From an optimization exercise on the open Yosys and OpenROAD flow, aimed at small area and a short achievable clock period; shortcuts taken in it are not production practice. RTL that was checked went through simulation tests only; none was proved equivalent to the original. Some runs may be left out. An edit can pass the tests and still lose a function that they never use. For runs 1 to 3 and 7 to 10, only the layout was checked, not whether the RTL still works. No activity file was given, so power comes from the tool's default toggle rates.

--- flow/design.v: outline only ---
// module float_copro_dp: 1529 lines
// module float_copro_enc: 30 lines
// module float_copro_add: 15 lines
// module float_copro: 56 lines
module float_copro
   (
    input  logic        clk,
    input  logic        copro_valid,
    input  logic        copro_accept,
    input  logic [10:0] copro_opcode,
    input  logic [31:0] copro_op0,
    input  logic [31:0] copro_op1,
    output logic        copro_complete,
    output logic [31:0] copro_result
    );
  // ...
==> flow/flow/run.sh <==
#!/bin/bash
# Standard ORFS layout (standard.sh) with these changes:
#  - after the standard synthesis, flow/fixinv.py removes the inverters that
#    Yosys's full-adder extraction leaves between adder cells (it flips the
#    polarity of adder cells, which are self-dual), and the netlist is loaded
#    from the result;
#  - ports are buffered with buf_1 cells (the standard flow picks a larger
#    delay cell); the resizer still sizes them up where timing needs it;
set -euo pipefail
MARGIN=${MARGIN:-9.0}
R=orfs/results/$FLOW_PLATFORM/float_copro/base
bash standard.sh synth > log_synth.txt 2>&1
cp $R/1_2_yosys.v $R/1_2_yosys_orig.v
python3 flow/fixinv.py $R/1_2_yosys_orig.v $R/1_2_yosys_fixinv.v > log_fixinv.txt 2>&1
python3 flow/xorbal.py $R/1_2_yosys_fixinv.v $R/1_2_yosys.v > log_xorbal.txt 2>&1
rm -f $R/1_synth.odb $R/1_synth.sdc
bash standard.sh synth > log_synth_odb.txt 2>&1
for step in floorplan place cts route finish; do
  bash standard.sh SETUP_SLACK_MARGIN=$MARGIN \
    "BUFFER_PORTS_ARGS=-buffer_cell sky130_fd_sc_hd__buf_1" $step > log_$step.txt 2>&1
done
==> flow/flow/fixinv.py <==
#!/usr/bin/env python3
"""Remove inverters around full adders in a Yosys-written gate netlist.

A full adder is self-dual: FA(~a, ~b, ~c) = (~cout, ~sum).  Yosys's extract_fa
leaves many inverters between adder cells.  This script chooses a polarity for
every full-adder cell (all its pins inverted or not) and for every xor2/xnor2
cell (an xor2 is an xnor2 with its output inverted), so that as few signals as
possible are needed in both polarities, and rebuilds the netlist with one
inverter for each signal that is.  Usage: fixinv.py IN.v OUT.v"""
import re, sys, random, math

LIB = "sky130_fd_sc_hd__"
OUTPINS = {"X", "Y", "Q", "Q_N", "COUT", "SUM", "HI", "LO"}

src = open(sys.argv[1]).read()
m = re.search(r"^\s*" + LIB, src, re.M)
head, body = src[:m.start()], src[m.start():]
end = body.rindex("endmodule")
tail, body = body[end:], body[:end]

inst_re = re.compile(r"\s*(" + LIB + r"\w+)\s+(\S+)\s*\((.*?)\);\s*", re.S)
pin_re = re.compile(r"\.(\w+)\(\s*(.*?)\s*\)\s*(?:,|$)", re.S)
cells, order = {}, []
pos = 0
while pos < len(body):
    mm = inst_re.match(body, pos)
    if not mm:
        if body[pos:].strip():
            sys.exit("unparsed netlist text: " + body[pos:pos + 200])
        break
    typ, name, pins = mm.groups()
    cells[name] = [typ, {p: n.strip() for p, n in pin_re.findall(pins.strip())}]
    order.append(name)
    pos = mm.end()

ports = set()
for mo in re.finditer(r"^\s*(?:output|input)\s+(\[\d+:\d+\]\s*)?(\S+)\s*;", head, re.M):
    rng, nm = mo.groups()
    if rng:
        a, b = map(int, re.findall(r"\d+", rng))
        ports.update(f"{nm}[{i}]" for i in range(min(a, b), max(a, b) + 1))
    ports.add(nm)

def kind(c):
    t = cells[c][0][len(LIB):]
    if t.startswith("inv_") or t.startswith("clkinv_"):
        return "inv"
    if t.startswith("fa_"):
        return "fa"
    if t.startswith("xor2_") or t.startswith("xnor2_"):
        return "x2"
    return "other"

drv, lds = {}, {}
for c, (t, pm) in cells.items():
    for p, n in pm.items():
        (drv.__setitem__(n, (c, p)) if p in OUTPINS else lds.setdefault(n, []).append((c, p)))

# root of every net through inverter chains
def root(n):
    par = 0
    seen = 0
    while n in drv and kind(drv[n][0]) == "inv" and seen < 50:
        n = cells[drv[n][0]][1]["A"]
        par ^= 1
        seen += 1
    return n, par

invs = [c for c in cells if kind(c) == "inv"]
roots = {}   # root net -> {"loads": [(cell, pin, par)], "names": {par: name}}
def R(r):
    return roots.setdefault(r, {"loads": [], "names": {0: r}})
for n in set(list(drv) + list(lds)):
    if n in drv and kind(drv[n][0]) == "inv":
        r, par = root(n)
        R(r)["names"].setdefault(par, n)
for c in cells:
    if kind(c) == "inv":
        continue
    for p, n in cells[c][1].items():
        if p in OUTPINS:
            continue
        r, par = root(n)
        R(r)["loads"].append((c, p, par))
for r, d in roots.items():
    for par, name in list(d["names"].items()):
        pass
port_need = {}
for pn in ports:
    if pn in drv or pn in lds:
        r, par = root(pn)
        if r in roots or pn in drv:
            R(r)
            if roots[r]["names"].get(par) not in (None, pn):
                # two names of the same phase, one a port: keep as is by making the
                # port a separate load that needs that phase
                pass
            roots[r]["names"][par] = pn
            port_need.setdefault(r, set()).add(par)

flip = {c: 0 for c in cells if kind(c) in ("fa", "x2")}
def drvflip(r):
    d = drv.get(r)
    if d is None:
        return 0
    c = d[0]
    return flip.get(c, 0)

def loadflip(c):
    return flip.get(c, 0) if kind(c) == "fa" else 0

def cost_root(r):
    d = roots[r]
    s = drvflip(r)
    need = set()
    for c, p, par in d["loads"]:
        need.add(par ^ loadflip(c) ^ s)
    for par in port_need.get(r, ()):
        need.add(par ^ s)
    return 1 if len(need) > 1 or (need == {1}) else 0
# note: need == {1} alone means every load wants the other phase: 1 inverter

cell_roots = {}
for r, d in roots.items():
    if r in drv:
        cell_roots.setdefault(drv[r][0], set()).add(r)
    for c, p, par in d["loads"]:
        cell_roots.setdefault(c, set()).add(r)

def total():
    return sum(cost_root(r) for r in roots)

start_inv = len(invs)
best = total()
cur = best
bestflip = dict(flip)
vars_ = list(flip)
random.seed(1)
T = 1.0
N = 60000
for it in range(N):
    T = 1.0 * (1 - it / N) + 0.02
    c = random.choice(vars_)
    rs = cell_roots.get(c, ())
    before = sum(cost_root(r) for r in rs)
    flip[c] ^= 1
    after = sum(cost_root(r) for r in rs)
    dlt = after - before
    if dlt <= 0 or random.random() < math.exp(-dlt / T):
        cur += dlt
        if cur < best:
            best = cur
            bestflip = dict(flip)
    else:
        flip[c] ^= 1
flip = bestflip

# rebuild
for c in invs:
    del cells[c]
newid = [0]
new_wires = []
def fresh(base):
    newid[0] += 1
    n = f"_fixinv_{newid[0]}_"
    new_wires.append(n)
    return n
ninv = 0
for r, d in roots.items():
    s = drvflip(r)
    names = dict(d["names"])
    if r in drv:
        # driver output now carries phase s
        pass
    need = {}
    for c, p, par in d["loads"]:
        ph = par ^ loadflip(c)
        need.setdefault(ph, []).append((c, p))
    for par in port_need.get(r, ()):
        need.setdefault(par, [])
    if not need:
        continue
    # the driven net: name of phase s
    if s not in names:
        names[s] = fresh(r)
    if r in drv:
        c, p = drv[r]
        cells[c][1][p] = names[s]
    for ph, lst in need.items():
        if ph not in names:
            names[ph] = fresh(r)
        for c, p in lst:
            cells[c][1][p] = names[ph]
        if ph != s:
            newid[0] += 1
            nm = f"_fixinv_i{newid[0]}_"
            cells[nm] = [LIB + "inv_1", {"A": names[s], "Y": names[ph]}]
            order.append(nm)
            ninv += 1
for c in cells:
    if kind(c) == "fa" and flip[c]:
        pass  # pins already rewired by phase; the cell itself is unchanged

for c in list(cells):
    if kind(c) == "x2" and flip[c]:
        t = cells[c][0]
        pm = cells[c][1]
        if "xnor2_" in t:
            cells[c][0] = t.replace("xnor2_", "xor2_")
            pm["X"] = pm.pop("Y")
        else:
            cells[c][0] = t.replace("xor2_", "xnor2_")
            pm["Y"] = pm.pop("X")
out = [head]
for w in new_wires:
    out.append(f"  wire {w};\n")
for c in order:
    if c in cells:
        t, pm = cells[c]
        out.append(f"  {t} {c} (\n" + ",\n".join(f"    .{p}({n}{' ' if n.startswith(chr(92)) else ''})" for p, n in pm.items()) + "\n  );\n")
out.append(tail)
open(sys.argv[2], "w").write("".join(out))
print(f"fixinv: inverters {start_inv} -> {ninv} (model {best}); flipped {sum(flip.values())} cells",
      file=sys.stderr)
==> flow/flow/xorbal.py <==
#!/usr/bin/env python3
"""Rebalance xor trees in a gate netlist by estimated arrival time.

ABC sees the logic between full-adder cells with every input arriving at the
same time, so the parity of the top product column (an xor of many adder
outputs) often has its latest inputs at the bottom of the tree.  This pass
finds every tree of xor2/xnor2/xor3/xnor3 cells (each inner cell feeding only
the next one), estimates when each leaf signal arrives with a coarse delay
model, and rebuilds the tree from xor2 cells, always joining the two earliest
signals (an xnor2 at the root when the parity is inverted).
Usage: xorbal.py IN.v OUT.v"""
import re, sys

LIB = "sky130_fd_sc_hd__"
OUTPINS = {"X", "Y", "Q", "Q_N", "COUT", "SUM", "HI", "LO"}

src = open(sys.argv[1]).read()
m = re.search(r"^\s*" + LIB, src, re.M)
head, body = src[:m.start()], src[m.start():]
end = body.rindex("endmodule")
tail, body = body[end:], body[:end]
inst_re = re.compile(r"\s*(" + LIB + r"\w+)\s+(\S+)\s*\((.*?)\);\s*", re.S)
pin_re = re.compile(r"\.(\w+)\(\s*(.*?)\s*\)\s*(?:,|$)", re.S)
cells, order = {}, []
pos = 0
while pos < len(body):
    mm = inst_re.match(body, pos)
    if not mm:
        if body[pos:].strip():
            sys.exit("unparsed netlist text: " + body[pos:pos + 200])
        break
    typ, name, pins = mm.groups()
    cells[name] = [typ, {p: n.strip() for p, n in pin_re.findall(pins.strip())}]
    order.append(name)
    pos = mm.end()
ports = set()
for mo in re.finditer(r"^\s*(?:output|input)\s+(\[\d+:\d+\]\s*)?(\S+)\s*;", head, re.M):
    rng, nm = mo.groups()
    if rng:
        a, b = map(int, re.findall(r"\d+", rng))
        ports.update(f"{nm}[{i}]" for i in range(min(a, b), max(a, b) + 1))
    ports.add(nm)

def base(c):
    return re.sub(r"_\d+$", "", cells[c][0][len(LIB):])

XOR = {"xor2": (["A", "B"], "X", 0), "xnor2": (["A", "B"], "Y", 1),
       "xor3": (["A", "B", "C"], "X", 0), "xnor3": (["A", "B", "C"], "X", 1)}

def build():
    drv, lds = {}, {}
    for c, (t, pm) in cells.items():
        for p, n in pm.items():
            if p in OUTPINS:
                drv[n] = (c, p)
            else:
                lds.setdefault(n, []).append((c, p))
    return drv, lds
drv, lds = build()

DELAY = {"fa": {"SUM": 0.5, "COUT": 0.42}, "ha": {"SUM": 0.3, "COUT": 0.25},
         "dfxtp": {"Q": 0.4}, "xor2": 0.2, "xnor2": 0.2, "xor3": 0.35, "xnor3": 0.35,
         "inv": 0.07, "buf": 0.15, "clkbuf": 0.15}
memo = {}
def arrival(n, depth=0):
    if n in memo:
        return memo[n]
    d = drv.get(n)
    if d is None or depth > 400:
        return 0.0
    c, p = d
    b = base(c)
    dl = DELAY.get(b, 0.2)
    if isinstance(dl, dict):
        dl = dl.get(p, 0.3)
    dl += 0.02 * len(lds.get(n, []))
    if b.startswith("dfxtp") or b.startswith("dfrtp"):
        t = dl
    else:
        t = dl + max([arrival(x, depth + 1) for q, x in cells[c][1].items()
                      if q not in OUTPINS] + [0.0])
    memo[n] = t
    return t

def is_x(c):
    return c in cells and base(c) in XOR

def inner(c):
    """c is an inner node: its output feeds exactly one load, an xor cell."""
    out = cells[c][1][XOR[base(c)][1]]
    l = lds.get(out, [])
    return out not in ports and len(l) == 1 and is_x(l[0][0])

sys.setrecursionlimit(10000)
for n in list(drv):
    arrival(n)
QUANT = 0.8
roots = [c for c in order if is_x(c) and not inner(c)]
newid = [0]
new_wires = []
changed = 0
for r in roots:
    leaves, parity, members = [], 0, []
    stack = [r]
    while stack:
        c = stack.pop()
        members.append(c)
        ins, out, inv = XOR[base(c)]
        parity ^= inv
        for p in ins:
            n = cells[c][1][p]
            d = drv.get(n)
            if d and is_x(d[0]) and inner(d[0]) and d[0] not in members:
                stack.append(d[0])
            else:
                # an inverter in front of the tree only flips its parity
                while d and d[0] in cells and base(d[0]) in ("inv", "clkinv"):
                    n = cells[d[0]][1]["A"]
                    parity ^= 1
                    d = drv.get(n)
                leaves.append(n)
    if len(leaves) < 3:
        continue
    # equal leaves cancel
    cnt = {}
    for n in leaves:
        cnt[n] = cnt.get(n, 0) + 1
    leaves = [n for n in cnt for _ in range(cnt[n] % 2)]
    if len(leaves) < 2:
        continue
    # arrival estimates are coarse: quantize them so that leaves of about the
    # same arrival are joined in balanced trees rather than chains
    items = sorted((round(arrival(n) / QUANT) * QUANT, n) for n in leaves)
    rout = cells[r][1][XOR[base(r)][1]]
    for c in members:
        del cells[c]
    while len(items) > 1:
        (t0, x), (t1, y) = items[0], items[1]
        items = items[2:]
        last = not items
        newid[0] += 1
        nm = f"_xorbal_{newid[0]}_"
        if last:
            o = rout
            typ = "xnor2_1" if parity else "xor2_1"
        else:
            o = f"_xorbal_n{newid[0]}_"
            new_wires.append(o)
            typ = "xor2_1"
        cells[nm] = [LIB + typ, {"A": x, "B": y, ("Y" if typ.startswith("xnor") else "X"): o}]
        order.append(nm)
        items.append((max(t0, t1) + 0.2, o))
        items.sort()
    changed += 1

# drop inverters left without loads
while True:
    drv, lds = build()
    dead = [c for c in cells if base(c) in ("inv", "clkinv")
            and not lds.get(cells[c][1]["Y"]) and cells[c][1]["Y"] not in ports]
    if not dead:
        break
    for c in dead:
        del cells[c]

out = [head]
for w in new_wires:
    out.append(f"  wire {w};\n")
for c in order:
    if c in cells:
        t, pm = cells[c]
        out.append(f"  {t} {c} (\n" + ",\n".join(
            f"    .{p}({n}{' ' if n.startswith(chr(92)) else ''})" for p, n in pm.items()) + "\n  );\n")
out.append(tail)
open(sys.argv[2], "w").write("".join(out))
print(f"xorbal: rebuilt {changed} xor trees", file=sys.stderr)
==> flow/standard.sh <==
#!/bin/bash
# synth_recipe.tcl (not shown) runs the flow's synth.tcl, then flattens the netlist and writes it again
# the make line also repeats each setting of config.mk as NAME=value (left out here)
make -C /OpenROAD-flow-scripts/flow DESIGN_CONFIG=/design/flow/config.mk WORK_HOME=/design/flow/orfs CLKGATE_MAP_FILE= SYNTH_SCRIPT=/design/flow/synth_recipe.tcl "${@:-finish}"
==> flow/config.mk <==
export PLATFORM = sky130hd
export DESIGN_NAME = float_copro
export DESIGN_NICKNAME = float_copro
export VERILOG_FILES = /design/flow/design.v
export SDC_FILE = /design/flow/constraint.sdc
export NUM_CORES = 4
export LEC_CHECK = 0
export CAP_MARGIN = 20
export CORE_MARGIN = 2
export CORE_UTILIZATION = 65
export SLEW_MARGIN = 20
==> flow/constraint.sdc <==
create_clock -name core_clock -period 14.0 [get_ports {clk}]
set_input_delay 2.8000 -clock core_clock [delete_from_list [all_inputs] [get_ports {clk}]]
set_output_delay 2.8000 -clock core_clock [all_outputs]
set_load 0.01 [all_outputs]
==> run_1/pinout.png <==
Drawn at 3 px/µm. Pins as bars across the die edge, other pins in grey.
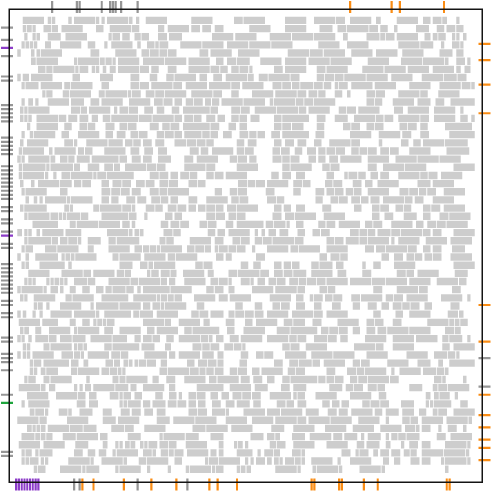
- green: copro_complete (pins 1; direction output; edge left)
- orange: copro_result (pins 32; direction output; edge 16 bottom, 12 right, 4 top)
- purple: copro_opcode (pins 11; direction input; edge 9 bottom, 2 left)
- all pins by edge: 55 left, 29 bottom, 14 right, 13 top

==> run_1/port_trees.png <==
Drawn at 4 px/µm.
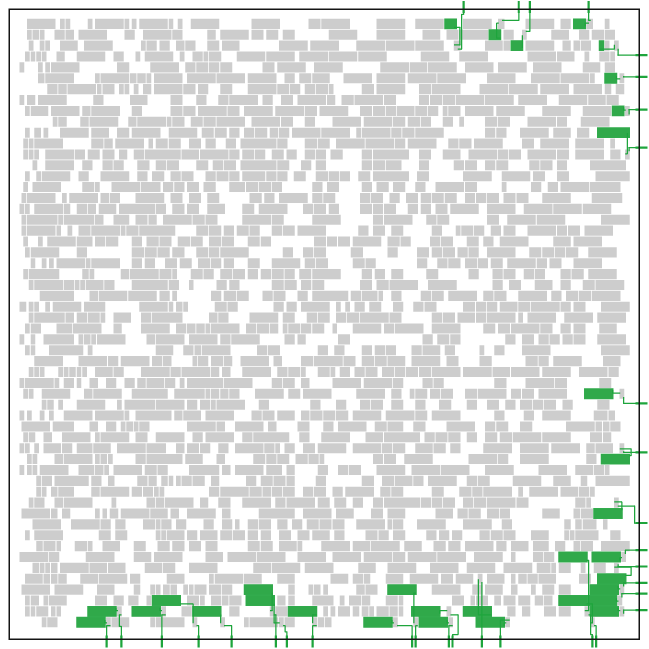
- green: copro_result (bits 32; direction output; edge 16 bottom, 12 right, 4 top; end cells 32; wire 301 µm)

==> run_1/clock_wires.png <==
Drawn at 4 px/µm.
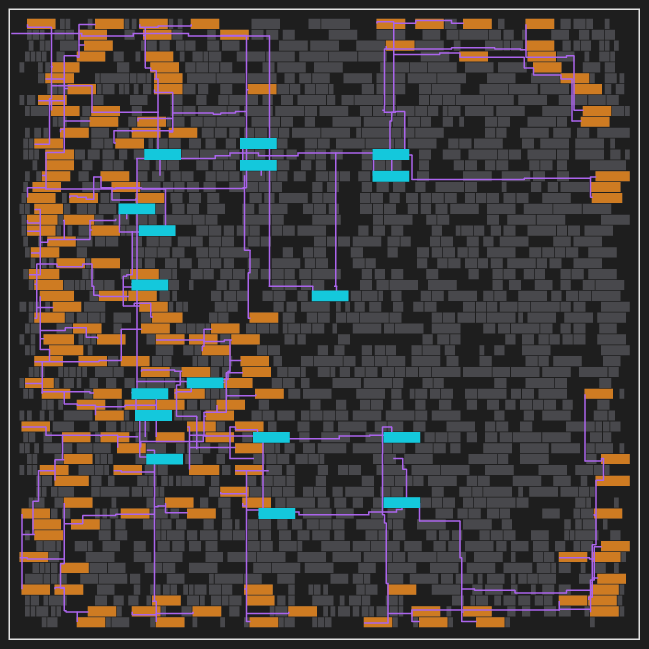
- orange: flip-flops (count 158)
- cyan: clock-net drivers (count 17)
- purple: clock wires (length 2400 µm)
- routed clock nets: 18
- flops lie: all over the die

==> run_1/congestion_map.png <==
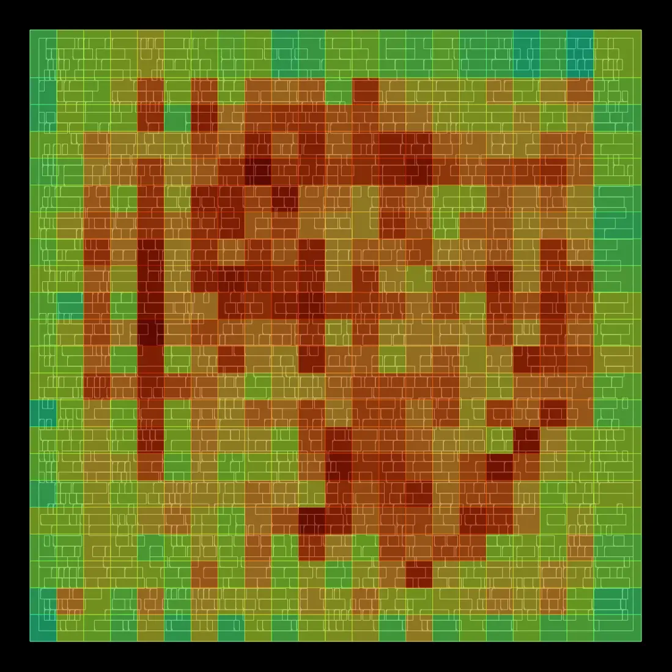
global-route total usage across every layer: 0.357
fraction of the core area covered by cells at the end of the flow: 0.711
global-route track usage on met2: 0.534

==> flow_summary.yaml, run 1 <==
pwr:
  leakagePower_nw: 6.62
  switching_power_mw: 1.32
  pwr-share-clk: 0.159
  total_power_mw: 3.02
  worst_ir_drop_vdd_mv: 0.144
  power-per-cell-area_nw_per_um2: 183
  seqPwrFrac: 0.200
  p_int_mw: 1.70
  share_of_total_power_consumed_by_net_switching: 0.438
  power_frac_comb: 0.641
sta:
  finClkSkew_ns: 0.0170
  worst_slew_pin_slew_ns: 1.16
  peak_clock_frequency_supported_by_timing_mhz: 192
  hold-worst-slack_ns: 0.584
  slew_headroom: 0.228
  worst_slack_ns: 8.79
  report.final.setup_viol: 0
  fin_crit_sh: 0.372
  timing.setup.tns_ns: 0
  final-max-slew-violation-count: 0
  grt_setup_unrepaired: "yes"
  timing.final.crit_period_ns: 5.21
  hold_violations: 0
critical_path:
  rrSetupSlack_ns: 8.94
  timing.critical_path.cells: "fa_2, inv_2, nor2b_1, o21ai_1, a21boi_1, o21ai_1, nand2b_1, a21o_1, a21oi_2, xnor2_1, buf_2"
  cpMaxStageDelayCell: "fa_2"
  critical_path.startpoint_type: "flip-flop"
  cpLargestDelayFamily: "compound AO/OA/AOI/OAI gates"
  cp.depth: 11
  timing.critical_path.arrival_ns: 2.41
  worstSetupPathType: "flip-flop to output pin"
  worst_ep_required_time_ns: 11.20
  worstPathBufferInverterCount: 2
  cp-end-kind: "output pin"
  path_common_cell: "o21ai_1"
  delay_of_the_slowest_critical_path_stage_ns: 0.38
  number_of_cells_on_the_worst_reg_to_reg_path: 13
  critical_path_fanout_max: 2
flow_run:
  max-cap-violations: 0
clock_tree:
  tritoncts_clock_tree: "yes"
  cts_inserted_buffers: 17
  clkLatencyLatePin_ns: 0.45
  cts_max_level: 4
  total_clock_sinks: 158
  ctsLongestPathBuffers: 2
  clk_transition_reported_paths_ns: 0.08
  master_cell_of_the_clock_root_buffer: "clkbuf_16"
  cts.hold.buffers_added: 0
placement:
  dp_hpwl_mm: 28.7
  gp_congestion: 0.925
  post_dp_cell_area_um2: 15800
  post-place-ws_ns: 8.48
  port_buffers: 101
  place_inst: 1812
logic_synthesis:
  post_synth.cell_area_avg_um2: 10.2
  yosysWarnings: 1
  post_synthesis_cells: 1496
  netlist_area_um2: 15200
layout:
  fin_cells: 1850
  non_filler_cell_area_final_um2: 16500
  multiInputGateArea_um2: 11500
  antenna_cells_inserted: 0
  layout-drive-gt1-share: 0.0738
  nNetsFinal: 1872
  seqCellArea_um2: 3200
  area.growth.synth_to_final_pct: 8.45
  nFillCells: 1856
die:
  top_level_ports: 111
  die_w_um: 157
  initial_utilization: 0.655
  die-area_um2: 24700
  fp-row-count: 56
  die_height_um: 157
  design.core.area_um2: 23300
worst_hold_path:
  type_of_the_tightest_min_delay_check: "flip-flop to flip-flop"
  worst_hold_path.num_cells: 2
detailed_routing:
  drt_pre_antenna_iters: 10
  num_vias: 11600
  viasPerCell: 6.28
  ant_nets: 0
  detail_route.iter0.violations: 1459
  drcViolationCount: 0
  post_drt_wl_per_cell_um: 23.0
  postRouteWirelength_mm: 42.6
grt:
  wire_length_of_the_first_global_routing_pass_mm: 66.4
  pin_count_of_the_biggest_net_entering_global_routing: 51
  grt_antenna_before_repair: 0
  global_route.overflow_total: 0
  number_of_global_route_vias_before_repair: 11800
status:
  run_status: "complete, no violations"
run 1: cells in the final DEF, fill, tap and decap left out, drive strengths merged, types with 2 or more instances in the layout:
| cell | instances |
|---|---|
| inv | 35 |
| dfxtp | 158 |
| a31oi | 4 |
| nor2 | 76 |
| ha | 78 |
| a21o | 13 |
| a21oi | 30 |
| clkinv | 2 |
| xor2 | 72 |
| o21ai | 16 |
| nor3b | 17 |
| fa | 198 |
| nor3 | 5 |
| buf | 143 |
| and3 | 19 |
| clkbuf | 21 |
| nand2 | 42 |
| o21bai | 4 |
| a22oi | 257 |
| nand2b | 23 |
| xnor2 | 254 |
| o31a | 2 |
| o41ai | 3 |
| a31o | 2 |
| o21a | 2 |
| nand3 | 3 |
| nor2b | 35 |
| a211oi | 4 |
run 1: cell type report:
cell class                      instances  area share
Clock buffer                           19      0.0274
Clock inverter                         13     0.00810
Inverter                               24     0.00545
Multi-Input combinational cell       1172       0.695
Sequential cell                       158       0.193
Tap cell                              319      0.0241
Timing Repair Buffer                  145      0.0468
run 1: worst reg2reg max path, cell delays in order, from the launching register on:
cell	delay (ns)
dfxtp_2	0.56
buf_4	0.40
xnor2_1	0.18
fa_1	0.52
fa_1	0.42
fa_1	0.60
fa_1	0.45
ha_1	0.38
and3_4	0.21
a221o_1	0.32
a31oi_2	0.21
o21ai_2	0.15
and4b_1	0.22
or3_1	0.35
run 1: power groups by stage:
stage                     clock (mW)  sequential [mW]  combinational [mW]
after floorplan                    0            0.609                1.45
after global placement             0            0.612                1.86
after detailed placement           0            0.614                1.90
after CTS                      0.483            0.606                1.93
after global routing           0.504            0.615                2.19
final                          0.479            0.606                1.94
run 1: what timing repair did:
action / in CTS / in global routing
gates resized for setup: 21 / 22
buffers inserted: 2 / 4
pin swaps: 12 / 5
endpoints found under the setup margin: 8 / 8
run 1: layer usage:
layer	routed length [µm]	global-route usage
met3	4950	0.0854
met1	17700	0.516
met2	18600	0.534
met5	51	0.0166
met4	1290	0.104
==> run 2: changes to the inputs <==
--- a/flow/flow/run.sh
+++ b/flow/flow/run.sh
@@ -8,2 +8,4 @@
 #    delay cell); the resizer still sizes them up where timing needs it;
+#  - the buffers ABC put in are removed at floorplan (REMOVE_ABC_BUFFERS),
+#    so that the resizer buffers the design from scratch;
 set -euo pipefail
@@ -18,3 +20,3 @@
 for step in floorplan place cts route finish; do
-  bash standard.sh SETUP_SLACK_MARGIN=$MARGIN \
+  bash standard.sh SETUP_SLACK_MARGIN=$MARGIN REMOVE_ABC_BUFFERS=1 \
     "BUFFER_PORTS_ARGS=-buffer_cell sky130_fd_sc_hd__buf_1" $step > log_$step.txt 2>&1
==> run_2/critical_path.png <==
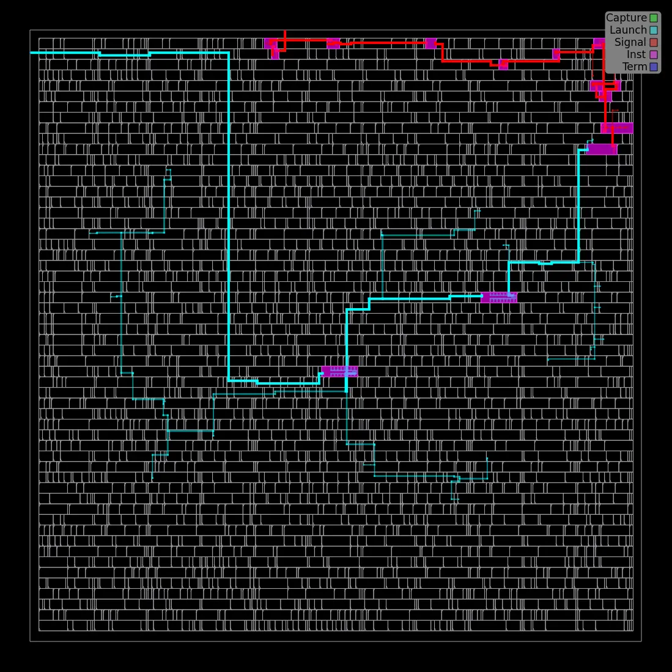
fraction of the core area covered by cells at the end of the flow: 0.723
minimum setup slack in the final design: 8.77 ns

==> run_2/congestion_map.png <==
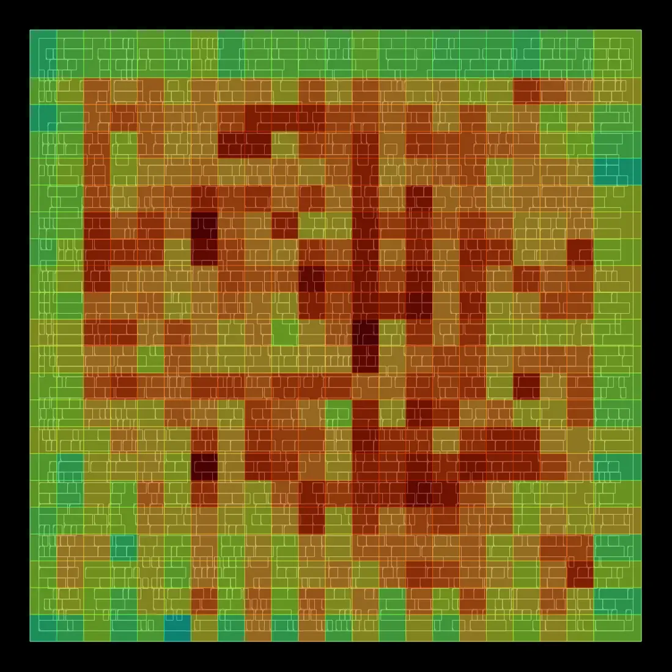
Global Route met1 Usage: 0.485
average detailed-routed wire length per instance: 23.3 µm
met3 track demand over resource: 0.0848
global-route total usage across every layer: 0.359

==> run_2/clock_wires.png <==
Drawn at 4 px/µm.
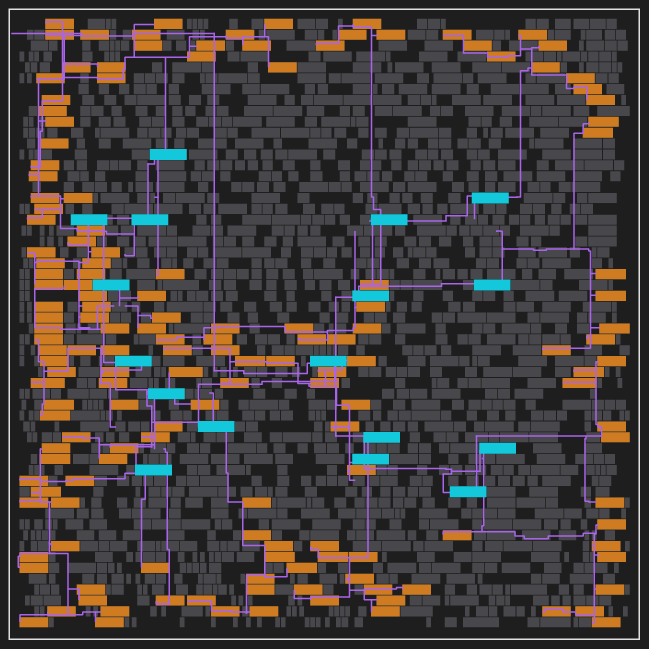
- purple: clock wires (length 2300 µm)
- cyan: clock-net drivers (count 17)
- orange: flip-flops (count 158)
- routed clock nets: 18
- flops lie: all over the die

==> run 2 against run 1 <==
Compared with the run above:
- largest power group unchanged
- still clean
- die area unchanged
- maximum frequency down 0.29%
- global-route usage up 0.21 points
- sequential share of layout area down 0.35 points
- clock power down 2%
- via count up 2.6%
- clock-buffer cell count down 1
- critical path depth unchanged
- non-clock buffer count up 18
- critical path type unchanged
- largest cell class unchanged
- combinational power up 9%
- sequential power down 0.8%
- setup slack worse by 0.015 ns
==> flow_summary.yaml, run 2 <==
critical_path:
  critical_path_fanout_max: 2
  timing.critical_path.arrival_ns: 2.43
  delay_of_the_slowest_critical_path_stage_ns: 0.38
  cpMaxStageDelayCell: "fa_2"
  number_of_cells_on_the_worst_reg_to_reg_path: 17
  cp-end-kind: "output pin"
  cpLargestDelayFamily: "compound AO/OA/AOI/OAI gates"
  worst_ep_required_time_ns: 11.20
  cp.depth: 11
  worstPathBufferInverterCount: 2
  rrSetupSlack_ns: 9.08
  critical_path.startpoint_type: "flip-flop"
  timing.critical_path.cells: "fa_2, inv_2, nor2b_2, o21ai_2, a21boi_2, o21ai_1, nand2b_1, a21o_1, a21oi_2, xnor2_1, buf_2"
  worstSetupPathType: "flip-flop to output pin"
layout:
  layout-drive-gt1-share: 0.0904
  area.growth.synth_to_final_pct: 10.3
  nNetsFinal: 1890
  fin_cells: 1869
  top_library_cells_by_usage_in_the_layout_fill_and_taps_aside: "a22oi_1 (256), xnor2_1 (254), fa_1 (196)"
  layout_commonest_cell: "a22oi_1"
sta:
  worst_slew_pin_slew_ns: 0.969
  timing.setup.tns_ns: 0
  final-max-slew-violation-count: 0
  peak_clock_frequency_supported_by_timing_mhz: 191
  timing.final.crit_period_ns: 5.23
  grt_setup_unrepaired: "yes"
  fin_crit_sh: 0.373
  hold_violations: 0
  finClkSkew_ns: 0.0168
  slew_headroom: 0.353
  hold-worst-slack_ns: 0.574
  report.final.setup_viol: 0
die:
  initial_utilization: 0.655
  top_level_ports: 111
  fp-row-count: 56
  die_w_um: 157
  design.core.area_um2: 23300
  die_height_um: 157
  die-area_um2: 24700
pwr:
  leakagePower_nw: 6.74
  worst_ir_drop_vdd_mv: 0.214
  total_power_mw: 3.19
  power-per-cell-area_nw_per_um2: 190
clock_tree:
  clkLatencyLatePin_ns: 0.45
  clk_transition_reported_paths_ns: 0.08
  cts_inserted_buffers: 17
  tritoncts_clock_tree: "yes"
  ctsLongestPathBuffers: 2
  cts_max_level: 4
  master_cell_of_the_clock_root_buffer: "clkbuf_16"
  cts.hold.buffers_added: 0
  total_clock_sinks: 158
placement:
  port_buffers: 101
  post-place-ws_ns: 8.66
  place_inst: 1815
  dp_hpwl_mm: 28.1
  gp_congestion: 0.849
grt:
  global_route.overflow_total: 0
  number_of_global_route_vias_before_repair: 12100
  pin_count_of_the_biggest_net_entering_global_routing: 51
  wire_length_of_the_first_global_routing_pass_mm: 66.8
  grt_antenna_before_repair: 1
detailed_routing:
  detail_route.iter0.violations: 1287
  postRouteWirelength_mm: 43.6
  viasPerCell: 6.38
  ant_nets: 0
  drcViolationCount: 0
  drt_pre_antenna_iters: 8
  num_vias: 11900
worst_hold_path:
  worst_hold_path.num_cells: 2
  type_of_the_tightest_min_delay_check: "flip-flop to flip-flop"
logic_synthesis:
  yosysWarnings: 1
  post_synthesis_cells: 1496
  post_synth.cell_area_avg_um2: 10.2
  netlist_area_um2: 15200
status:
  run_status: "complete, no violations"
flow_run:
  max-cap-violations: 0
-- run 2: cell type report --
| type | count | area [µm²] |
|---|---|---|
| tap | 319 | 399 |
| sequential | 158 | 3190 |
| fill | 1812 | 6440 |
| clock buffer | 18 | 429 |
| clock inverter | 14 | 148 |
| multi-input combinational | 1172 | 11500 |
| inverter | 24 | 90.1 |
| antenna | 1 | 2.50 |
| timing repair buffer | 163 | 1020 |
-- run 2: routing by layer --
layer | GRT usage | vias to the layer above | wire [µm]
met3 | 0.0848 | 140 | 4800
met2 | 0.575 | 710 | 20200
met1 | 0.485 | 5875 | 17200
met5 | 0 | - | 0
li1 | - | 5201 | -
met4 | 0.116 | 0 | 1400
-- run 2: per-stage QoR --
stage / area, µm² / util
2_1_floorplan: 14700 / -
3_3_place_gp: 15800 / 0.679
3_5_place_dp: 15800 / 0.679
4_1_cts: 16500 / 0.710
5_1_grt: 16800 / 0.723
6_report: 16800 / 0.723
-- run 2: where the power goes --
group | switching, mW | total [mW] | internal [mW] | leakage [nW]
registers | 0.0435 | 0.601 | 0.558 | 1.32
logic | 1.13 | 2.12 | 0.994 | 5.14
clock network | 0.230 | 0.468 | 0.238 | 0.277
-- run 2: what timing repair did --
action                     in CTS  in global routing
pin swaps                      10                 22
setup endpoints to repair       6                  8
cloned                          0                  3
gates resized for setup        28                 45
setup buffers                   9                  9
-- run 2: worst register-to-register path, stage by stage, from the launching register on --
cell and delay, ns:
dfxtp_4 0.35, buf_12 0.15, a22oi_2 0.21, xor2_1 0.19, nand2b_1 0.10, fa_1 0.52, fa_2 0.39, fa_1 0.49
fa_1 0.60, ha_4 0.22, o21ai_2 0.10, nand2b_1 0.08, and3_4 0.20, a221o_1 0.35, a31oi_4 0.20, o21ai_4 0.09
and4b_1 0.20, or3_1 0.36
==> run 3: changes to the inputs <==
--- a/flow/design.v
+++ b/flow/design.v
@@ -6,6 +6,6 @@
    input  logic [31:0] c,
-   output logic [23:0] lo,
+   output logic [19:0] lo,
    output logic        lo_cy,
-   output logic [7:0] hi_s,
-   output logic [7:0] hi_c
+   output logic [11:0] hi_s,
+   output logic [11:0] hi_c
    );
@@ -799,32 +799,32 @@
    assign pp0_31 = ((one[0] & b[31]) | (two[0] & b[30])) ^ neg[0];
-   assign pp1_0 = (((one[1] & b[0]) | (two[1] & 1'b0)) ^ neg[1]) | c[2];
-   assign pp1_1 = (((one[1] & b[1]) | (two[1] & b[0])) ^ neg[1]) | c[3];
-   assign pp1_2 = (((one[1] & b[2]) | (two[1] & b[1])) ^ neg[1]) | c[4];
-   assign pp1_3 = (((one[1] & b[3]) | (two[1] & b[2])) ^ neg[1]) | c[5];
-   assign pp1_4 = (((one[1] & b[4]) | (two[1] & b[3])) ^ neg[1]) | c[6];
-   assign pp1_5 = (((one[1] & b[5]) | (two[1] & b[4])) ^ neg[1]) | c[7];
-   assign pp1_6 = (((one[1] & b[6]) | (two[1] & b[5])) ^ neg[1]) | c[8];
-   assign pp1_7 = (((one[1] & b[7]) | (two[1] & b[6])) ^ neg[1]) | c[9];
-   assign pp1_8 = (((one[1] & b[8]) | (two[1] & b[7])) ^ neg[1]) | c[10];
-   assign pp1_9 = (((one[1] & b[9]) | (two[1] & b[8])) ^ neg[1]) | c[11];
-   assign pp1_10 = (((one[1] & b[10]) | (two[1] & b[9])) ^ neg[1]) | c[12];
-   assign pp1_11 = (((one[1] & b[11]) | (two[1] & b[10])) ^ neg[1]) | c[13];
-   assign pp1_12 = (((one[1] & b[12]) | (two[1] & b[11])) ^ neg[1]) | c[14];
-   assign pp1_13 = (((one[1] & b[13]) | (two[1] & b[12])) ^ neg[1]) | c[15];
-   assign pp1_14 = (((one[1] & b[14]) | (two[1] & b[13])) ^ neg[1]) | c[16];
-   assign pp1_15 = (((one[1] & b[15]) | (two[1] & b[14])) ^ neg[1]) | c[17];
-   assign pp1_16 = (((one[1] & b[16]) | (two[1] & b[15])) ^ neg[1]) | c[18];
-   assign pp1_17 = (((one[1] & b[17]) | (two[1] & b[16])) ^ neg[1]) | c[19];
-   assign pp1_18 = (((one[1] & b[18]) | (two[1] & b[17])) ^ neg[1]) | c[20];
-   assign pp1_19 = (((one[1] & b[19]) | (two[1] & b[18])) ^ neg[1]) | c[21];
-   assign pp1_20 = (((one[1] & b[20]) | (two[1] & b[19])) ^ neg[1]) | c[22];
-   assign pp1_21 = (((one[1] & b[21]) | (two[1] & b[20])) ^ neg[1]) | c[23];
-   assign pp1_22 = (((one[1] & b[22]) | (two[1] & b[21])) ^ neg[1]) | c[24];
-   assign pp1_23 = (((one[1] & b[23]) | (two[1] & b[22])) ^ neg[1]) | c[25];
-   assign pp1_24 = (((one[1] & b[24]) | (two[1] & b[23])) ^ neg[1]) | c[26];
-   assign pp1_25 = (((one[1] & b[25]) | (two[1] & b[24])) ^ neg[1]) | c[27];
-   assign pp1_26 = (((one[1] & b[26]) | (two[1] & b[25])) ^ neg[1]) | c[28];
-   assign pp1_27 = (((one[1] & b[27]) | (two[1] & b[26])) ^ neg[1]) | c[29];
-   assign pp1_28 = (((one[1] & b[28]) | (two[1] & b[27])) ^ neg[1]) | c[30];
-   assign pp1_29 = (((one[1] & b[29]) | (two[1] & b[28])) ^ neg[1]) | c[31];
+   assign pp1_0 = ((one[1] & b[0]) | (two[1] & 1'b0) | c[2]) ^ neg[1];
+   assign pp1_1 = ((one[1] & b[1]) | (two[1] & b[0]) | c[3]) ^ neg[1];
+   assign pp1_2 = ((one[1] & b[2]) | (two[1] & b[1]) | c[4]) ^ neg[1];
+   assign pp1_3 = ((one[1] & b[3]) | (two[1] & b[2]) | c[5]) ^ neg[1];
+   assign pp1_4 = ((one[1] & b[4]) | (two[1] & b[3]) | c[6]) ^ neg[1];
+   assign pp1_5 = ((one[1] & b[5]) | (two[1] & b[4]) | c[7]) ^ neg[1];
+   assign pp1_6 = ((one[1] & b[6]) | (two[1] & b[5]) | c[8]) ^ neg[1];
+   assign pp1_7 = ((one[1] & b[7]) | (two[1] & b[6]) | c[9]) ^ neg[1];
+   assign pp1_8 = ((one[1] & b[8]) | (two[1] & b[7]) | c[10]) ^ neg[1];
+   assign pp1_9 = ((one[1] & b[9]) | (two[1] & b[8]) | c[11]) ^ neg[1];
+   assign pp1_10 = ((one[1] & b[10]) | (two[1] & b[9]) | c[12]) ^ neg[1];
+   assign pp1_11 = ((one[1] & b[11]) | (two[1] & b[10]) | c[13]) ^ neg[1];
+   assign pp1_12 = ((one[1] & b[12]) | (two[1] & b[11]) | c[14]) ^ neg[1];
+   assign pp1_13 = ((one[1] & b[13]) | (two[1] & b[12]) | c[15]) ^ neg[1];
+   assign pp1_14 = ((one[1] & b[14]) | (two[1] & b[13]) | c[16]) ^ neg[1];
+   assign pp1_15 = ((one[1] & b[15]) | (two[1] & b[14]) | c[17]) ^ neg[1];
+   assign pp1_16 = ((one[1] & b[16]) | (two[1] & b[15]) | c[18]) ^ neg[1];
+   assign pp1_17 = ((one[1] & b[17]) | (two[1] & b[16]) | c[19]) ^ neg[1];
+   assign pp1_18 = ((one[1] & b[18]) | (two[1] & b[17]) | c[20]) ^ neg[1];
+   assign pp1_19 = ((one[1] & b[19]) | (two[1] & b[18]) | c[21]) ^ neg[1];
+   assign pp1_20 = ((one[1] & b[20]) | (two[1] & b[19]) | c[22]) ^ neg[1];
+   assign pp1_21 = ((one[1] & b[21]) | (two[1] & b[20]) | c[23]) ^ neg[1];
+   assign pp1_22 = ((one[1] & b[22]) | (two[1] & b[21]) | c[24]) ^ neg[1];
+   assign pp1_23 = ((one[1] & b[23]) | (two[1] & b[22]) | c[25]) ^ neg[1];
+   assign pp1_24 = ((one[1] & b[24]) | (two[1] & b[23]) | c[26]) ^ neg[1];
+   assign pp1_25 = ((one[1] & b[25]) | (two[1] & b[24]) | c[27]) ^ neg[1];
+   assign pp1_26 = ((one[1] & b[26]) | (two[1] & b[25]) | c[28]) ^ neg[1];
+   assign pp1_27 = ((one[1] & b[27]) | (two[1] & b[26]) | c[29]) ^ neg[1];
+   assign pp1_28 = ((one[1] & b[28]) | (two[1] & b[27]) | c[30]) ^ neg[1];
+   assign pp1_29 = ((one[1] & b[29]) | (two[1] & b[28]) | c[31]) ^ neg[1];
    assign pp2_0 = ((one[2] & b[0]) | (two[2] & 1'b0)) ^ neg[2];
@@ -1525,5 +1525,5 @@
    wire [31:0] rc = {1'b0, fs196, fs195, fs194, fs193, fs192, fs191, fs190, fs189, fs188, fs187, fs186, fs185, fs184, fs183, fs182, fs181, fs180, fs179, fs178, fs177, fs176, fs175, fs174, fs173, fs172, fs171, fs170, fc169, fs169, hs28, hs27};
-   float_copro_add #(.N(24), .CI(0)) lo_add (.a(rs[23:0]), .b(rc[23:0]), .ci(1'b0), .y({lo_cy, lo}));
-   assign hi_s = rs[31:24];
-   assign hi_c = rc[31:24];
+   float_copro_add #(.N(20), .CI(0)) lo_add (.a(rs[19:0]), .b(rc[19:0]), .ci(1'b0), .y({lo_cy, lo}));
+   assign hi_s = rs[31:20] ^ rc[31:20];
+   assign hi_c = rs[31:20] & rc[31:20];
 endmodule
@@ -1601,5 +1601,5 @@
    assign neg = neg_r;
-   logic [23:0] lo_d, lo_r;
+   logic [19:0] lo_d, lo_r;
    logic        cy_d, cy_r;
-   logic [7:0] hs_d, hc_d, hs_r, hc_r;
+   logic [11:0] hs_d, hc_d, hs_r, hc_r;
    float_copro_dp datapath (
@@ -1626,5 +1626,21 @@
    assign copro_complete = mul_r ? cnt >= 4'd2 : as_r ? cnt >= 4'd3 : cnt >= 4'd11;
-   wire [8:0] hi;
-   float_copro_add #(.N(8), .CI(2)) hi_add (.a(hs_r), .b(hc_r), .ci(cy_r), .y(hi));
-   assign copro_result = {hi[7:0], lo_r};
+   logic [11:0] gg [0:4];
+   logic [11:0] pp [0:4];
+   always_comb begin
+      gg[0] = hc_r;
+      pp[0] = hs_r;
+      for (int l = 0; l < 4; l++)
+         for (int i = 0; i < 12; i++)
+            if (i >= (1 << l)) begin
+               gg[l+1][i] = gg[l][i] | (pp[l][i] & gg[l][i - (1 << l)]);
+               pp[l+1][i] = pp[l][i] & pp[l][i - (1 << l)];
+            end else begin
+               gg[l+1][i] = gg[l][i];
+               pp[l+1][i] = pp[l][i];
+            end
+   end
+   wire [11:0] gl = gg[4];
+   wire [11:0] pl = pp[4];
+   wire [11:0] carry = {gl[10:0] | (pl[10:0] & {11{cy_r}}), cy_r};
+   assign copro_result = {hs_r ^ carry, lo_r};
 endmodule
--- a/flow/flow/run.sh
+++ b/flow/flow/run.sh
@@ -8,6 +8,4 @@
 #    delay cell); the resizer still sizes them up where timing needs it;
-#  - the buffers ABC put in are removed at floorplan (REMOVE_ABC_BUFFERS),
-#    so that the resizer buffers the design from scratch;
 set -euo pipefail
-MARGIN=${MARGIN:-9.0}
+MARGIN=${MARGIN:-9.2}
 R=orfs/results/$FLOW_PLATFORM/float_copro/base
@@ -20,3 +18,3 @@
 for step in floorplan place cts route finish; do
-  bash standard.sh SETUP_SLACK_MARGIN=$MARGIN REMOVE_ABC_BUFFERS=1 \
+  bash standard.sh SETUP_SLACK_MARGIN=$MARGIN \
     "BUFFER_PORTS_ARGS=-buffer_cell sky130_fd_sc_hd__buf_1" $step > log_$step.txt 2>&1
==> run_3/critical_path.png <==
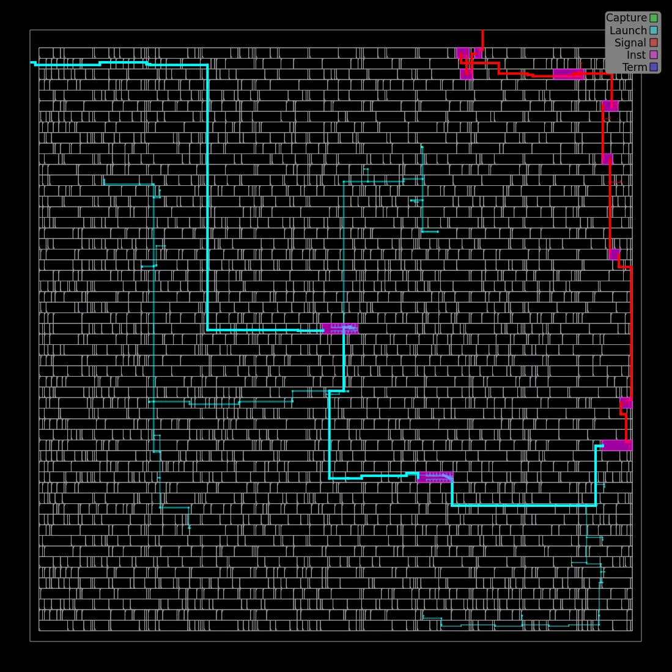
fraction of the core area covered by cells at the end of the flow: 0.716
Setup TNS Final: 0 ns
minimum setup slack in the final design: 9.06 ns

==> run_3/clock_wires.png <==
Drawn at 4 px/µm.
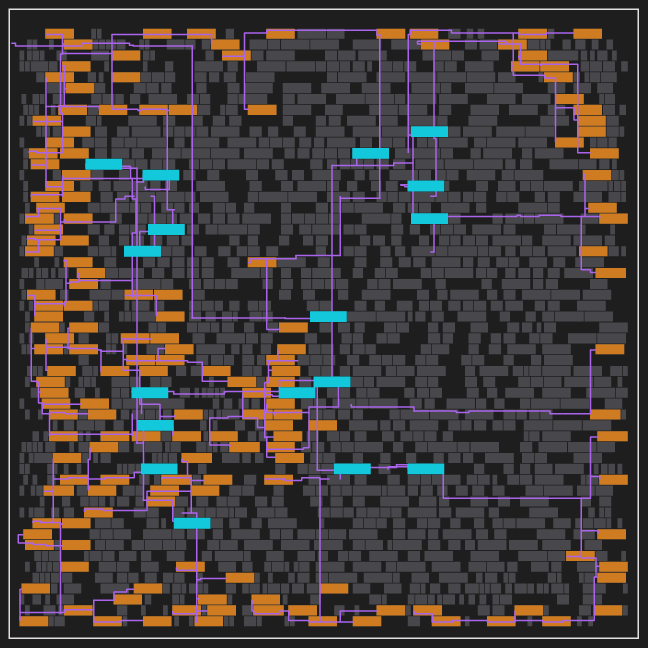
- cyan: clock-net drivers (count 17)
- purple: clock wires (length 2430 µm)
- orange: flip-flops (count 162)
- routed clock nets: 18
- flops lie: all over the die

==> run_3/port_trees.png <==
Drawn at 4 px/µm.
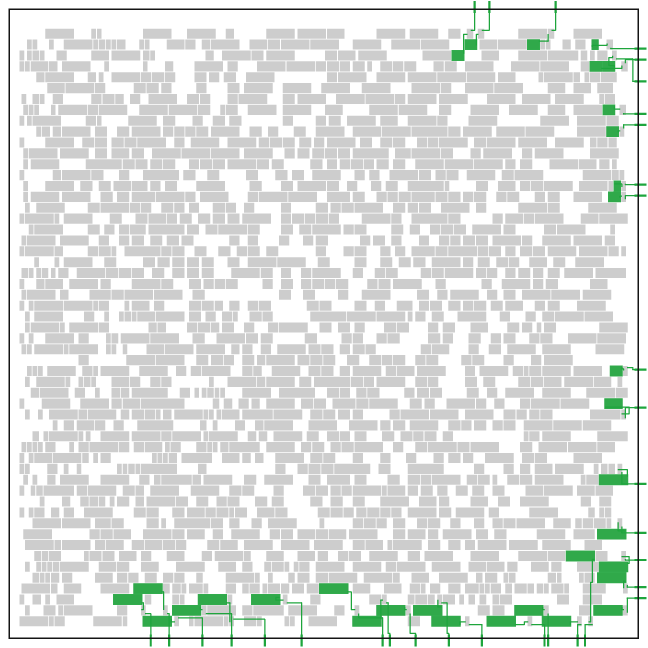
- green: copro_result (bits 32; direction output; edge 15 bottom, 14 right, 3 top; end cells 32; wire 328 µm)

==> run 3 against run 2 <==
Compared with the run above:
- sequential cell count rose by 4
- maximum frequency rose by 5.8%
- first-iteration DRC count down 1.2%
- critical endpoint unchanged
- highest routed layer unchanged
==> flow_summary.yaml, run 3 <==
status:
  run_status: "complete, no violations"
critical_path:
  critical_path.startpoint_type: "flip-flop"
  rrSetupSlack_ns: 9.46
  worstSetupPathType: "flip-flop to output pin"
  delay_of_the_slowest_critical_path_stage_ns: 0.35
  number_of_cells_on_the_worst_reg_to_reg_path: 12
  worst_ep_required_time_ns: 11.20
  cpMaxStageDelayCell: "or3_4"
  worstPathBufferInverterCount: 1
  cp.depth: 8
  cpLargestDelayFamily: "compound AO/OA/AOI/OAI gates"
  timing.critical_path.cells: "a21oi_2, o21a_1, o21a_1, or3_4, a31oi_4, a21oi_2, xnor2_1, buf_2"
  critical_path_fanout_max: 2
  timing.critical_path.arrival_ns: 2.14
  cp-end-kind: "output pin"
sta:
  timing.final.crit_period_ns: 4.94
  fin_crit_sh: 0.353
  hold_violations: 0
  slew_headroom: 0.250
  report.final.setup_viol: 0
  worst_slew_pin_slew_ns: 1.12
  finClkSkew_ns: 0.0126
  peak_clock_frequency_supported_by_timing_mhz: 202
  final-max-slew-violation-count: 0
  hold-worst-slack_ns: 0.571
  grt_setup_unrepaired: "yes"
grt:
  grt_usage: 0.352
  global_route.overflow_total: 0
  pin_count_of_the_biggest_net_entering_global_routing: 51
  grt_antenna_before_repair: 0
  number_of_global_route_vias_before_repair: 11700
  wire_length_of_the_first_global_routing_pass_mm: 65.0
detailed_routing:
  num_vias: 11500
  drt_pre_antenna_iters: 6
  drcViolationCount: 0
  ant_nets: 0
  viasPerCell: 6.40
  post_drt_wl_per_cell_um: 23.1
  detail_route.iter0.violations: 1271
  postRouteWirelength_mm: 41.5
layout:
  top_library_cells_by_usage_in_the_layout_fill_and_taps_aside: "xnor2_1 (260), a22oi_1 (226), fa_1 (196)"
  nFillCells: 1752
  area.growth.synth_to_final_pct: 7.35
  layout-drive-gt1-share: 0.0708
  layout_commonest_cell: "xnor2_1"
  fin_cells: 1796
  nNetsFinal: 1823
  antenna_cells_inserted: 0
die:
  design.core.area_um2: 22800
  die_height_um: 157
  die_w_um: 157
  fp-row-count: 55
  die-area_um2: 24600
  top_level_ports: 111
  initial_utilization: 0.667
clock_tree:
  ctsLongestPathBuffers: 2
  cts_inserted_buffers: 17
  total_clock_sinks: 162
  tritoncts_clock_tree: "yes"
  cts_max_level: 4
  clk_transition_reported_paths_ns: 0.08
  master_cell_of_the_clock_root_buffer: "clkbuf_16"
  clkLatencyLatePin_ns: 0.45
pwr:
  power-per-cell-area_nw_per_um2: 177
  share_of_total_power_consumed_by_net_switching: 0.429
  switching_power_mw: 1.24
  pwr-share-clk: 0.175
  seqPwrFrac: 0.220
  leakagePower_nw: 6.38
  power_frac_comb: 0.605
  p_int_mw: 1.64
  worst_ir_drop_vdd_mv: 0.154
placement:
  gp_congestion: 0.903
  place_inst: 1759
  post-place-ws_ns: 9.08
  port_buffers: 101
  dp_hpwl_mm: 28.4
logic_synthesis:
  post_synth.cell_area_avg_um2: 10.4
  yosysWarnings: 3
  post_synthesis_cells: 1457
  netlist_area_um2: 15200
flow_run:
  max-cap-violations: 0
worst_hold_path:
  worst_hold_path.num_cells: 2
  type_of_the_tightest_min_delay_check: "flip-flop to flip-flop"
==> run 3: cell type report <==
cell class / instances / area (µm²) / share of cell area
inverter: 11 / 45.0 / 0.00276
multi-input combinational: 1143 / 11300 / 0.696
clock inverter: 15 / 204 / 0.0125
sequential: 162 / 3250 / 0.200
timing repair buffer: 135 / 643 / 0.0394
clock buffer: 17 / 425 / 0.0261
tap: 313 / 392 / 0.0240
==> run 3: tightest hold or removal path, cell delays in order, from the launching register on <==
cell and delay (ns):
dfxtp_1 0.36, nor2_1 0.12, nor3_1 0.05
==> run 3: stage by stage <==
stage               total power, mW  cell area, µm²
CTS                            2.88           16300
global placement               2.30           15600
detailed placement             2.36           15600
global route                   3.14           16300
finish                         2.88           16300
floorplan                      1.91           15200
==> run 3: power groups by stage <==
stage	combinational (mW)	sequential (mW)	clock, mW
after global routing	1.97	0.642	0.530
after global placement	1.66	0.637	0
after detailed placement	1.72	0.640	0
after floorplan	1.28	0.626	0
after CTS	1.74	0.631	0.509
final	1.74	0.633	0.504
==> run 3: timing repair <==
action	CTS	global route
hold buffers	0	0
setup endpoints to repair	7	8
pin swaps	5	3
setup buffers	4	1
resized for setup	12	10
==> run 3: per-layer routing <==
| metal | vias up | global-route usage | share of wire | wire length, µm |
|---|---|---|---|---|
| li1 | 5050 | - | - | - |
| met1 | 5666 | 0.493 | 0.42 | 17600 |
| met2 | 682 | 0.545 | 0.45 | 18700 |
| met5 | - | 0 | 0 | 0 |
| met3 | 96 | 0.0706 | 0.094 | 3890 |
| met4 | 0 | 0.124 | 0.032 | 1340 |
==> run 4: changes to the inputs <==
--- a/flow/design.v
+++ b/flow/design.v
@@ -6,6 +6,6 @@
    input  logic [31:0] c,
-   output logic [19:0] lo,
+   output logic [20:0] lo,
    output logic        lo_cy,
-   output logic [11:0] hi_s,
-   output logic [11:0] hi_c
+   output logic [10:0] hi_s,
+   output logic [10:0] hi_c
    );
@@ -1525,5 +1525,5 @@
    wire [31:0] rc = {1'b0, fs196, fs195, fs194, fs193, fs192, fs191, fs190, fs189, fs188, fs187, fs186, fs185, fs184, fs183, fs182, fs181, fs180, fs179, fs178, fs177, fs176, fs175, fs174, fs173, fs172, fs171, fs170, fc169, fs169, hs28, hs27};
-   float_copro_add #(.N(20), .CI(0)) lo_add (.a(rs[19:0]), .b(rc[19:0]), .ci(1'b0), .y({lo_cy, lo}));
-   assign hi_s = rs[31:20] ^ rc[31:20];
-   assign hi_c = rs[31:20] & rc[31:20];
+   float_copro_add #(.N(21), .CI(0)) lo_add (.a(rs[20:0]), .b(rc[20:0]), .ci(1'b0), .y({lo_cy, lo}));
+   assign hi_s = rs[31:21] ^ rc[31:21];
+   assign hi_c = rs[31:21] & rc[31:21];
 endmodule
@@ -1601,5 +1601,5 @@
    assign neg = neg_r;
-   logic [19:0] lo_d, lo_r;
+   logic [20:0] lo_d, lo_r;
    logic        cy_d, cy_r;
-   logic [11:0] hs_d, hc_d, hs_r, hc_r;
+   logic [10:0] hs_d, hc_d, hs_r, hc_r;
    float_copro_dp datapath (
@@ -1626,4 +1626,4 @@
    assign copro_complete = mul_r ? cnt >= 4'd2 : as_r ? cnt >= 4'd3 : cnt >= 4'd11;
-   logic [11:0] gg [0:4];
-   logic [11:0] pp [0:4];
+   logic [10:0] gg [0:4];
+   logic [10:0] pp [0:4];
    always_comb begin
@@ -1632,3 +1632,3 @@
       for (int l = 0; l < 4; l++)
-         for (int i = 0; i < 12; i++)
+         for (int i = 0; i < 11; i++)
             if (i >= (1 << l)) begin
@@ -1641,5 +1641,5 @@
    end
-   wire [11:0] gl = gg[4];
-   wire [11:0] pl = pp[4];
-   wire [11:0] carry = {gl[10:0] | (pl[10:0] & {11{cy_r}}), cy_r};
+   wire [10:0] gl = gg[4];
+   wire [10:0] pl = pp[4];
+   wire [10:0] carry = {gl[9:0] | (pl[9:0] & {10{cy_r}}), cy_r};
    assign copro_result = {hs_r ^ carry, lo_r};
--- a/flow/flow/run.sh
+++ b/flow/flow/run.sh
@@ -9,3 +9,3 @@
 set -euo pipefail
-MARGIN=${MARGIN:-9.2}
+MARGIN=${MARGIN:-9.4}
 R=orfs/results/$FLOW_PLATFORM/float_copro/base
==> run_4/util_map.png <==
Drawn at 2 px/µm. 16 x 16 tiles, from black (low) to pale yellow (high), 0 to 100% covered.
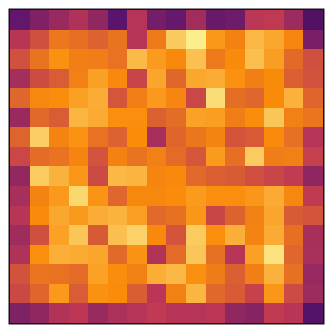
- tiles over 75% full: 31%
- mean over tiles: 66%
- fullest tile: 96%

==> run_4/pinout.png <==
Drawn at 3 px/µm. Pins as bars across the die edge, other pins in grey.
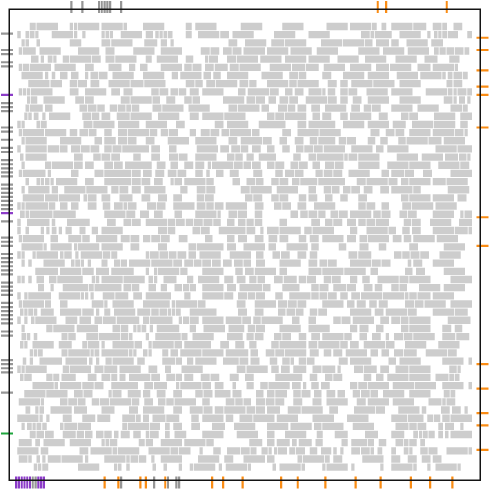
- orange: copro_result (pins 32; direction output; edge 16 bottom, 13 right, 3 top)
- green: copro_complete (pins 1; direction output; edge left)
- purple: copro_opcode (pins 11; direction input; edge 9 bottom, 2 left)

==> run_4/clock_wires.png <==
Drawn at 4 px/µm.
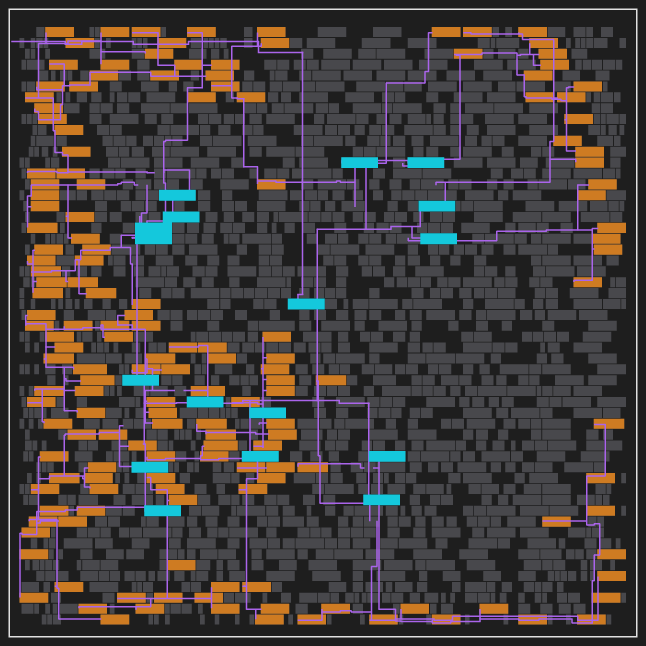
- purple: clock wires (length 2370 µm)
- cyan: clock-net drivers (count 17)
- orange: flip-flops (count 161)
- routed clock nets: 18
- flops lie: all over the die

==> run 4 against run 3 <==
Compared with the run above:
- still clean
- clock-buffer cell count did not move
- final area rose by 0.77%
- maximum frequency fell by 0.12%
==> flow_summary.yaml, run 4 <==
pwr:
  leakagePower_nw: 6.44
  total_power_mw: 2.88
  worst_ir_drop_vdd_mv: 0.147
  power-per-cell-area_nw_per_um2: 175
clock_tree:
  clkLatencyLatePin_ns: 0.44
  total_clock_sinks: 161
  tritoncts_clock_tree: "yes"
  clk_transition_reported_paths_ns: 0.08
  cts_inserted_buffers: 17
  master_cell_of_the_clock_root_buffer: "clkbuf_16"
  ctsLongestPathBuffers: 2
  cts_max_level: 4
placement:
  dp_hpwl_mm: 28.3
  port_buffers: 101
  gp_congestion: 0.898
detailed_routing:
  post_drt_wl_per_cell_um: 23.7
  drt_pre_antenna_iters: 6
  detail_route.iter0.violations: 1273
  drcViolationCount: 0
  postRouteWirelength_mm: 42.0
  ant_nets: 0
  viasPerCell: 6.56
  num_vias: 11700
die:
  die_w_um: 156
  top_level_ports: 111
  initial_utilization: 0.665
  design.core.area_um2: 22700
  die_height_um: 156
  die-area_um2: 24500
  fp-row-count: 55
sta:
  peak_clock_frequency_supported_by_timing_mhz: 202
  worst_slew_pin_slew_ns: 1.03
  hold_violations: 0
  fin_crit_sh: 0.353
  report.final.setup_viol: 0
  finClkSkew_ns: 0.0202
  hold-worst-slack_ns: 0.575
  grt_setup_unrepaired: "yes"
  timing.setup.tns_ns: 0
  timing.final.crit_period_ns: 4.94
  slew_headroom: 0.312
  final-max-slew-violation-count: 0
critical_path:
  timing.critical_path.arrival_ns: 2.14
  cp-end-kind: "output pin"
  rrSetupSlack_ns: 9.50
  worst_ep_required_time_ns: 11.20
  number_of_cells_on_the_worst_reg_to_reg_path: 8
  worstSetupPathType: "flip-flop to output pin"
  critical_path.startpoint_type: "flip-flop"
  critical_path_fanout_max: 2
layout:
  layout_commonest_cell: "xnor2_1"
  layout-drive-gt1-share: 0.0879
  nFillCells: 1722
  antenna_cells_inserted: 0
  top_library_cells_by_usage_in_the_layout_fill_and_taps_aside: "xnor2_1 (255), a22oi_1 (227), fa_1 (196)"
  area.growth.synth_to_final_pct: 8.76
  nNetsFinal: 1832
status:
  run_status: "complete, no violations"
logic_synthesis:
  post_synth.cell_area_avg_um2: 10.4
  post_synthesis_cells: 1458
  yosysWarnings: 3
  netlist_area_um2: 15100
grt:
  number_of_global_route_vias_before_repair: 11600
  wire_length_of_the_first_global_routing_pass_mm: 65.4
  grt_antenna_before_repair: 0
  global_route.overflow_total: 0
  grt_usage: 0.354
  pin_count_of_the_biggest_net_entering_global_routing: 51
flow_run:
  max-cap-violations: 0
worst_hold_path:
  worst_hold_path.num_cells: 2
  type_of_the_tightest_min_delay_check: "flip-flop to flip-flop"
run 4: metal layers:
layer,GRT usage,up-vias,share of wire
met5,0,-,0
met4,0.128,0,0.033
met3,0.0720,119,0.11
met2,0.548,755,0.44
met1,0.497,5723,0.41
li1,-,5055,-
run 4: layout make-up:
| cell class | count | area (µm²) | share of cell area |
|---|---|---|---|
| multi-input cells | 1137 | 11400 | 0.692 |
| flip-flops and latches | 161 | 3260 | 0.198 |
| repair buffers | 143 | 798 | 0.0486 |
| clock buffers | 17 | 425 | 0.0259 |
| well taps | 285 | 357 | 0.0217 |
| clock inverters | 14 | 145 | 0.00883 |
| inverters | 19 | 75.1 | 0.00457 |
run 4: power by group:
part,switching [mW],internal [mW],leakage [nW]
registers,0.0572,0.568,1.35
clock network,0.230,0.237,0.278
logic,0.955,0.831,4.82
run 4: worst max-delay path, cell delays in order (launching register included):
cell	delay, ns
dfxtp_2	0.35
a21o_1	0.13
a21oi_2	0.06
and4b_2	0.31
nor3_2	0.05
o41a_1	0.35
o21bai_1	0.16
xor2_1	0.15
buf_2	0.14
run 4: what timing repair did:
item                       in CTS  in global routing
setup endpoints to repair      20                 18
setup buffers                   5                  3
cloned                          0                  1
hold buffers                    0                  0
pin swaps                       7                  8
gates resized for setup        26                 45
run 4: through the flow:
| stage | utilization | cell area (µm²) | setup slack (ns) | std cells |
|---|---|---|---|---|
| finish | 0.724 | 16400 | 9.06 | 1776 |
| global route | 0.724 | 16400 | 8.94 | 1776 |
| CTS | 0.714 | 16200 | 9.01 | 1772 |
| detailed placement | 0.685 | 15600 | 8.82 | 1736 |
| global placement | 0.685 | 15600 | 8.78 | 1736 |
| floorplan | - | 15100 | 9.47 | 1458 |
==> run 5: changes to the inputs <==
--- a/flow/flow/run.sh
+++ b/flow/flow/run.sh
@@ -9,3 +9,3 @@
 set -euo pipefail
-MARGIN=${MARGIN:-9.4}
+MARGIN=${MARGIN:-9.0}
 R=orfs/results/$FLOW_PLATFORM/float_copro/base
==> run_5/util_map.png <==
Drawn at 2 px/µm. 16 x 16 tiles, from black (low) to pale yellow (high), 0 to 100% covered.
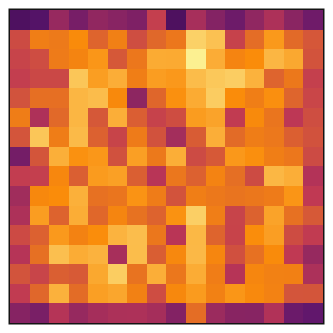
Initial Utilization: 0.665
area inside the core boundary: 22700 µm²
fraction of the core area covered by cells at the end of the flow: 0.713

==> run_5/critical_path.png <==
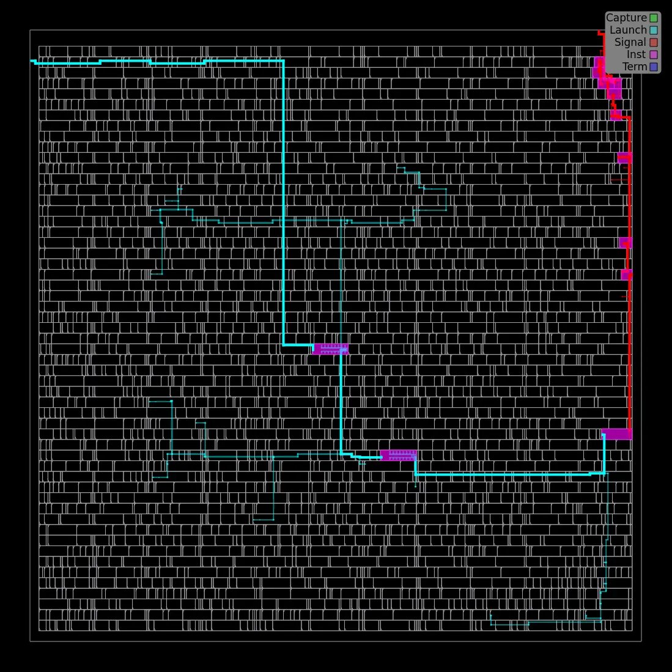
minimum setup slack in the final design: 8.99 ns
post-layout instance count excluding filler cells: 1772

==> run_5/congestion_map.png <==
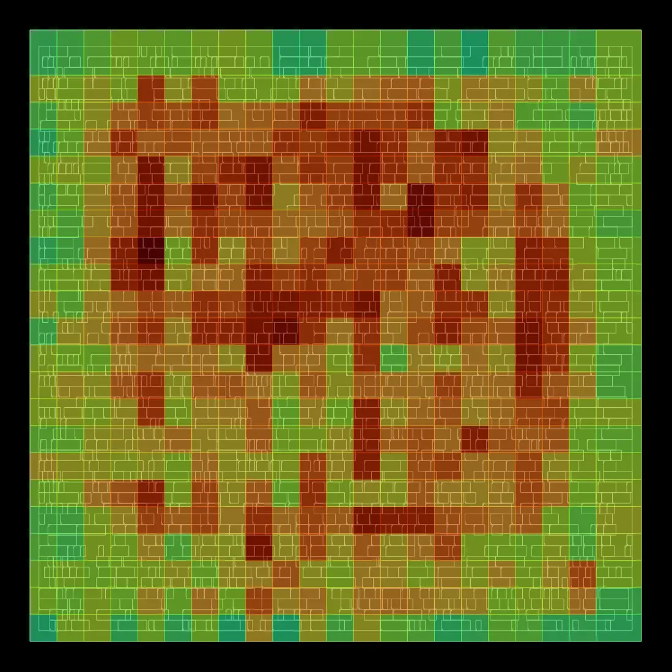
average detailed-routed wire length per instance: 23.5 µm
met3 track demand over resource: 0.109

==> run 5 against run 4 <==
Compared with the run above:
- still clean on timing, DRC and antenna
- setup slack worse by 0.069 ns
- register-to-register slack worse by 0.29 ns
- routed wire length shrank 0.93%
- final cell count down 0.23%
- clock-buffer cell count is the same
- critical endpoint is now copro_result[29]
==> flow_summary.yaml, run 5 <==
clock_tree:
  total_clock_sinks: 161
  cts_max_level: 4
  clk_transition_reported_paths_ns: 0.07
  master_cell_of_the_clock_root_buffer: "clkbuf_16"
  cts_inserted_buffers: 17
  ctsLongestPathBuffers: 2
  clkLatencyLatePin_ns: 0.43
  tritoncts_clock_tree: "yes"
flow_run:
  max-cap-violations: 0
layout:
  layout-drive-gt1-share: 0.0632
  nNetsFinal: 1828
  area.growth.synth_to_final_pct: 7.14
  layout_commonest_cell: "xnor2_1"
  top_library_cells_by_usage_in_the_layout_fill_and_taps_aside: "xnor2_1 (257), a22oi_1 (227), fa_1 (196)"
  antenna_cells_inserted: 0
  non_filler_cell_area_final_um2: 16200
placement:
  port_buffers: 101
  dp_hpwl_mm: 28.4
  post-place-ws_ns: 8.86
  post_dp_cell_area_um2: 15600
  gp_congestion: 0.912
  place_inst: 1738
detailed_routing:
  drt_pre_antenna_iters: 8
  ant_nets: 0
  detail_route.iter0.violations: 1203
  drcViolationCount: 0
  dr.max_layer_used: "met4"
  drt-met1-wl_mm: 17.0
  viasPerCell: 6.49
  postRouteWirelength_mm: 41.6
  num_vias: 11500
  wl_met3_mm: 4.66
  met2RoutedLength_mm: 18.9
sta:
  report.final.setup_viol: 0
  peak_clock_frequency_supported_by_timing_mhz: 199
  grt_setup_unrepaired: "yes"
  timing.setup.tns_ns: 0
  worst_slew_pin_slew_ns: 1.18
  finClkSkew_ns: 0.0138
  fin_crit_sh: 0.358
  final-max-slew-violation-count: 0
  timing.final.crit_period_ns: 5.01
  hold-worst-slack_ns: 0.568
  slew_headroom: 0.212
  hold_violations: 0
pwr:
  worst_ir_drop_vdd_mv: 0.163
  leakagePower_nw: 6.35
  power-per-cell-area_nw_per_um2: 173
  total_power_mw: 2.81
logic_synthesis:
  yosysWarnings: 3
  netlist_area_um2: 15100
  post_synth.cell_area_avg_um2: 10.4
  post_synthesis_cells: 1458
die:
  top_level_ports: 111
  die_height_um: 156
  die-area_um2: 24500
  fp-row-count: 55
  die_w_um: 156
critical_path:
  worstSetupPathType: "flip-flop to output pin"
  timing.critical_path.arrival_ns: 2.21
  delay_of_the_slowest_critical_path_stage_ns: 0.33
  path_common_cell: "a21oi_2"
  critical_path.startpoint_type: "flip-flop"
  cp.depth: 9
  cp-end-kind: "output pin"
  cpLargestDelayFamily: "compound AO/OA/AOI/OAI gates"
  cpMaxStageDelayCell: "dfxtp_2"
  timing.critical_path.cells: "a21o_1, a21oi_2, and4b_1, buf_4, nor3_2, o21bai_2, a21oi_2, xnor2_1, buf_2"
  rrSetupSlack_ns: 9.21
  critical_path_fanout_max: 3
  worstPathBufferInverterCount: 2
  worst_ep_required_time_ns: 11.20
  number_of_cells_on_the_worst_reg_to_reg_path: 13
grt:
  number_of_global_route_vias_before_repair: 11900
  pin_count_of_the_biggest_net_entering_global_routing: 51
  grt_antenna_before_repair: 0
  global_route.overflow_total: 0
  grt_usage: 0.354
  wire_length_of_the_first_global_routing_pass_mm: 65.8
worst_hold_path:
  type_of_the_tightest_min_delay_check: "flip-flop to flip-flop"
  worst_hold_path.num_cells: 2
status:
  run_status: "complete, no violations"
[run 5: report_power, final]
| part | internal [mW] | switching, mW |
|---|---|---|
| Clock | 0.236 | 0.224 |
| Combinational | 0.793 | 0.926 |
| Sequential | 0.569 | 0.0570 |
[run 5: what timing repair did]
item	CTS	global route
gates resized for setup	8	7
cloned	0	0
setup buffers	1	2
hold buffers	0	0
pin swaps	4	2
setup endpoints to repair	9	5
[run 5: routing by layer]
| layer | up-vias | global-route usage |
|---|---|---|
| met1 | 5664 | 0.478 |
| li1 | 5053 | - |
| met5 | - | 0 |
| met4 | 0 | 0.122 |
| met3 | 82 | 0.109 |
| met2 | 697 | 0.546 |
[run 5: layout make-up]
| cell class | count | area (µm²) |
|---|---|---|
| clock buffers | 17 | 425 |
| clock inverters | 14 | 135 |
| fillers | 1744 | 6520 |
| inverters | 19 | 71.3 |
| multi-input cells | 1137 | 11300 |
| flip-flops and latches | 161 | 3240 |
| well taps | 285 | 357 |
| repair buffers | 139 | 668 |
[run 5: tightest hold or removal path: stages (launching register included)]
cell     delay [ns]
dfxtp_1        0.37
nor2_1         0.12
nor3_1         0.04
==> run 6: changes to the inputs <==
--- a/flow/config.mk
+++ b/flow/config.mk
@@ -9,3 +9,4 @@
 export CORE_MARGIN = 2
-export CORE_UTILIZATION = 65
+export CORE_UTILIZATION = 70
+export PLACE_DENSITY = 0.8
 export SLEW_MARGIN = 20
==> run_6/port_trees.png <==
Drawn at 4 px/µm.
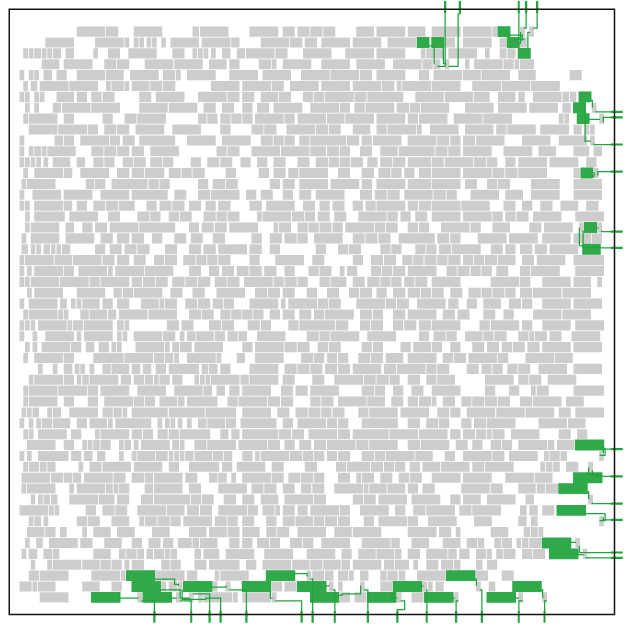
I/O Buffers: 101
Top-Level Pins: 111

==> run_6/pinout.png <==
Drawn at 3 px/µm. Pins as bars across the die edge, other pins in grey.
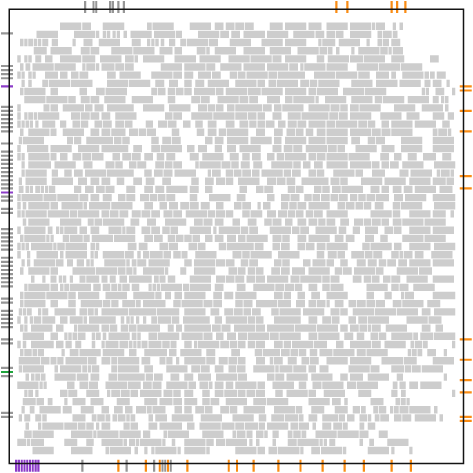
Die X: 151 µm
overall die height: 151 µm

==> run_6/util_map.png <==
Drawn at 2 px/µm. 15 x 15 tiles, from black (low) to pale yellow (high), 0 to 100% covered.
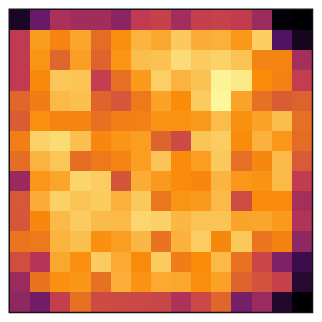
- tiles over 75% full: 49%
- mean over tiles: 70%
- fullest tile: 98%

==> run 6 against run 5 <==
Compared with the run above:
- first-iteration DRC count up 28%
- clock skew up 0.0055 ns
- register-to-register slack about the same
- sequential power about the same
- clock-buffer cell count up 2
- critical path type unchanged
==> flow_summary.yaml, run 6 <==
layout:
  antenna_cells_inserted: 0
  area.growth.synth_to_final_pct: 6.97
  non_filler_cell_area_final_um2: 16200
  nFillCells: 1454
  top_library_cells_by_usage_in_the_layout_fill_and_taps_aside: "xnor2_1 (257), a22oi_1 (227), fa_1 (196)"
  nNetsFinal: 1824
  layout_commonest_cell: "xnor2_1"
  layout-drive-gt1-share: 0.0627
critical_path:
  number_of_cells_on_the_worst_reg_to_reg_path: 13
  worst_ep_required_time_ns: 11.20
  critical_path_fanout_max: 2
  worstSetupPathType: "flip-flop to output pin"
  critical_path.startpoint_type: "flip-flop"
clock_tree:
  cts_inserted_buffers: 17
  cts_max_level: 4
  cts.hold.buffers_added: 0
  tritoncts_clock_tree: "yes"
  ctsLongestPathBuffers: 2
  clkLatencyLatePin_ns: 0.45
  master_cell_of_the_clock_root_buffer: "clkbuf_16"
  total_clock_sinks: 161
  clk_transition_reported_paths_ns: 0.08
detailed_routing:
  drt_pre_antenna_iters: 6
  num_vias: 11800
  post_drt_wl_per_cell_um: 23.6
  wl_met3_mm: 5.38
  ant_nets: 0
  met2RoutedLength_mm: 18.2
  detail_route.iter0.violations: 1544
  viasPerCell: 6.71
  postRouteWirelength_mm: 41.5
die:
  design.core.area_um2: 21100
  die-area_um2: 22800
  initial_utilization: 0.717
  fp-row-count: 53
sta:
  worst_slew_pin_slew_ns: 1.01
  finClkSkew_ns: 0.0192
  hold-worst-slack_ns: 0.584
  slew_headroom: 0.324
  timing.final.crit_period_ns: 4.97
  final-max-slew-violation-count: 0
  hold_violations: 0
  peak_clock_frequency_supported_by_timing_mhz: 201
  fin_crit_sh: 0.355
  report.final.setup_viol: 0
  timing.setup.tns_ns: 0
  grt_setup_unrepaired: "yes"
placement:
  gp_congestion: 0.908
  post_dp_cell_area_um2: 15500
grt:
  number_of_global_route_vias_before_repair: 12000
  grt_usage: 0.381
  pin_count_of_the_biggest_net_entering_global_routing: 51
  grt_antenna_before_repair: 0
  global_route.overflow_total: 0
pwr:
  seqPwrFrac: 0.224
  switching_power_mw: 1.20
  pwr-share-clk: 0.169
  power-per-cell-area_nw_per_um2: 173
  worst_ir_drop_vdd_mv: 0.100
  total_power_mw: 2.79
  p_int_mw: 1.60
flow_run:
  max-cap-violations: 0
worst_hold_path:
  worst_hold_path.num_cells: 2
  type_of_the_tightest_min_delay_check: "flip-flop to flip-flop"
logic_synthesis:
  yosysWarnings: 3
  post_synth.cell_area_avg_um2: 10.4
  post_synthesis_cells: 1458
  netlist_area_um2: 15100
status:
  run_status: "complete, no violations"
[run 6: stage by stage]
step                      setup slack [ns]   util  instances
after floorplan                       9.25      -       1458
after global placement                8.97  0.737       1725
after detailed placement              8.88  0.737       1725
after CTS                             8.98  0.766       1758
after global routing                  8.89  0.767       1759
final                                 9.03  0.767       1759
[run 6: layout make-up]
type                    instances  area, µm²  share of cell area
inverters                      19       71.3             0.00441
well taps                     275        344              0.0213
repair buffers                135        638              0.0395
clock buffers                  19        443              0.0274
multi-input cells            1137      11300               0.699
flip-flops and latches        161       3240               0.200
clock inverters                13        139             0.00859
[run 6: per-layer routing]
metal | vias up | GRT usage
met1 | 5679 | 0.515
li1 | 5044 | -
met2 | 899 | 0.578
met4 | 0 | 0.180
met3 | 183 | 0.0949
met5 | - | 0
[run 6: what timing repair did]
item,CTS,global route
pin swaps,5,1
gates resized for setup,8,8
buffers inserted,1,1
endpoints found under the setup margin,6,8
[run 6: power groups by stage]
| stage | registers, mW | clock network, mW | logic (mW) |
|---|---|---|---|
| after CTS | 0.622 | 0.475 | 1.70 |
| after floorplan | 0.623 | 0 | 1.27 |
| final | 0.625 | 0.473 | 1.69 |
| after global placement | 0.630 | 0 | 1.62 |
| after detailed placement | 0.632 | 0 | 1.68 |
| after global routing | 0.634 | 0.492 | 1.93 |
[run 6: worst max-delay path: stages, from the launching register on]
cell	delay [ns]
dfxtp_2	0.35
a21o_1	0.12
a21oi_2	0.06
and4b_2	0.31
nor3_1	0.07
o41a_1	0.35
o21bai_1	0.17
xor2_1	0.15
buf_2	0.15
==> run 7: changes to the inputs <==
--- a/flow/design.v
+++ b/flow/design.v
@@ -6,6 +6,6 @@
    input  logic [31:0] c,
-   output logic [20:0] lo,
+   output logic [17:0] lo,
    output logic        lo_cy,
-   output logic [10:0] hi_s,
-   output logic [10:0] hi_c
+   output logic [13:0] hi_s,
+   output logic [13:0] hi_c
    );
@@ -1525,5 +1525,5 @@
    wire [31:0] rc = {1'b0, fs196, fs195, fs194, fs193, fs192, fs191, fs190, fs189, fs188, fs187, fs186, fs185, fs184, fs183, fs182, fs181, fs180, fs179, fs178, fs177, fs176, fs175, fs174, fs173, fs172, fs171, fs170, fc169, fs169, hs28, hs27};
-   float_copro_add #(.N(21), .CI(0)) lo_add (.a(rs[20:0]), .b(rc[20:0]), .ci(1'b0), .y({lo_cy, lo}));
-   assign hi_s = rs[31:21] ^ rc[31:21];
-   assign hi_c = rs[31:21] & rc[31:21];
+   float_copro_add #(.N(18), .CI(0)) lo_add (.a(rs[17:0]), .b(rc[17:0]), .ci(1'b0), .y({lo_cy, lo}));
+   assign hi_s = rs[31:18];
+   assign hi_c = rc[31:18];
 endmodule
@@ -1601,5 +1601,5 @@
    assign neg = neg_r;
-   logic [20:0] lo_d, lo_r;
+   logic [17:0] lo_d, lo_r;
    logic        cy_d, cy_r;
-   logic [10:0] hs_d, hc_d, hs_r, hc_r;
+   logic [13:0] hs_d, hc_d, hs_r, hc_r;
    float_copro_dp datapath (
@@ -1626,21 +1626,5 @@
    assign copro_complete = mul_r ? cnt >= 4'd2 : as_r ? cnt >= 4'd3 : cnt >= 4'd11;
-   logic [10:0] gg [0:4];
-   logic [10:0] pp [0:4];
-   always_comb begin
-      gg[0] = hc_r;
-      pp[0] = hs_r;
-      for (int l = 0; l < 4; l++)
-         for (int i = 0; i < 11; i++)
-            if (i >= (1 << l)) begin
-               gg[l+1][i] = gg[l][i] | (pp[l][i] & gg[l][i - (1 << l)]);
-               pp[l+1][i] = pp[l][i] & pp[l][i - (1 << l)];
-            end else begin
-               gg[l+1][i] = gg[l][i];
-               pp[l+1][i] = pp[l][i];
-            end
-   end
-   wire [10:0] gl = gg[4];
-   wire [10:0] pl = pp[4];
-   wire [10:0] carry = {gl[9:0] | (pl[9:0] & {10{cy_r}}), cy_r};
-   assign copro_result = {hs_r ^ carry, lo_r};
+   wire [14:0] hi;
+   float_copro_add #(.N(14), .CI(2)) hi_add (.a(hs_r), .b(hc_r), .ci(cy_r), .y(hi));
+   assign copro_result = {hi[13:0], lo_r};
 endmodule
--- a/flow/flow/run.sh
+++ b/flow/flow/run.sh
@@ -6,2 +6,5 @@
 #    from the result;
+#  - then flow/ksadd.py replaces the gates that add the upper result bits in
+#    stage 2 (from the hs_r/hc_r carry-save registers and cy_r) by a
+#    Kogge-Stone adder;
 #  - ports are buffered with buf_1 cells (the standard flow picks a larger
@@ -10,2 +13,3 @@
 MARGIN=${MARGIN:-9.0}
+SPLIT=18      # S of gen/gen.py: result bits below it come from lo_r
 R=orfs/results/$FLOW_PLATFORM/float_copro/base
@@ -14,3 +18,4 @@
 python3 flow/fixinv.py $R/1_2_yosys_orig.v $R/1_2_yosys_fixinv.v > log_fixinv.txt 2>&1
-python3 flow/xorbal.py $R/1_2_yosys_fixinv.v $R/1_2_yosys.v > log_xorbal.txt 2>&1
+python3 flow/xorbal.py $R/1_2_yosys_fixinv.v $R/1_2_yosys_xorbal.v > log_xorbal.txt 2>&1
+python3 flow/ksadd.py $R/1_2_yosys_xorbal.v $R/1_2_yosys.v $SPLIT sc > log_ksadd.txt 2>&1
 rm -f $R/1_synth.odb $R/1_synth.sdc
==> flow/flow/ksadd.py (new file) <==
#!/usr/bin/env python3
"""Rebuild the adder in front of the upper result bits as a Kogge-Stone adder.

In stage 2, copro_result[S+i] = p_i ^ carry_i, where p_i (register hs_r[i])
and g_i (register hc_r[i]) are the propagate/generate pairs of the upper
bits and the carry into them starts with cy_r.  ABC maps this adder as
slack permits in its own view, which ignores the output delay.  This script
removes the gates in the fan-in of those output ports and puts in a
Kogge-Stone prefix tree of alternating a21oi/o21ai and nand2/nor2 cells.
With MODE sc the registers hs_r/hc_r hold the two carry-save rows instead,
and the propagate/generate pairs are formed here first.
Usage: ksadd.py IN.v OUT.v S [pg|sc]"""
import re, sys

inp, outp, S = sys.argv[1], sys.argv[2], int(sys.argv[3])
MODE = sys.argv[4] if len(sys.argv) > 4 else "pg"
LIB = "sky130_fd_sc_hd__"
OUTPINS = {"X", "Y", "Q", "Q_N", "COUT", "SUM", "HI", "LO"}
src = open(inp).read()
m = re.search(r"^\s*" + LIB, src, re.M)
head, body = src[:m.start()], src[m.start():]
end = body.rindex("endmodule")
tail, body = body[end:], body[:end]
inst_re = re.compile(r"\s*(" + LIB + r"\w+)\s+(\S+)\s*\((.*?)\);\s*", re.S)
pin_re = re.compile(r"\.(\w+)\(\s*(.*?)\s*\)\s*(?:,|$)", re.S)
cells, order = {}, []
pos = 0
while pos < len(body):
    mm = inst_re.match(body, pos)
    if not mm:
        if body[pos:].strip():
            sys.exit("unparsed netlist text: " + body[pos:pos + 200])
        break
    typ, name, pins = mm.groups()
    cells[name] = [typ, {p: n.strip() for p, n in pin_re.findall(pins.strip())}]
    order.append(name)
    pos = mm.end()
drv, lds = {}, {}
for c, (t, pm) in cells.items():
    for p, n in pm.items():
        (drv.__setitem__(n, c) if p in OUTPINS else lds.setdefault(n, []).append(c))

def base(c):
    return cells[c][0][len(LIB):]

pq, gq, cy = {}, {}, None
for c, (t, pm) in cells.items():
    if not base(c).startswith("dfxtp"):
        continue
    nm = c.lstrip("\\")
    mo = re.match(r"hs_r\[(\d+)\]", nm)
    if mo:
        pq[int(mo.group(1))] = pm["Q"]
    mo = re.match(r"hc_r\[(\d+)\]", nm)
    if mo:
        gq[int(mo.group(1))] = pm["Q"]
    if nm.startswith("cy_r"):
        cy = pm["Q"]
H = 32 - S
assert cy and all(i in pq for i in range(H)), (cy, sorted(pq))
outs = [f"copro_result[{S + i}]" for i in range(H)]

# gates in the fan-in of the upper outputs, back to registers
cone, stack = set(), list(outs)
while stack:
    n = stack.pop()
    c = drv.get(n)
    if c is None or c in cone or base(c).startswith(("df", "fa_", "ha_")):
        continue
    cone.add(c)
    stack += [x for p, x in cells[c][1].items() if p not in OUTPINS]
for c in cone:
    for p, n in cells[c][1].items():
        if p in OUTPINS:
            for l in lds.get(n, []):
                assert l in cone, f"{c} also feeds {l}"
for c in cone:
    del cells[c]

nid = [0]
wires = []
def net():
    nid[0] += 1
    w = f"_ksadd_n{nid[0]}_"
    wires.append(w)
    return w
def cell(typ, pins):
    nid[0] += 1
    nm = f"_ksadd_c{nid[0]}_"
    cells[nm] = [LIB + typ, pins]
    order.append(nm)
def inv(s):
    y = net()
    cell("inv_1", {"A": s, "Y": y})
    return y

# propagate/generate of every upper bit, as (net, inverted)
pbit, gbit = {}, {}
for i in range(H):
    if MODE == "pg" or i not in gq:
        pbit[i] = (pq[i], 0)
        gbit[i] = (gq[i], 0) if (MODE == "pg" and i in gq) else (None, 0)
    else:
        y = net()
        cell("xnor2_1", {"A": pq[i], "B": gq[i], "Y": y})
        pbit[i] = (y, 1)
        y = net()
        cell("nand2_1", {"A": pq[i], "B": gq[i], "Y": y})
        gbit[i] = (y, 1)
# node k: position 0 = carry in (g = cy, p = 0), position k = bit k-1
G = [(cy, 0)] + [gbit[k - 1] for k in range(1, H)]
P = [None] + [pbit[k - 1] for k in range(1, H)]
def topol(sig, want):
    s, pol = sig
    return s if pol == want else inv(s)
d = 1
while d < H:
    nG, nP = list(G), list(P)
    for k in range(d, H):
        gk, pk, gj = G[k], P[k], G[k - d]
        if pk is None or gj[0] is None:
            continue       # propagate 0 or nothing to pass on: G unchanged
        if gk[0] is None:  # generate 0: G = P_k & G_j
            pol = pk[1]
            a, b = topol(pk, pol), topol(gj, pol)
            y = net()
            cell("nand2_1" if pol == 0 else "nor2_1", {"A": a, "B": b, "Y": y})
            nG[k] = (y, 1 - pol)
        else:
            pol = gk[1]
            a1, a2, b1 = topol(pk, pol), topol(gj, pol), gk[0]
            y = net()
            cell("a21oi_1" if pol == 0 else "o21ai_1", {"A1": a1, "A2": a2, "B1": b1, "Y": y})
            nG[k] = (y, 1 - pol)
        pj = P[k - d]
        if pj is None:
            nP[k] = None
        else:
            pol = pk[1]
            a, b = topol(pk, pol), topol(pj, pol)
            y = net()
            cell("nand2_1" if pol == 0 else "nor2_1", {"A": a, "B": b, "Y": y})
            nP[k] = (y, 1 - pol)
    G, P = nG, nP
    d *= 2
for i in range(H):
    c, pol = G[i]
    pn, ppol = pbit[i]
    if c is None:
        cell("buf_1" if ppol == 0 else "inv_1", {"A": pn, ("X" if ppol == 0 else "Y"): outs[i]})
    elif pol == ppol:
        cell("xor2_1", {"A": pn, "B": c, "X": outs[i]})
    else:
        cell("xnor2_1", {"A": pn, "B": c, "Y": outs[i]})

def esc(n):
    return n + " " if n.startswith("\\") else n
out = [head]
for w in wires:
    out.append(f"  wire {w};\n")
for c in order:
    if c in cells:
        t, pm = cells[c]
        out.append(f"  {t} {c} (\n" + ",\n".join(f"    .{p}({esc(n)})" for p, n in pm.items()) + "\n  );\n")
out.append(tail)
open(outp, "w").write("".join(out))
print(f"ksadd: replaced {len(cone)} gates by a {H}-bit Kogge-Stone adder", file=sys.stderr)
--- a/flow/config.mk
+++ b/flow/config.mk
@@ -9,4 +9,3 @@
 export CORE_MARGIN = 2
-export CORE_UTILIZATION = 70
-export PLACE_DENSITY = 0.8
+export CORE_UTILIZATION = 65
 export SLEW_MARGIN = 20
==> run_7/util_map.png <==
Drawn at 2 px/µm. 16 x 16 tiles, from black (low) to pale yellow (high), 0 to 100% covered.
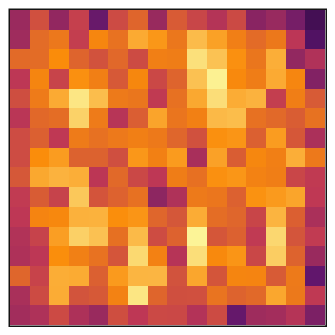
- tiles over 75% full: 26%
- mean over tiles: 65%
- fullest tile: 98%

==> run_7/critical_path.png <==
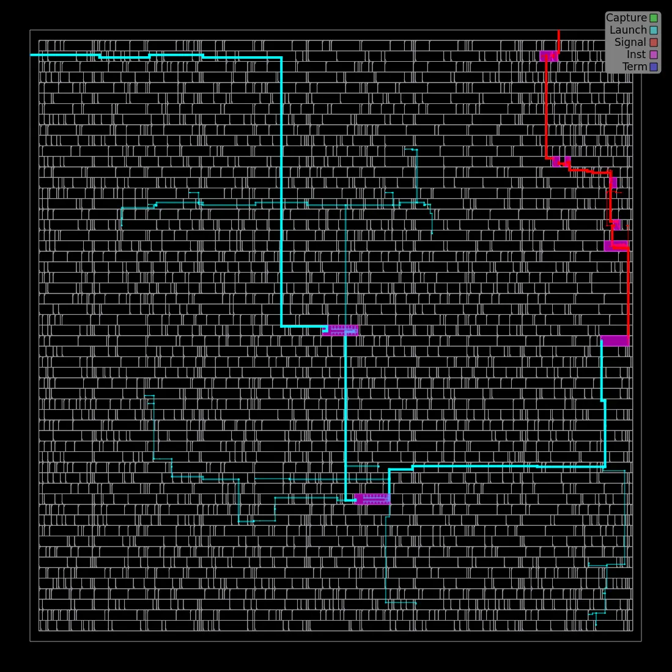
post-layout instance count excluding filler cells: 1858
fraction of the core area covered by cells at the end of the flow: 0.707
min cycle time layout: 4.87 ns
minimum setup slack in the final design: 9.13 ns

==> run_7/clock_wires.png <==
Drawn at 4 px/µm.
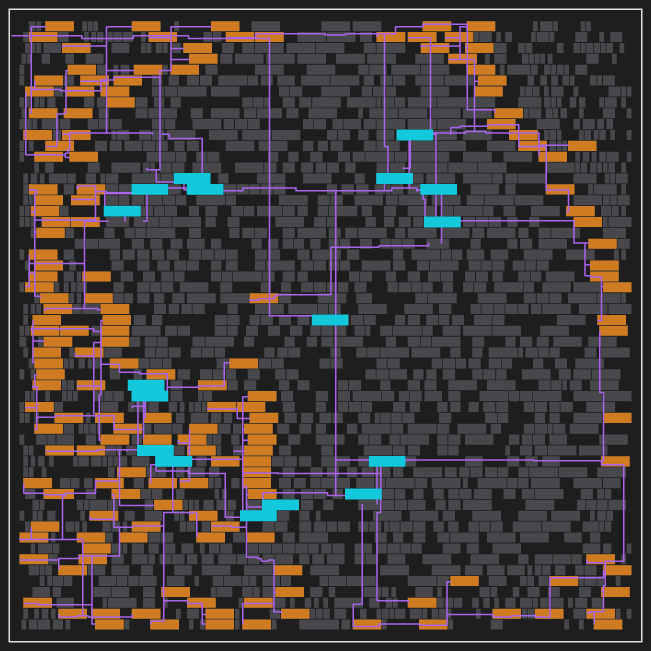
clock network power: 480 µW
final clock skew: 0.0199 ns

==> run 7 against run 6 <==
Compared with the run above:
- highest routed layer unchanged
- clock-buffer cell count shrank 2
- largest power group unchanged
- sequential power grew 3.8%
- critical path type unchanged
- hold slack lost 0.014 ns
==> flow_summary.yaml, run 7 <==
sta:
  hold_violations: 0
  final-max-slew-violation-count: 0
  worst_slew_pin_slew_ns: 1.22
  timing.setup.tns_ns: 0
  grt_setup_unrepaired: "yes"
  peak_clock_frequency_supported_by_timing_mhz: 205
  fin_crit_sh: 0.348
  slew_headroom: 0.184
  report.final.setup_viol: 0
critical_path:
  cpMaxStageDelayCell: "dfxtp_1"
  worst_ep_required_time_ns: 11.20
  delay_of_the_slowest_critical_path_stage_ns: 0.36
  number_of_cells_on_the_worst_reg_to_reg_path: 13
  cp-end-kind: "output pin"
  worstSetupPathType: "flip-flop to output pin"
  rrSetupSlack_ns: 9.19
  timing.critical_path.arrival_ns: 2.07
  critical_path.startpoint_type: "flip-flop"
  timing.critical_path.cells: "xnor2_2, o21ai_1, a21oi_1, inv_1, a21oi_1, xor2_1, buf_1"
  critical_path_fanout_max: 4
  path_common_cell: "a21oi_1"
logic_synthesis:
  post_synthesis_cells: 1513
  netlist_area_um2: 15400
  post_synth.cell_area_avg_um2: 10.2
  yosysWarnings: 1
grt:
  global_route.overflow_total: 0
  grt_usage: 0.351
  wire_length_of_the_first_global_routing_pass_mm: 66.0
  pin_count_of_the_biggest_net_entering_global_routing: 51
  grt_antenna_before_repair: 0
  number_of_global_route_vias_before_repair: 11800
  grt.met1_usage: 0.503
  grt_busiest_layer: "met2"
  grtUsageMet2: 0.542
  groute.layer.met3.usage: 0.0550
pwr:
  power_frac_comb: 0.603
  power-per-cell-area_nw_per_um2: 173
  leakagePower_nw: 6.40
  switching_power_mw: 1.27
  total_power_mw: 2.85
  pwr-share-clk: 0.169
  share_of_total_power_consumed_by_net_switching: 0.445
  worst_ir_drop_vdd_mv: 0.127
  seqPwrFrac: 0.228
  p_int_mw: 1.58
layout:
  antenna_cells_inserted: 0
  non_filler_cell_area_final_um2: 16500
  seqCellArea_um2: 3280
  top_library_cells_by_usage_in_the_layout_fill_and_taps_aside: "xnor2_1 (260), a22oi_1 (227), fa_1 (196)"
  layout-drive-gt1-share: 0.0591
  nNetsFinal: 1865
  layout_commonest_cell: "xnor2_1"
  area.growth.synth_to_final_pct: 7.36
  multiInputGateArea_um2: 11500
  nFillCells: 1856
placement:
  post-place-ws_ns: 9.22
  port_buffers: 101
  gp_congestion: 0.936
  post_dp_cell_area_um2: 15800
  dp_hpwl_mm: 29.3
die:
  top_level_ports: 111
  design.core.area_um2: 23300
  die_w_um: 158
  initial_utilization: 0.658
  die_height_um: 158
  fp-row-count: 56
  die-area_um2: 24900
detailed_routing:
  viasPerCell: 6.31
  drcViolationCount: 0
  postRouteWirelength_mm: 42.0
  post_drt_wl_per_cell_um: 22.6
  ant_nets: 0
  drt_pre_antenna_iters: 6
  detail_route.iter0.violations: 1218
  num_vias: 11700
clock_tree:
  ctsLongestPathBuffers: 2
  master_cell_of_the_clock_root_buffer: "clkbuf_16"
  cts_inserted_buffers: 17
  clk_transition_reported_paths_ns: 0.09
  cts.hold.buffers_added: 0
  cts_max_level: 4
  tritoncts_clock_tree: "yes"
  clkLatencyLatePin_ns: 0.44
  total_clock_sinks: 164
worst_hold_path:
  type_of_the_tightest_min_delay_check: "flip-flop to flip-flop"
  worst_hold_path.num_cells: 1
flow_run:
  max-cap-violations: 0
status:
  run_status: "complete, no violations"
-- run 7: through the flow --
stage | instances | hold slack [ns]
6_report | 1858 | 0.570
5_1_grt | 1858 | 0.599
4_1_cts | 1857 | 0.573
3_5_place_dp | 1825 | 0.557
3_3_place_gp | 1825 | 0.548
2_1_floorplan | 1513 | 0.507
-- run 7: timing repair --
| action | CTS | global route |
|---|---|---|
| gates resized for setup | 2 | 9 |
| buffers inserted | 0 | 1 |
| setup endpoints to repair | 2 | 7 |
| pin swaps | 0 | 1 |
-- run 7: power by group through the flow --
| stage | Sequential (mW) | Clock, mW | Combinational, mW |
|---|---|---|---|
| after detailed placement | 0.650 | 0 | 1.70 |
| after CTS | 0.641 | 0.489 | 1.71 |
| after global placement | 0.647 | 0 | 1.66 |
| final | 0.649 | 0.480 | 1.72 |
| after floorplan | 0.635 | 0 | 1.26 |
| after global routing | 0.659 | 0.507 | 1.95 |
-- run 7: final cells by class --
type                            count  share of cell area
Clock inverter                     15              0.0101
Sequential cell                   164               0.199
Inverter                           20             0.00455
Clock buffer                       17              0.0258
Multi-Input combinational cell   1189               0.698
Timing Repair Buffer              134              0.0381
Tap cell                          319              0.0242
-- run 7: routing by layer --
layer / share of wire / vias up
li1: - / 5222
met1: 0.42 / 5763
met2: 0.45 / 665
met3: 0.097 / 76
met4: 0.028 / 0
met5: 0 / -
-- run 7: critical path: cells and delay by family (launching register included) --
kind | cells | cell delay (ns)
AOI/OAI and AO/OA | 3 | 0.62
xor gates and xnor gates | 2 | 0.42
buffers and inverters | 2 | 0.23
DFF | 1 | 0.36
==> run 8: changes to the inputs <==
--- a/flow/flow/run.sh
+++ b/flow/flow/run.sh
@@ -12,3 +12,3 @@
 set -euo pipefail
-MARGIN=${MARGIN:-9.0}
+MARGIN=${MARGIN:-9.5}
 SPLIT=18      # S of gen/gen.py: result bits below it come from lo_r
==> run_8/util_map.png <==
Drawn at 2 px/µm. 16 x 16 tiles, from black (low) to pale yellow (high), 0 to 100% covered.
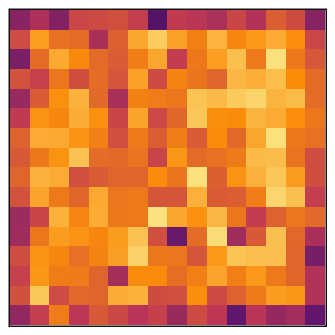
- tiles over 75% full: 34%
- mean over tiles: 67%
- fullest tile: 94%

==> run_8/clock_wires.png <==
Drawn at 4 px/µm.
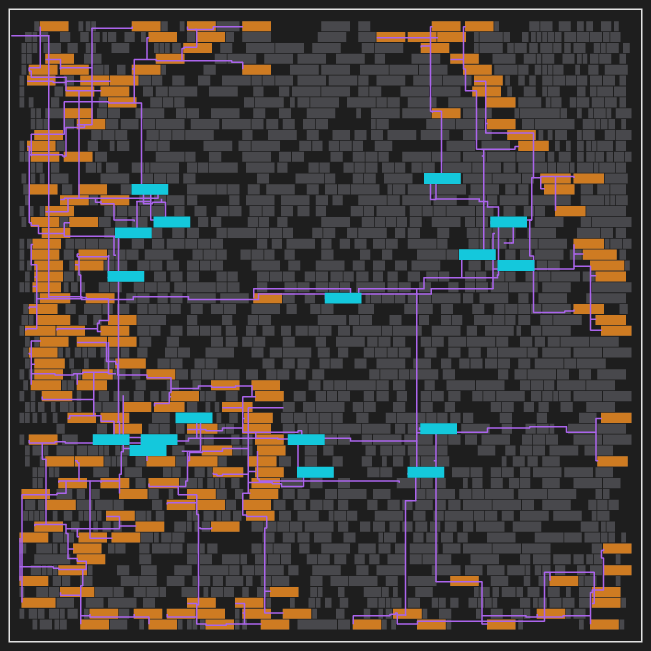
clock network power: 481 µW
part of the power in the clock network: 0.154

==> run_8/congestion_map.png <==
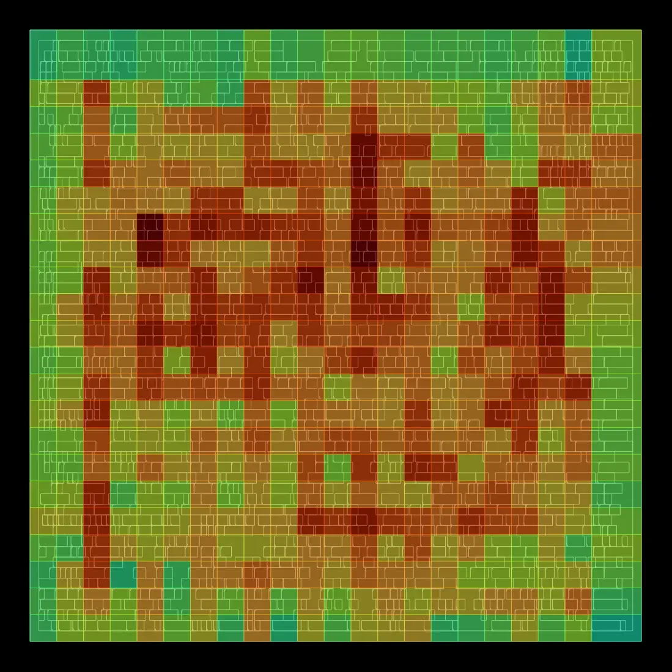
global-route total usage across every layer: 0.355
GRT busiest layer: met2
Global Route met1 Usage: 0.486

==> run 8 against run 7 <==
Compared with the run above:
- final area is 3.7% higher
- sequential cell count stayed put
- routed wire length is 2.8% higher
- clock power hardly changed
- final cell count is 1.5% higher
- clock skew is 0.0036 ns higher
- clock-buffer cell count stayed put
- total power is 9.9% higher
- sequential power is 3.4% higher
- largest power group unchanged
==> flow_summary.yaml, run 8 <==
critical_path:
  critical_path_fanout_max: 3
  critical_path.startpoint_type: "flip-flop"
  cpMaxStageDelayCell: "dfxtp_2"
  cp-end-kind: "output pin"
  cpLargestDelayFamily: "XOR/XNOR gates"
  number_of_cells_on_the_worst_reg_to_reg_path: 14
  worstPathBufferInverterCount: 2
  worstSetupPathType: "flip-flop to output pin"
  cp.depth: 8
  worst_ep_required_time_ns: 11.20
  timing.critical_path.arrival_ns: 1.91
  delay_of_the_slowest_critical_path_stage_ns: 0.36
  rrSetupSlack_ns: 9.65
  timing.critical_path.cells: "xnor2_4, buf_6, nor2_4, a21oi_2, o21ai_1, a21oi_1, xor2_1, buf_2"
layout:
  non_filler_cell_area_final_um2: 17100
  top_library_cells_by_usage_in_the_layout_fill_and_taps_aside: "xnor2_1 (255), a22oi_1 (227), fa_1 (196)"
  nNetsFinal: 1892
  layout_commonest_cell: "xnor2_1"
  nFillCells: 1744
  antenna_cells_inserted: 0
  fraction_of_the_core_area_covered_by_cells_at_the_end_of_the_flow: 0.733
  area.growth.synth_to_final_pct: 11.3
  layout-drive-gt1-share: 0.135
  fin_cells: 1885
status:
  run_status: "complete, no violations"
placement:
  post_dp_cell_area_um2: 15800
  post-place-ws_ns: 9.25
  port_buffers: 101
  dp_hpwl_mm: 29.2
  gp_congestion: 0.925
  place_inst: 1827
grt:
  number_of_global_route_vias_before_repair: 12100
  pin_count_of_the_biggest_net_entering_global_routing: 51
  grt_antenna_before_repair: 0
  global_route.overflow_total: 0
  wire_length_of_the_first_global_routing_pass_mm: 66.7
sta:
  finClkSkew_ns: 0.0235
  hold-worst-slack_ns: 0.580
  timing.setup.tns_ns: 0
  final-max-slew-violation-count: 0
  worst_slew_pin_slew_ns: 1.03
  hold_violations: 0
  slew_headroom: 0.315
  fin_crit_sh: 0.336
  report.final.setup_viol: 0
  grt_setup_unrepaired: "yes"
  peak_clock_frequency_supported_by_timing_mhz: 212
  worst_slack_ns: 9.29
  timing.final.crit_period_ns: 4.71
detailed_routing:
  ant_nets: 0
  post_drt_wl_per_cell_um: 22.9
  num_vias: 12000
  drt_pre_antenna_iters: 6
  drt-met1-wl_mm: 17.8
  met2RoutedLength_mm: 19.6
  detail_route.iter0.violations: 1350
  drcViolationCount: 0
  postRouteWirelength_mm: 43.2
  viasPerCell: 6.38
  dr.max_layer_used: "met4"
  wl_met3_mm: 4.15
logic_synthesis:
  yosysWarnings: 1
  netlist_area_um2: 15400
  post_synth.cell_area_avg_um2: 10.2
  post_synthesis_cells: 1513
clock_tree:
  clk_transition_reported_paths_ns: 0.08
  ctsLongestPathBuffers: 2
  cts_max_level: 4
  clkLatencyLatePin_ns: 0.44
  cts_inserted_buffers: 17
  total_clock_sinks: 164
  master_cell_of_the_clock_root_buffer: "clkbuf_16"
  tritoncts_clock_tree: "yes"
die:
  die-area_um2: 24900
  fp-row-count: 56
  top_level_ports: 111
  die_height_um: 158
  initial_utilization: 0.658
  die_w_um: 158
  design.core.area_um2: 23300
pwr:
  power-per-cell-area_nw_per_um2: 183
  total_power_mw: 3.13
  leakagePower_nw: 6.65
  worst_ir_drop_vdd_mv: 0.183
worst_hold_path:
  type_of_the_tightest_min_delay_check: "flip-flop to flip-flop"
  worst_hold_path.num_cells: 2
flow_run:
  max-cap-violations: 0
-- run 8: worst min-delay path, stage by stage (launching register included) --
cell and delay, ns:
dfxtp_1 0.37, nor2_1 0.12, nor3b_1 0.05
-- run 8: repair_timing --
item | CTS | global route
buffers inserted | 25 | 1
hold buffers | 0 | 0
resized for setup | 67 | 65
pin swaps | 29 | 31
endpoints found under the setup margin | 17 | 18
-- run 8: report_power, final --
| part | switching, mW | internal [mW] |
|---|---|---|
| Sequential | 0.0889 | 0.582 |
| Clock | 0.241 | 0.239 |
| Combinational | 1.06 | 0.921 |
-- run 8: per-layer routing --
layer / global-route usage / vias up
met1: 0.486 / 5901
met5: 0 / -
met4: 0.141 / 0
met2: 0.553 / 731
met3: 0.0742 / 123
li1: - / 5276
-- run 8: cell type report --
cell class                 count  area, µm²  area share
multi-input combinational   1189      11800       0.691
clock buffer                  17        425      0.0249
timing repair buffer         161        881      0.0515
tap                          319        399      0.0233
sequential                   164       3340       0.195
inverter                      20       78.8     0.00461
clock inverter                15        165     0.00966
==> run 9: changes to the inputs <==
--- a/flow/design.v
+++ b/flow/design.v
@@ -6,6 +6,6 @@
    input  logic [31:0] c,
-   output logic [17:0] lo,
+   output logic [18:0] lo,
    output logic        lo_cy,
-   output logic [13:0] hi_s,
-   output logic [13:0] hi_c
+   output logic [12:0] hi_s,
+   output logic [12:0] hi_c
    );
@@ -1525,5 +1525,5 @@
    wire [31:0] rc = {1'b0, fs196, fs195, fs194, fs193, fs192, fs191, fs190, fs189, fs188, fs187, fs186, fs185, fs184, fs183, fs182, fs181, fs180, fs179, fs178, fs177, fs176, fs175, fs174, fs173, fs172, fs171, fs170, fc169, fs169, hs28, hs27};
-   float_copro_add #(.N(18), .CI(0)) lo_add (.a(rs[17:0]), .b(rc[17:0]), .ci(1'b0), .y({lo_cy, lo}));
-   assign hi_s = rs[31:18];
-   assign hi_c = rc[31:18];
+   float_copro_add #(.N(19), .CI(0)) lo_add (.a(rs[18:0]), .b(rc[18:0]), .ci(1'b0), .y({lo_cy, lo}));
+   assign hi_s = rs[31:19] ^ rc[31:19];
+   assign hi_c = rs[31:19] & rc[31:19];
 endmodule
@@ -1601,5 +1601,5 @@
    assign neg = neg_r;
-   logic [17:0] lo_d, lo_r;
+   logic [18:0] lo_d, lo_r;
    logic        cy_d, cy_r;
-   logic [13:0] hs_d, hc_d, hs_r, hc_r;
+   logic [12:0] hs_d, hc_d, hs_r, hc_r;
    float_copro_dp datapath (
@@ -1626,5 +1626,3 @@
    assign copro_complete = mul_r ? cnt >= 4'd2 : as_r ? cnt >= 4'd3 : cnt >= 4'd11;
-   wire [14:0] hi;
-   float_copro_add #(.N(14), .CI(2)) hi_add (.a(hs_r), .b(hc_r), .ci(cy_r), .y(hi));
-   assign copro_result = {hi[13:0], lo_r};
+   assign copro_result = {hs_r + {hc_r[11:0], cy_r}, lo_r};
 endmodule
--- a/flow/flow/run.sh
+++ b/flow/flow/run.sh
@@ -7,3 +7,3 @@
 #  - then flow/ksadd.py replaces the gates that add the upper result bits in
-#    stage 2 (from the hs_r/hc_r carry-save registers and cy_r) by a
+#    stage 2 (from the hs_r/hc_r propagate/generate registers and cy_r) by a
 #    Kogge-Stone adder;
@@ -13,3 +13,3 @@
 MARGIN=${MARGIN:-9.5}
-SPLIT=18      # S of gen/gen.py: result bits below it come from lo_r
+SPLIT=19      # S of gen/gen.py: result bits below it come from lo_r
 R=orfs/results/$FLOW_PLATFORM/float_copro/base
@@ -19,3 +19,3 @@
 python3 flow/xorbal.py $R/1_2_yosys_fixinv.v $R/1_2_yosys_xorbal.v > log_xorbal.txt 2>&1
-python3 flow/ksadd.py $R/1_2_yosys_xorbal.v $R/1_2_yosys.v $SPLIT sc > log_ksadd.txt 2>&1
+python3 flow/ksadd.py $R/1_2_yosys_xorbal.v $R/1_2_yosys.v $SPLIT > log_ksadd.txt 2>&1
 rm -f $R/1_synth.odb $R/1_synth.sdc
--- a/flow/flow/ksadd.py
+++ b/flow/flow/ksadd.py
@@ -9,5 +9,3 @@
 Kogge-Stone prefix tree of alternating a21oi/o21ai and nand2/nor2 cells.
-With MODE sc the registers hs_r/hc_r hold the two carry-save rows instead,
-and the propagate/generate pairs are formed here first.
-Usage: ksadd.py IN.v OUT.v S [pg|sc]"""
+Usage: ksadd.py IN.v OUT.v S"""
 import re, sys
@@ -15,3 +13,2 @@
 inp, outp, S = sys.argv[1], sys.argv[2], int(sys.argv[3])
-MODE = sys.argv[4] if len(sys.argv) > 4 else "pg"
 LIB = "sky130_fd_sc_hd__"
@@ -96,18 +93,5 @@
 
-# propagate/generate of every upper bit, as (net, inverted)
-pbit, gbit = {}, {}
-for i in range(H):
-    if MODE == "pg" or i not in gq:
-        pbit[i] = (pq[i], 0)
-        gbit[i] = (gq[i], 0) if (MODE == "pg" and i in gq) else (None, 0)
-    else:
-        y = net()
-        cell("xnor2_1", {"A": pq[i], "B": gq[i], "Y": y})
-        pbit[i] = (y, 1)
-        y = net()
-        cell("nand2_1", {"A": pq[i], "B": gq[i], "Y": y})
-        gbit[i] = (y, 1)
 # node k: position 0 = carry in (g = cy, p = 0), position k = bit k-1
-G = [(cy, 0)] + [gbit[k - 1] for k in range(1, H)]
-P = [None] + [pbit[k - 1] for k in range(1, H)]
+G = [(cy, 0)] + [(gq[k - 1], 0) if (k - 1) in gq else (None, 0) for k in range(1, H)]
+P = [None] + [(pq[k - 1], 0) for k in range(1, H)]
 def topol(sig, want):
@@ -147,9 +131,8 @@
     c, pol = G[i]
-    pn, ppol = pbit[i]
     if c is None:
-        cell("buf_1" if ppol == 0 else "inv_1", {"A": pn, ("X" if ppol == 0 else "Y"): outs[i]})
-    elif pol == ppol:
-        cell("xor2_1", {"A": pn, "B": c, "X": outs[i]})
+        cell("buf_1", {"A": pq[i], "X": outs[i]})
+    elif pol == 0:
+        cell("xor2_1", {"A": pq[i], "B": c, "X": outs[i]})
     else:
-        cell("xnor2_1", {"A": pn, "B": c, "Y": outs[i]})
+        cell("xnor2_1", {"A": pq[i], "B": c, "Y": outs[i]})
 
==> run_9/util_map.png <==
Drawn at 2 px/µm. 16 x 16 tiles, from black (low) to pale yellow (high), 0 to 100% covered.
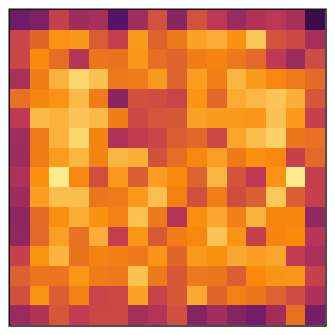
area inside the core boundary: 23300 µm²
Initial Utilization: 0.658
fraction of the core area covered by cells at the end of the flow: 0.719

==> run_9/clock_wires.png <==
Drawn at 4 px/µm.
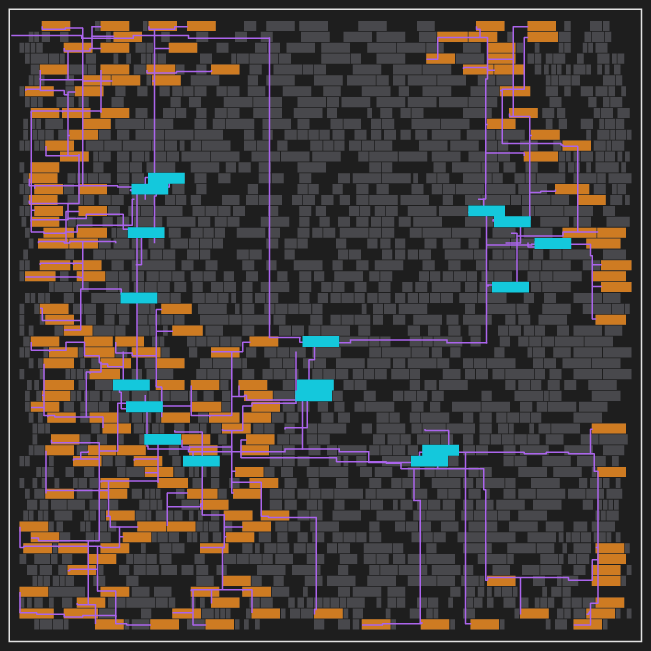
- cyan: clock-net drivers (count 17)
- purple: clock wires (length 2510 µm)
- orange: flip-flops (count 163)
- flops lie: all over the die

==> run_9/critical_path.png <==
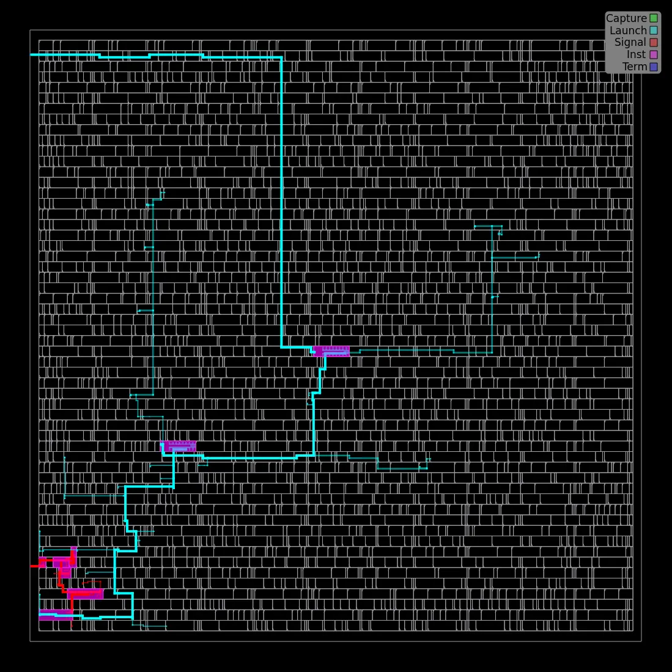
minimum setup slack in the final design: 9.45 ns
post-layout instance count excluding filler cells: 1856
min cycle time layout: 4.55 ns

==> run 9 against run 8 <==
Compared with the run above:
- largest power group unchanged
- clock skew grew 0.0053 ns
- hold slack lost 0.00074 ns
- critical path type unchanged
- setup slack gained 0.15 ns
- critical endpoint is now copro_complete
- critical path depth shrank 2
- first-iteration DRC count grew 11%
==> flow_summary.yaml, run 9 <==
die:
  die_height_um: 158
  die-area_um2: 24900
  fp-row-count: 56
  top_level_ports: 111
clock_tree:
  cts_inserted_buffers: 17
  total_clock_sinks: 163
  master_cell_of_the_clock_root_buffer: "clkbuf_16"
  tritoncts_clock_tree: "yes"
  clkLatencyLatePin_ns: 0.45
  clk_transition_reported_paths_ns: 0.08
  cts.hold.buffers_added: 0
  ctsLongestPathBuffers: 2
  cts_max_level: 4
sta:
  hold-worst-slack_ns: 0.580
  timing.setup.tns_ns: 0
  grt_setup_unrepaired: "yes"
  slew_headroom: 0.343
  worst_slew_pin_slew_ns: 0.986
  final-max-slew-violation-count: 0
  fin_crit_sh: 0.325
  report.final.setup_viol: 0
worst_hold_path:
  type_of_the_tightest_min_delay_check: "flip-flop to flip-flop"
  worst_hold_path.num_cells: 2
grt:
  wire_length_of_the_first_global_routing_pass_mm: 68.2
  grt_busiest_layer: "met2"
  global_route.overflow_total: 0
  pin_count_of_the_biggest_net_entering_global_routing: 51
  grt_usage: 0.362
  grt.met1_usage: 0.514
  grtUsageMet2: 0.558
detailed_routing:
  postRouteWirelength_mm: 43.4
  viasPerCell: 6.40
  num_vias: 11900
  ant_nets: 0
  detail_route.iter0.violations: 1494
  post_drt_wl_per_cell_um: 23.4
  drcViolationCount: 0
logic_synthesis:
  post_synthesis_cells: 1498
  post_synth.cell_area_avg_um2: 10.2
  netlist_area_um2: 15300
  yosysWarnings: 1
pwr:
  p_int_mw: 1.64
  power-per-cell-area_nw_per_um2: 174
  switching_power_mw: 1.28
  worst_ir_drop_vdd_mv: 0.146
  total_power_mw: 2.92
  pwr-share-clk: 0.175
  seqPwrFrac: 0.225
  share_of_total_power_consumed_by_net_switching: 0.439
  power_frac_comb: 0.601
  leakagePower_nw: 6.54
placement:
  place_inst: 1816
  gp_congestion: 0.913
  post_dp_cell_area_um2: 15800
  post-place-ws_ns: 9.11
  port_buffers: 101
  dp_hpwl_mm: 29.1
layout:
  top_library_cells_by_usage_in_the_layout_fill_and_taps_aside: "xnor2_1 (251), a22oi_1 (225), fa_1 (196)"
  layout-drive-gt1-share: 0.107
  antenna_cells_inserted: 0
  layout_commonest_cell: "xnor2_1"
  area.growth.synth_to_final_pct: 9.28
  nFillCells: 1795
  seqCellArea_um2: 3320
  nNetsFinal: 1876
critical_path:
  cp.depth: 6
  worst_ep_required_time_ns: 11.20
  timing.critical_path.cells: "ha_4, or2_4, maj3_2, nor2_1, a21oi_1, buf_2"
  delay_of_the_slowest_critical_path_stage_ns: 0.36
  number_of_cells_on_the_worst_reg_to_reg_path: 12
  cpLargestDelayFamily: "adder cells"
  rrSetupSlack_ns: 9.57
  worstSetupPathType: "flip-flop to output pin"
  critical_path.startpoint_type: "flip-flop"
  cp-end-kind: "output pin"
  critical_path_fanout_max: 4
  cpMaxStageDelayCell: "dfxtp_4"
  timing.critical_path.arrival_ns: 1.75
flow_run:
  max-cap-violations: 0
status:
  run_status: "complete, no violations"
## run 9: area by class of cell
type                    instances  area share
clock buffers                  17      0.0254
clock inverters                15      0.0121
inverters                      24     0.00559
multi-input cells            1170       0.689
flip-flops and latches        163       0.198
well taps                     319      0.0238
repair buffers                148      0.0456
## run 9: layer usage
metal / up-vias / routed length, µm
met4: 0 / 1460
met2: 759 / 19400
li1: 5200 / -
met1: 5796 / 18100
met3: 122 / 4440
met5: - / 0
## run 9: what timing repair did
item,CTS,global route
gates cloned,0,0
gates resized for setup,33,64
endpoints found under the setup margin,18,15
buffers inserted,6,2
pin swaps,4,9
## run 9: power by group through the flow
stage / clock network, mW / logic [mW] / registers (mW)
after floorplan: 0 / 1.26 / 0.635
after global placement: 0 / 1.66 / 0.644
after detailed placement: 0 / 1.71 / 0.646
after CTS: 0.515 / 1.73 / 0.641
after global routing: 0.534 / 2.00 / 0.666
final: 0.511 / 1.76 / 0.657
## run 9: worst register-to-register path, cell delays in order, from the launching register on
cell      delay [ns]
dfxtp_1         0.30
buf_4           0.24
a221oi_2        0.31
xnor2_1         0.19
ha_1            0.32
fa_1            0.46
fa_1            0.39
fa_1            0.50
fa_1            0.43
ha_2            0.41
mux2_2          0.35
a311oi_1        0.25
o311ai_2        0.15
==> run 10: changes to the inputs <==
--- a/flow/design.v
+++ b/flow/design.v
@@ -1626,3 +1626,11 @@
    assign copro_complete = mul_r ? cnt >= 4'd2 : as_r ? cnt >= 4'd3 : cnt >= 4'd11;
-   assign copro_result = {hs_r + {hc_r[11:0], cy_r}, lo_r};
+   wire [13:0] carry;
+   assign carry[0] = cy_r;
+   genvar i;
+   generate
+      for (i = 0; i < 13; i = i + 1) begin : hi_carry
+         assign carry[i+1] = hc_r[i] | (hs_r[i] & carry[i]);
+      end
+   endgenerate
+   assign copro_result = {hs_r ^ carry[12:0], lo_r};
 endmodule
--- a/flow/flow/run.sh
+++ b/flow/flow/run.sh
@@ -8,3 +8,4 @@
 #    stage 2 (from the hs_r/hc_r propagate/generate registers and cy_r) by a
-#    Kogge-Stone adder;
+#    Kogge-Stone adder (kept only if Yosys proves the two netlists
+#    equivalent);
 #  - ports are buffered with buf_1 cells (the standard flow picks a larger
@@ -19,3 +20,24 @@
 python3 flow/xorbal.py $R/1_2_yosys_fixinv.v $R/1_2_yosys_xorbal.v > log_xorbal.txt 2>&1
-python3 flow/ksadd.py $R/1_2_yosys_xorbal.v $R/1_2_yosys.v $SPLIT > log_ksadd.txt 2>&1
+python3 flow/ksadd.py $R/1_2_yosys_xorbal.v $R/1_2_yosys_ksadd.v $SPLIT > log_ksadd.txt 2>&1
+# keep the Kogge-Stone netlist only if Yosys proves it equivalent to the one before
+LIB=$FLOW_HOME/platforms/$FLOW_PLATFORM/lib/sky130_fd_sc_hd__tt_025C_1v80.lib
+cat > eq_ksadd.ys <<EOT
+read_liberty -overwrite -ignore_miss_func $LIB
+read_verilog $R/1_2_yosys_xorbal.v
+rename float_copro gold
+read_verilog $R/1_2_yosys_ksadd.v
+rename float_copro gate
+flatten gold gate
+opt_clean
+equiv_make gold gate eq
+hierarchy -top eq
+equiv_simple -seq 1
+equiv_status -assert
+EOT
+if $FLOW_HOME/../tools/install/yosys/bin/yosys -q -s eq_ksadd.ys > log_eq_ksadd.txt 2>&1; then
+  cp $R/1_2_yosys_ksadd.v $R/1_2_yosys.v
+else
+  echo "ksadd netlist not proved equivalent; using the one before" >> log_eq_ksadd.txt
+  cp $R/1_2_yosys_xorbal.v $R/1_2_yosys.v
+fi
 rm -f $R/1_synth.odb $R/1_synth.sdc
--- a/flow/flow/ksadd.py
+++ b/flow/flow/ksadd.py
@@ -9,3 +9,5 @@
 Kogge-Stone prefix tree of alternating a21oi/o21ai and nand2/nor2 cells.
-Usage: ksadd.py IN.v OUT.v S"""
+With MODE sc the registers hs_r/hc_r hold the two carry-save rows instead,
+and the propagate/generate pairs are formed here first.
+Usage: ksadd.py IN.v OUT.v S [pg|sc]"""
 import re, sys
@@ -13,2 +15,3 @@
 inp, outp, S = sys.argv[1], sys.argv[2], int(sys.argv[3])
+MODE = sys.argv[4] if len(sys.argv) > 4 else "pg"
 LIB = "sky130_fd_sc_hd__"
@@ -64,3 +67,3 @@
     c = drv.get(n)
-    if c is None or c in cone or base(c).startswith(("df", "fa_", "ha_")):
+    if c is None or c in cone or base(c).startswith("df"):
         continue
@@ -93,5 +96,18 @@
 
+# propagate/generate of every upper bit, as (net, inverted)
+pbit, gbit = {}, {}
+for i in range(H):
+    if MODE == "pg" or i not in gq:
+        pbit[i] = (pq[i], 0)
+        gbit[i] = (gq[i], 0) if (MODE == "pg" and i in gq) else (None, 0)
+    else:
+        y = net()
+        cell("xnor2_1", {"A": pq[i], "B": gq[i], "Y": y})
+        pbit[i] = (y, 1)
+        y = net()
+        cell("nand2_1", {"A": pq[i], "B": gq[i], "Y": y})
+        gbit[i] = (y, 1)
 # node k: position 0 = carry in (g = cy, p = 0), position k = bit k-1
-G = [(cy, 0)] + [(gq[k - 1], 0) if (k - 1) in gq else (None, 0) for k in range(1, H)]
-P = [None] + [(pq[k - 1], 0) for k in range(1, H)]
+G = [(cy, 0)] + [gbit[k - 1] for k in range(1, H)]
+P = [None] + [pbit[k - 1] for k in range(1, H)]
 def topol(sig, want):
@@ -131,8 +147,17 @@
     c, pol = G[i]
+    pn, ppol = pbit[i]
     if c is None:
-        cell("buf_1", {"A": pq[i], "X": outs[i]})
-    elif pol == 0:
-        cell("xor2_1", {"A": pq[i], "B": c, "X": outs[i]})
+        cell("buf_1" if ppol == 0 else "inv_1", {"A": pn, ("X" if ppol == 0 else "Y"): outs[i]})
+    elif pol == ppol:
+        cell("xor2_1", {"A": pn, "B": c, "X": outs[i]})
     else:
-        cell("xnor2_1", {"A": pq[i], "B": c, "Y": outs[i]})
+        cell("xnor2_1", {"A": pn, "B": c, "Y": outs[i]})
+
+ndrv = {}
+for c, (t, pm) in cells.items():
+    for p, n in pm.items():
+        if p in OUTPINS:
+            ndrv[n] = ndrv.get(n, 0) + 1
+assert all(v == 1 for v in ndrv.values()), "a net with two drivers"
+assert all(ndrv.get(o) == 1 for o in outs)
 
==> run_10/pinout.png <==
Drawn at 3 px/µm. Pins as bars across the die edge, other pins in grey.
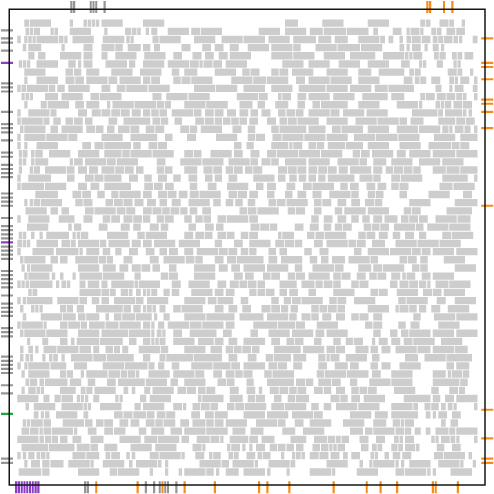
- green: copro_complete (pins 1; direction output; edge left)
- purple: copro_opcode (pins 11; direction input; edge 9 bottom, 2 left)
- orange: copro_result (pins 32; direction output; edge 15 bottom, 13 right, 4 top)

==> run_10/critical_path.png <==
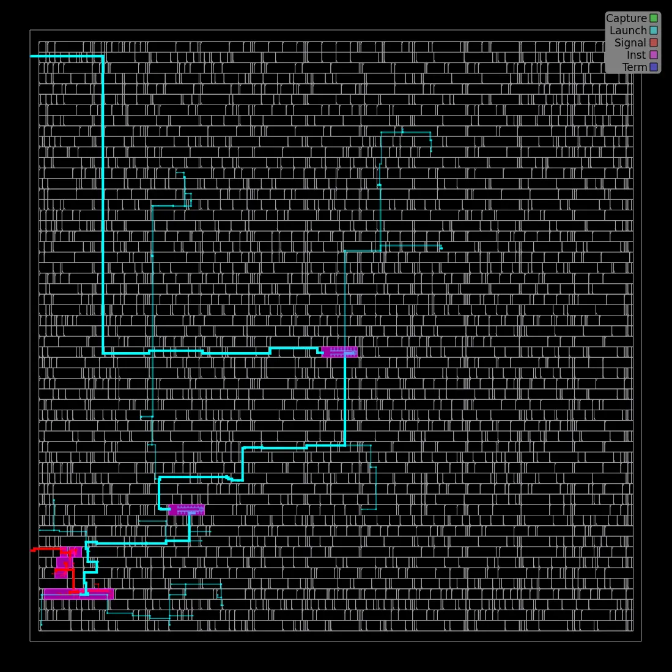
minimum setup slack in the final design: 9.47 ns
min cycle time layout: 4.53 ns
fraction of the core area covered by cells at the end of the flow: 0.723

==> run_10/clock_wires.png <==
Drawn at 4 px/µm.
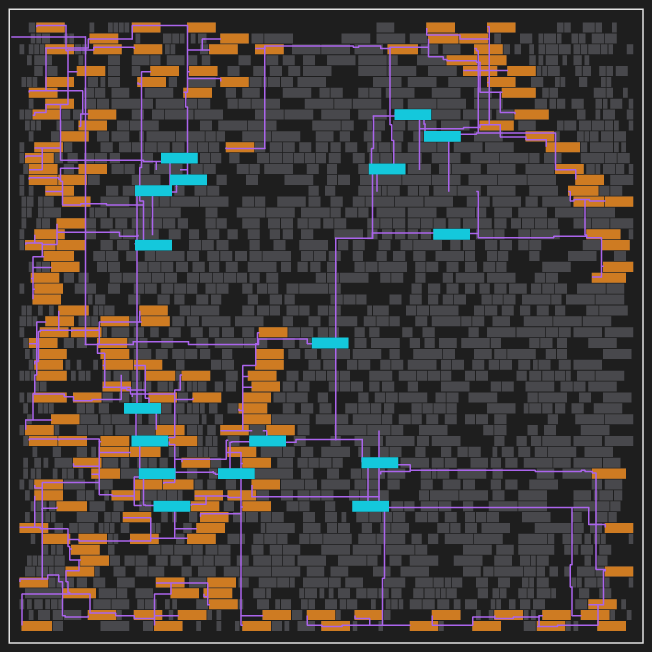
- purple: clock wires (length 2440 µm)
- cyan: clock-net drivers (count 17)
- orange: flip-flops (count 163)
- flops lie: all over the die

==> run 10 against run 9 <==
Compared with the run above:
- still clean on timing, DRC and antenna
- largest power group unchanged
- combinational power is 4% higher
- routed wire length is 2.0% lower
- critical path depth stayed put
- maximum frequency is 0.47% higher
- non-clock buffer count is 5 lower
- highest routed layer is now met5
- clock skew is 0.0050 ns lower
- first-iteration DRC count is 18% lower
- final cell count hardly changed
- critical path type unchanged
- sequential share of layout area is 0.17 points lower
- die area is 0.50% higher
==> flow_summary.yaml, run 10 <==
detailed_routing:
  drcViolationCount: 0
  drt_pre_antenna_iters: 7
  post_drt_wl_per_cell_um: 22.9
  num_vias: 11900
  postRouteWirelength_mm: 42.5
  viasPerCell: 6.42
  detail_route.iter0.violations: 1229
critical_path:
  worst_ep_required_time_ns: 11.20
  cp-end-kind: "output pin"
  number_of_cells_on_the_worst_reg_to_reg_path: 9
  worstSetupPathType: "flip-flop to output pin"
  timing.critical_path.arrival_ns: 1.73
  rrSetupSlack_ns: 9.52
sta:
  worst_slew_pin_slew_ns: 1.01
  hold-worst-slack_ns: 0.574
  finClkSkew_ns: 0.0238
  grt_setup_unrepaired: "yes"
  final-max-slew-violation-count: 0
  hold_violations: 0
  timing.setup.tns_ns: 0
  report.final.setup_viol: 0
pwr:
  seqPwrFrac: 0.220
  leakagePower_nw: 6.55
  switching_power_mw: 1.31
  p_int_mw: 1.67
  share_of_total_power_consumed_by_net_switching: 0.439
  pwr-share-clk: 0.166
placement:
  post_dp_cell_area_um2: 15900
  dp_hpwl_mm: 29.1
  place_inst: 1821
layout:
  fin_cells: 1857
  layout-drive-gt1-share: 0.108
  area.growth.synth_to_final_pct: 9.72
  antenna_cells_inserted: 0
  layout_commonest_cell: "xnor2_1"
die:
  die_height_um: 158
  initial_utilization: 0.659
  die_w_um: 158
clock_tree:
  clk_transition_reported_paths_ns: 0.08
  total_clock_sinks: 163
  tritoncts_clock_tree: "yes"
  clkLatencyLatePin_ns: 0.45
  cts_inserted_buffers: 17
grt:
  wire_length_of_the_first_global_routing_pass_mm: 65.7
  pin_count_of_the_biggest_net_entering_global_routing: 51
  global_route.overflow_total: 0
status:
  run_status: "complete, no violations"
logic_synthesis:
  netlist_area_um2: 15400
  yosysWarnings: 1
worst_hold_path:
  type_of_the_tightest_min_delay_check: "flip-flop to flip-flop"
run 10: power by group through the flow:
stage	Sequential, mW	Clock [mW]	Combinational, mW
after floorplan	0.634	0	1.32
after detailed placement	0.645	0	1.76
after CTS	0.638	0.501	1.79
after global placement	0.644	0	1.72
after global routing	0.665	0.522	2.07
final	0.655	0.494	1.83
run 10: layout make-up:
class / instances / area [µm²]
multi-input cells: 1186 / 11800
fillers: 1832 / 6470
flip-flops and latches: 163 / 3330
repair buffers: 143 / 764
clock buffers: 17 / 425
well taps: 319 / 399
clock inverters: 15 / 198
inverters: 14 / 52.6
run 10: repair_timing:
item,CTS,global route
setup endpoints to repair,12,12
resized for setup,33,82
gates cloned,0,0
pin swaps,4,15
setup buffers,3,1
run 10: stage by stage:
stage                     setup WS, ns  total power [mW]
after global placement            8.87              2.37
after global routing              9.41              3.26
after detailed placement          9.30              2.41
final                             9.47              2.98
after CTS                         9.44              2.93
after floorplan                   9.62              1.95
run 10: per-layer routing:
layer	GRT usage	wire length, µm	up-vias
met3	0.0797	4150	102
met5	0	36	-
met4	0.127	1390	2
met2	0.544	19100	739
li1	-	-	5242
met1	0.485	17800	5834
run 10: worst max-delay path, stage by stage (launching register included):
cell and delay [ns]:
dfxtp_4 0.36, ha_4 0.15, or2_4 0.22, maj3_2 0.28, nor2_1 0.08, a21oi_1 0.04, buf_2 0.14

==> afterwards: timing with drivers on the ports <==
The results above use ideal ports. As a check the final layouts listed here were re-extracted and re-timed, cells and wires unchanged. Step 1 (the two cells are an assumption about what drives the block):
set clk [get_ports {clk}]
set_driving_cell -lib_cell sky130_fd_sc_hd__clkbuf_16 $clk
set_driving_cell -lib_cell sky130_fd_sc_hd__buf_2 [delete_from_list [all_inputs] $clk]
Step 2, shift: input delay + t, output delay - t, t = (earliest + latest rising clock arrival at the registers) / 2. This alone moves slack from input paths to output paths. Three values: ideal ports, drivers, drivers and shift; two values: the first two.
run	shift t [ns]	slack for setup (ns)	worst setup path after step 2	worst slew at a driven data input, ns
run 1	0.488	8.788 / 8.738 / 8.942	register to register	0.04
run 2	0.496	8.773 / 8.720 / 9.082	register to register	0.08
run 3	0.489	9.061 / 9.011 / 9.282	input to register	0.05
run 4	0.482	9.055 / 9.005 / 9.159	input to register	0.05
run 5	0.475	8.986 / 8.936 / 9.161	input to register	0.05
run 6	0.492	9.033 / 8.982 / 9.213	input to register	0.06
run 7	0.485	9.131 / 9.079 / 9.195	register to register	0.06
run 8	0.481	9.294 / 9.245 / 9.222	input to register	0.05
run 9	0.483	9.448 / 9.396 / 9.572	register to register	0.04
run 10	0.488	9.469 / 9.416 / 9.290	input to register	0.05
After both steps setup and hold are still met in every run listed. The setup slack of run 10, which loses most, moves by -0.053 ns with the drivers and by -0.179 ns with both steps.
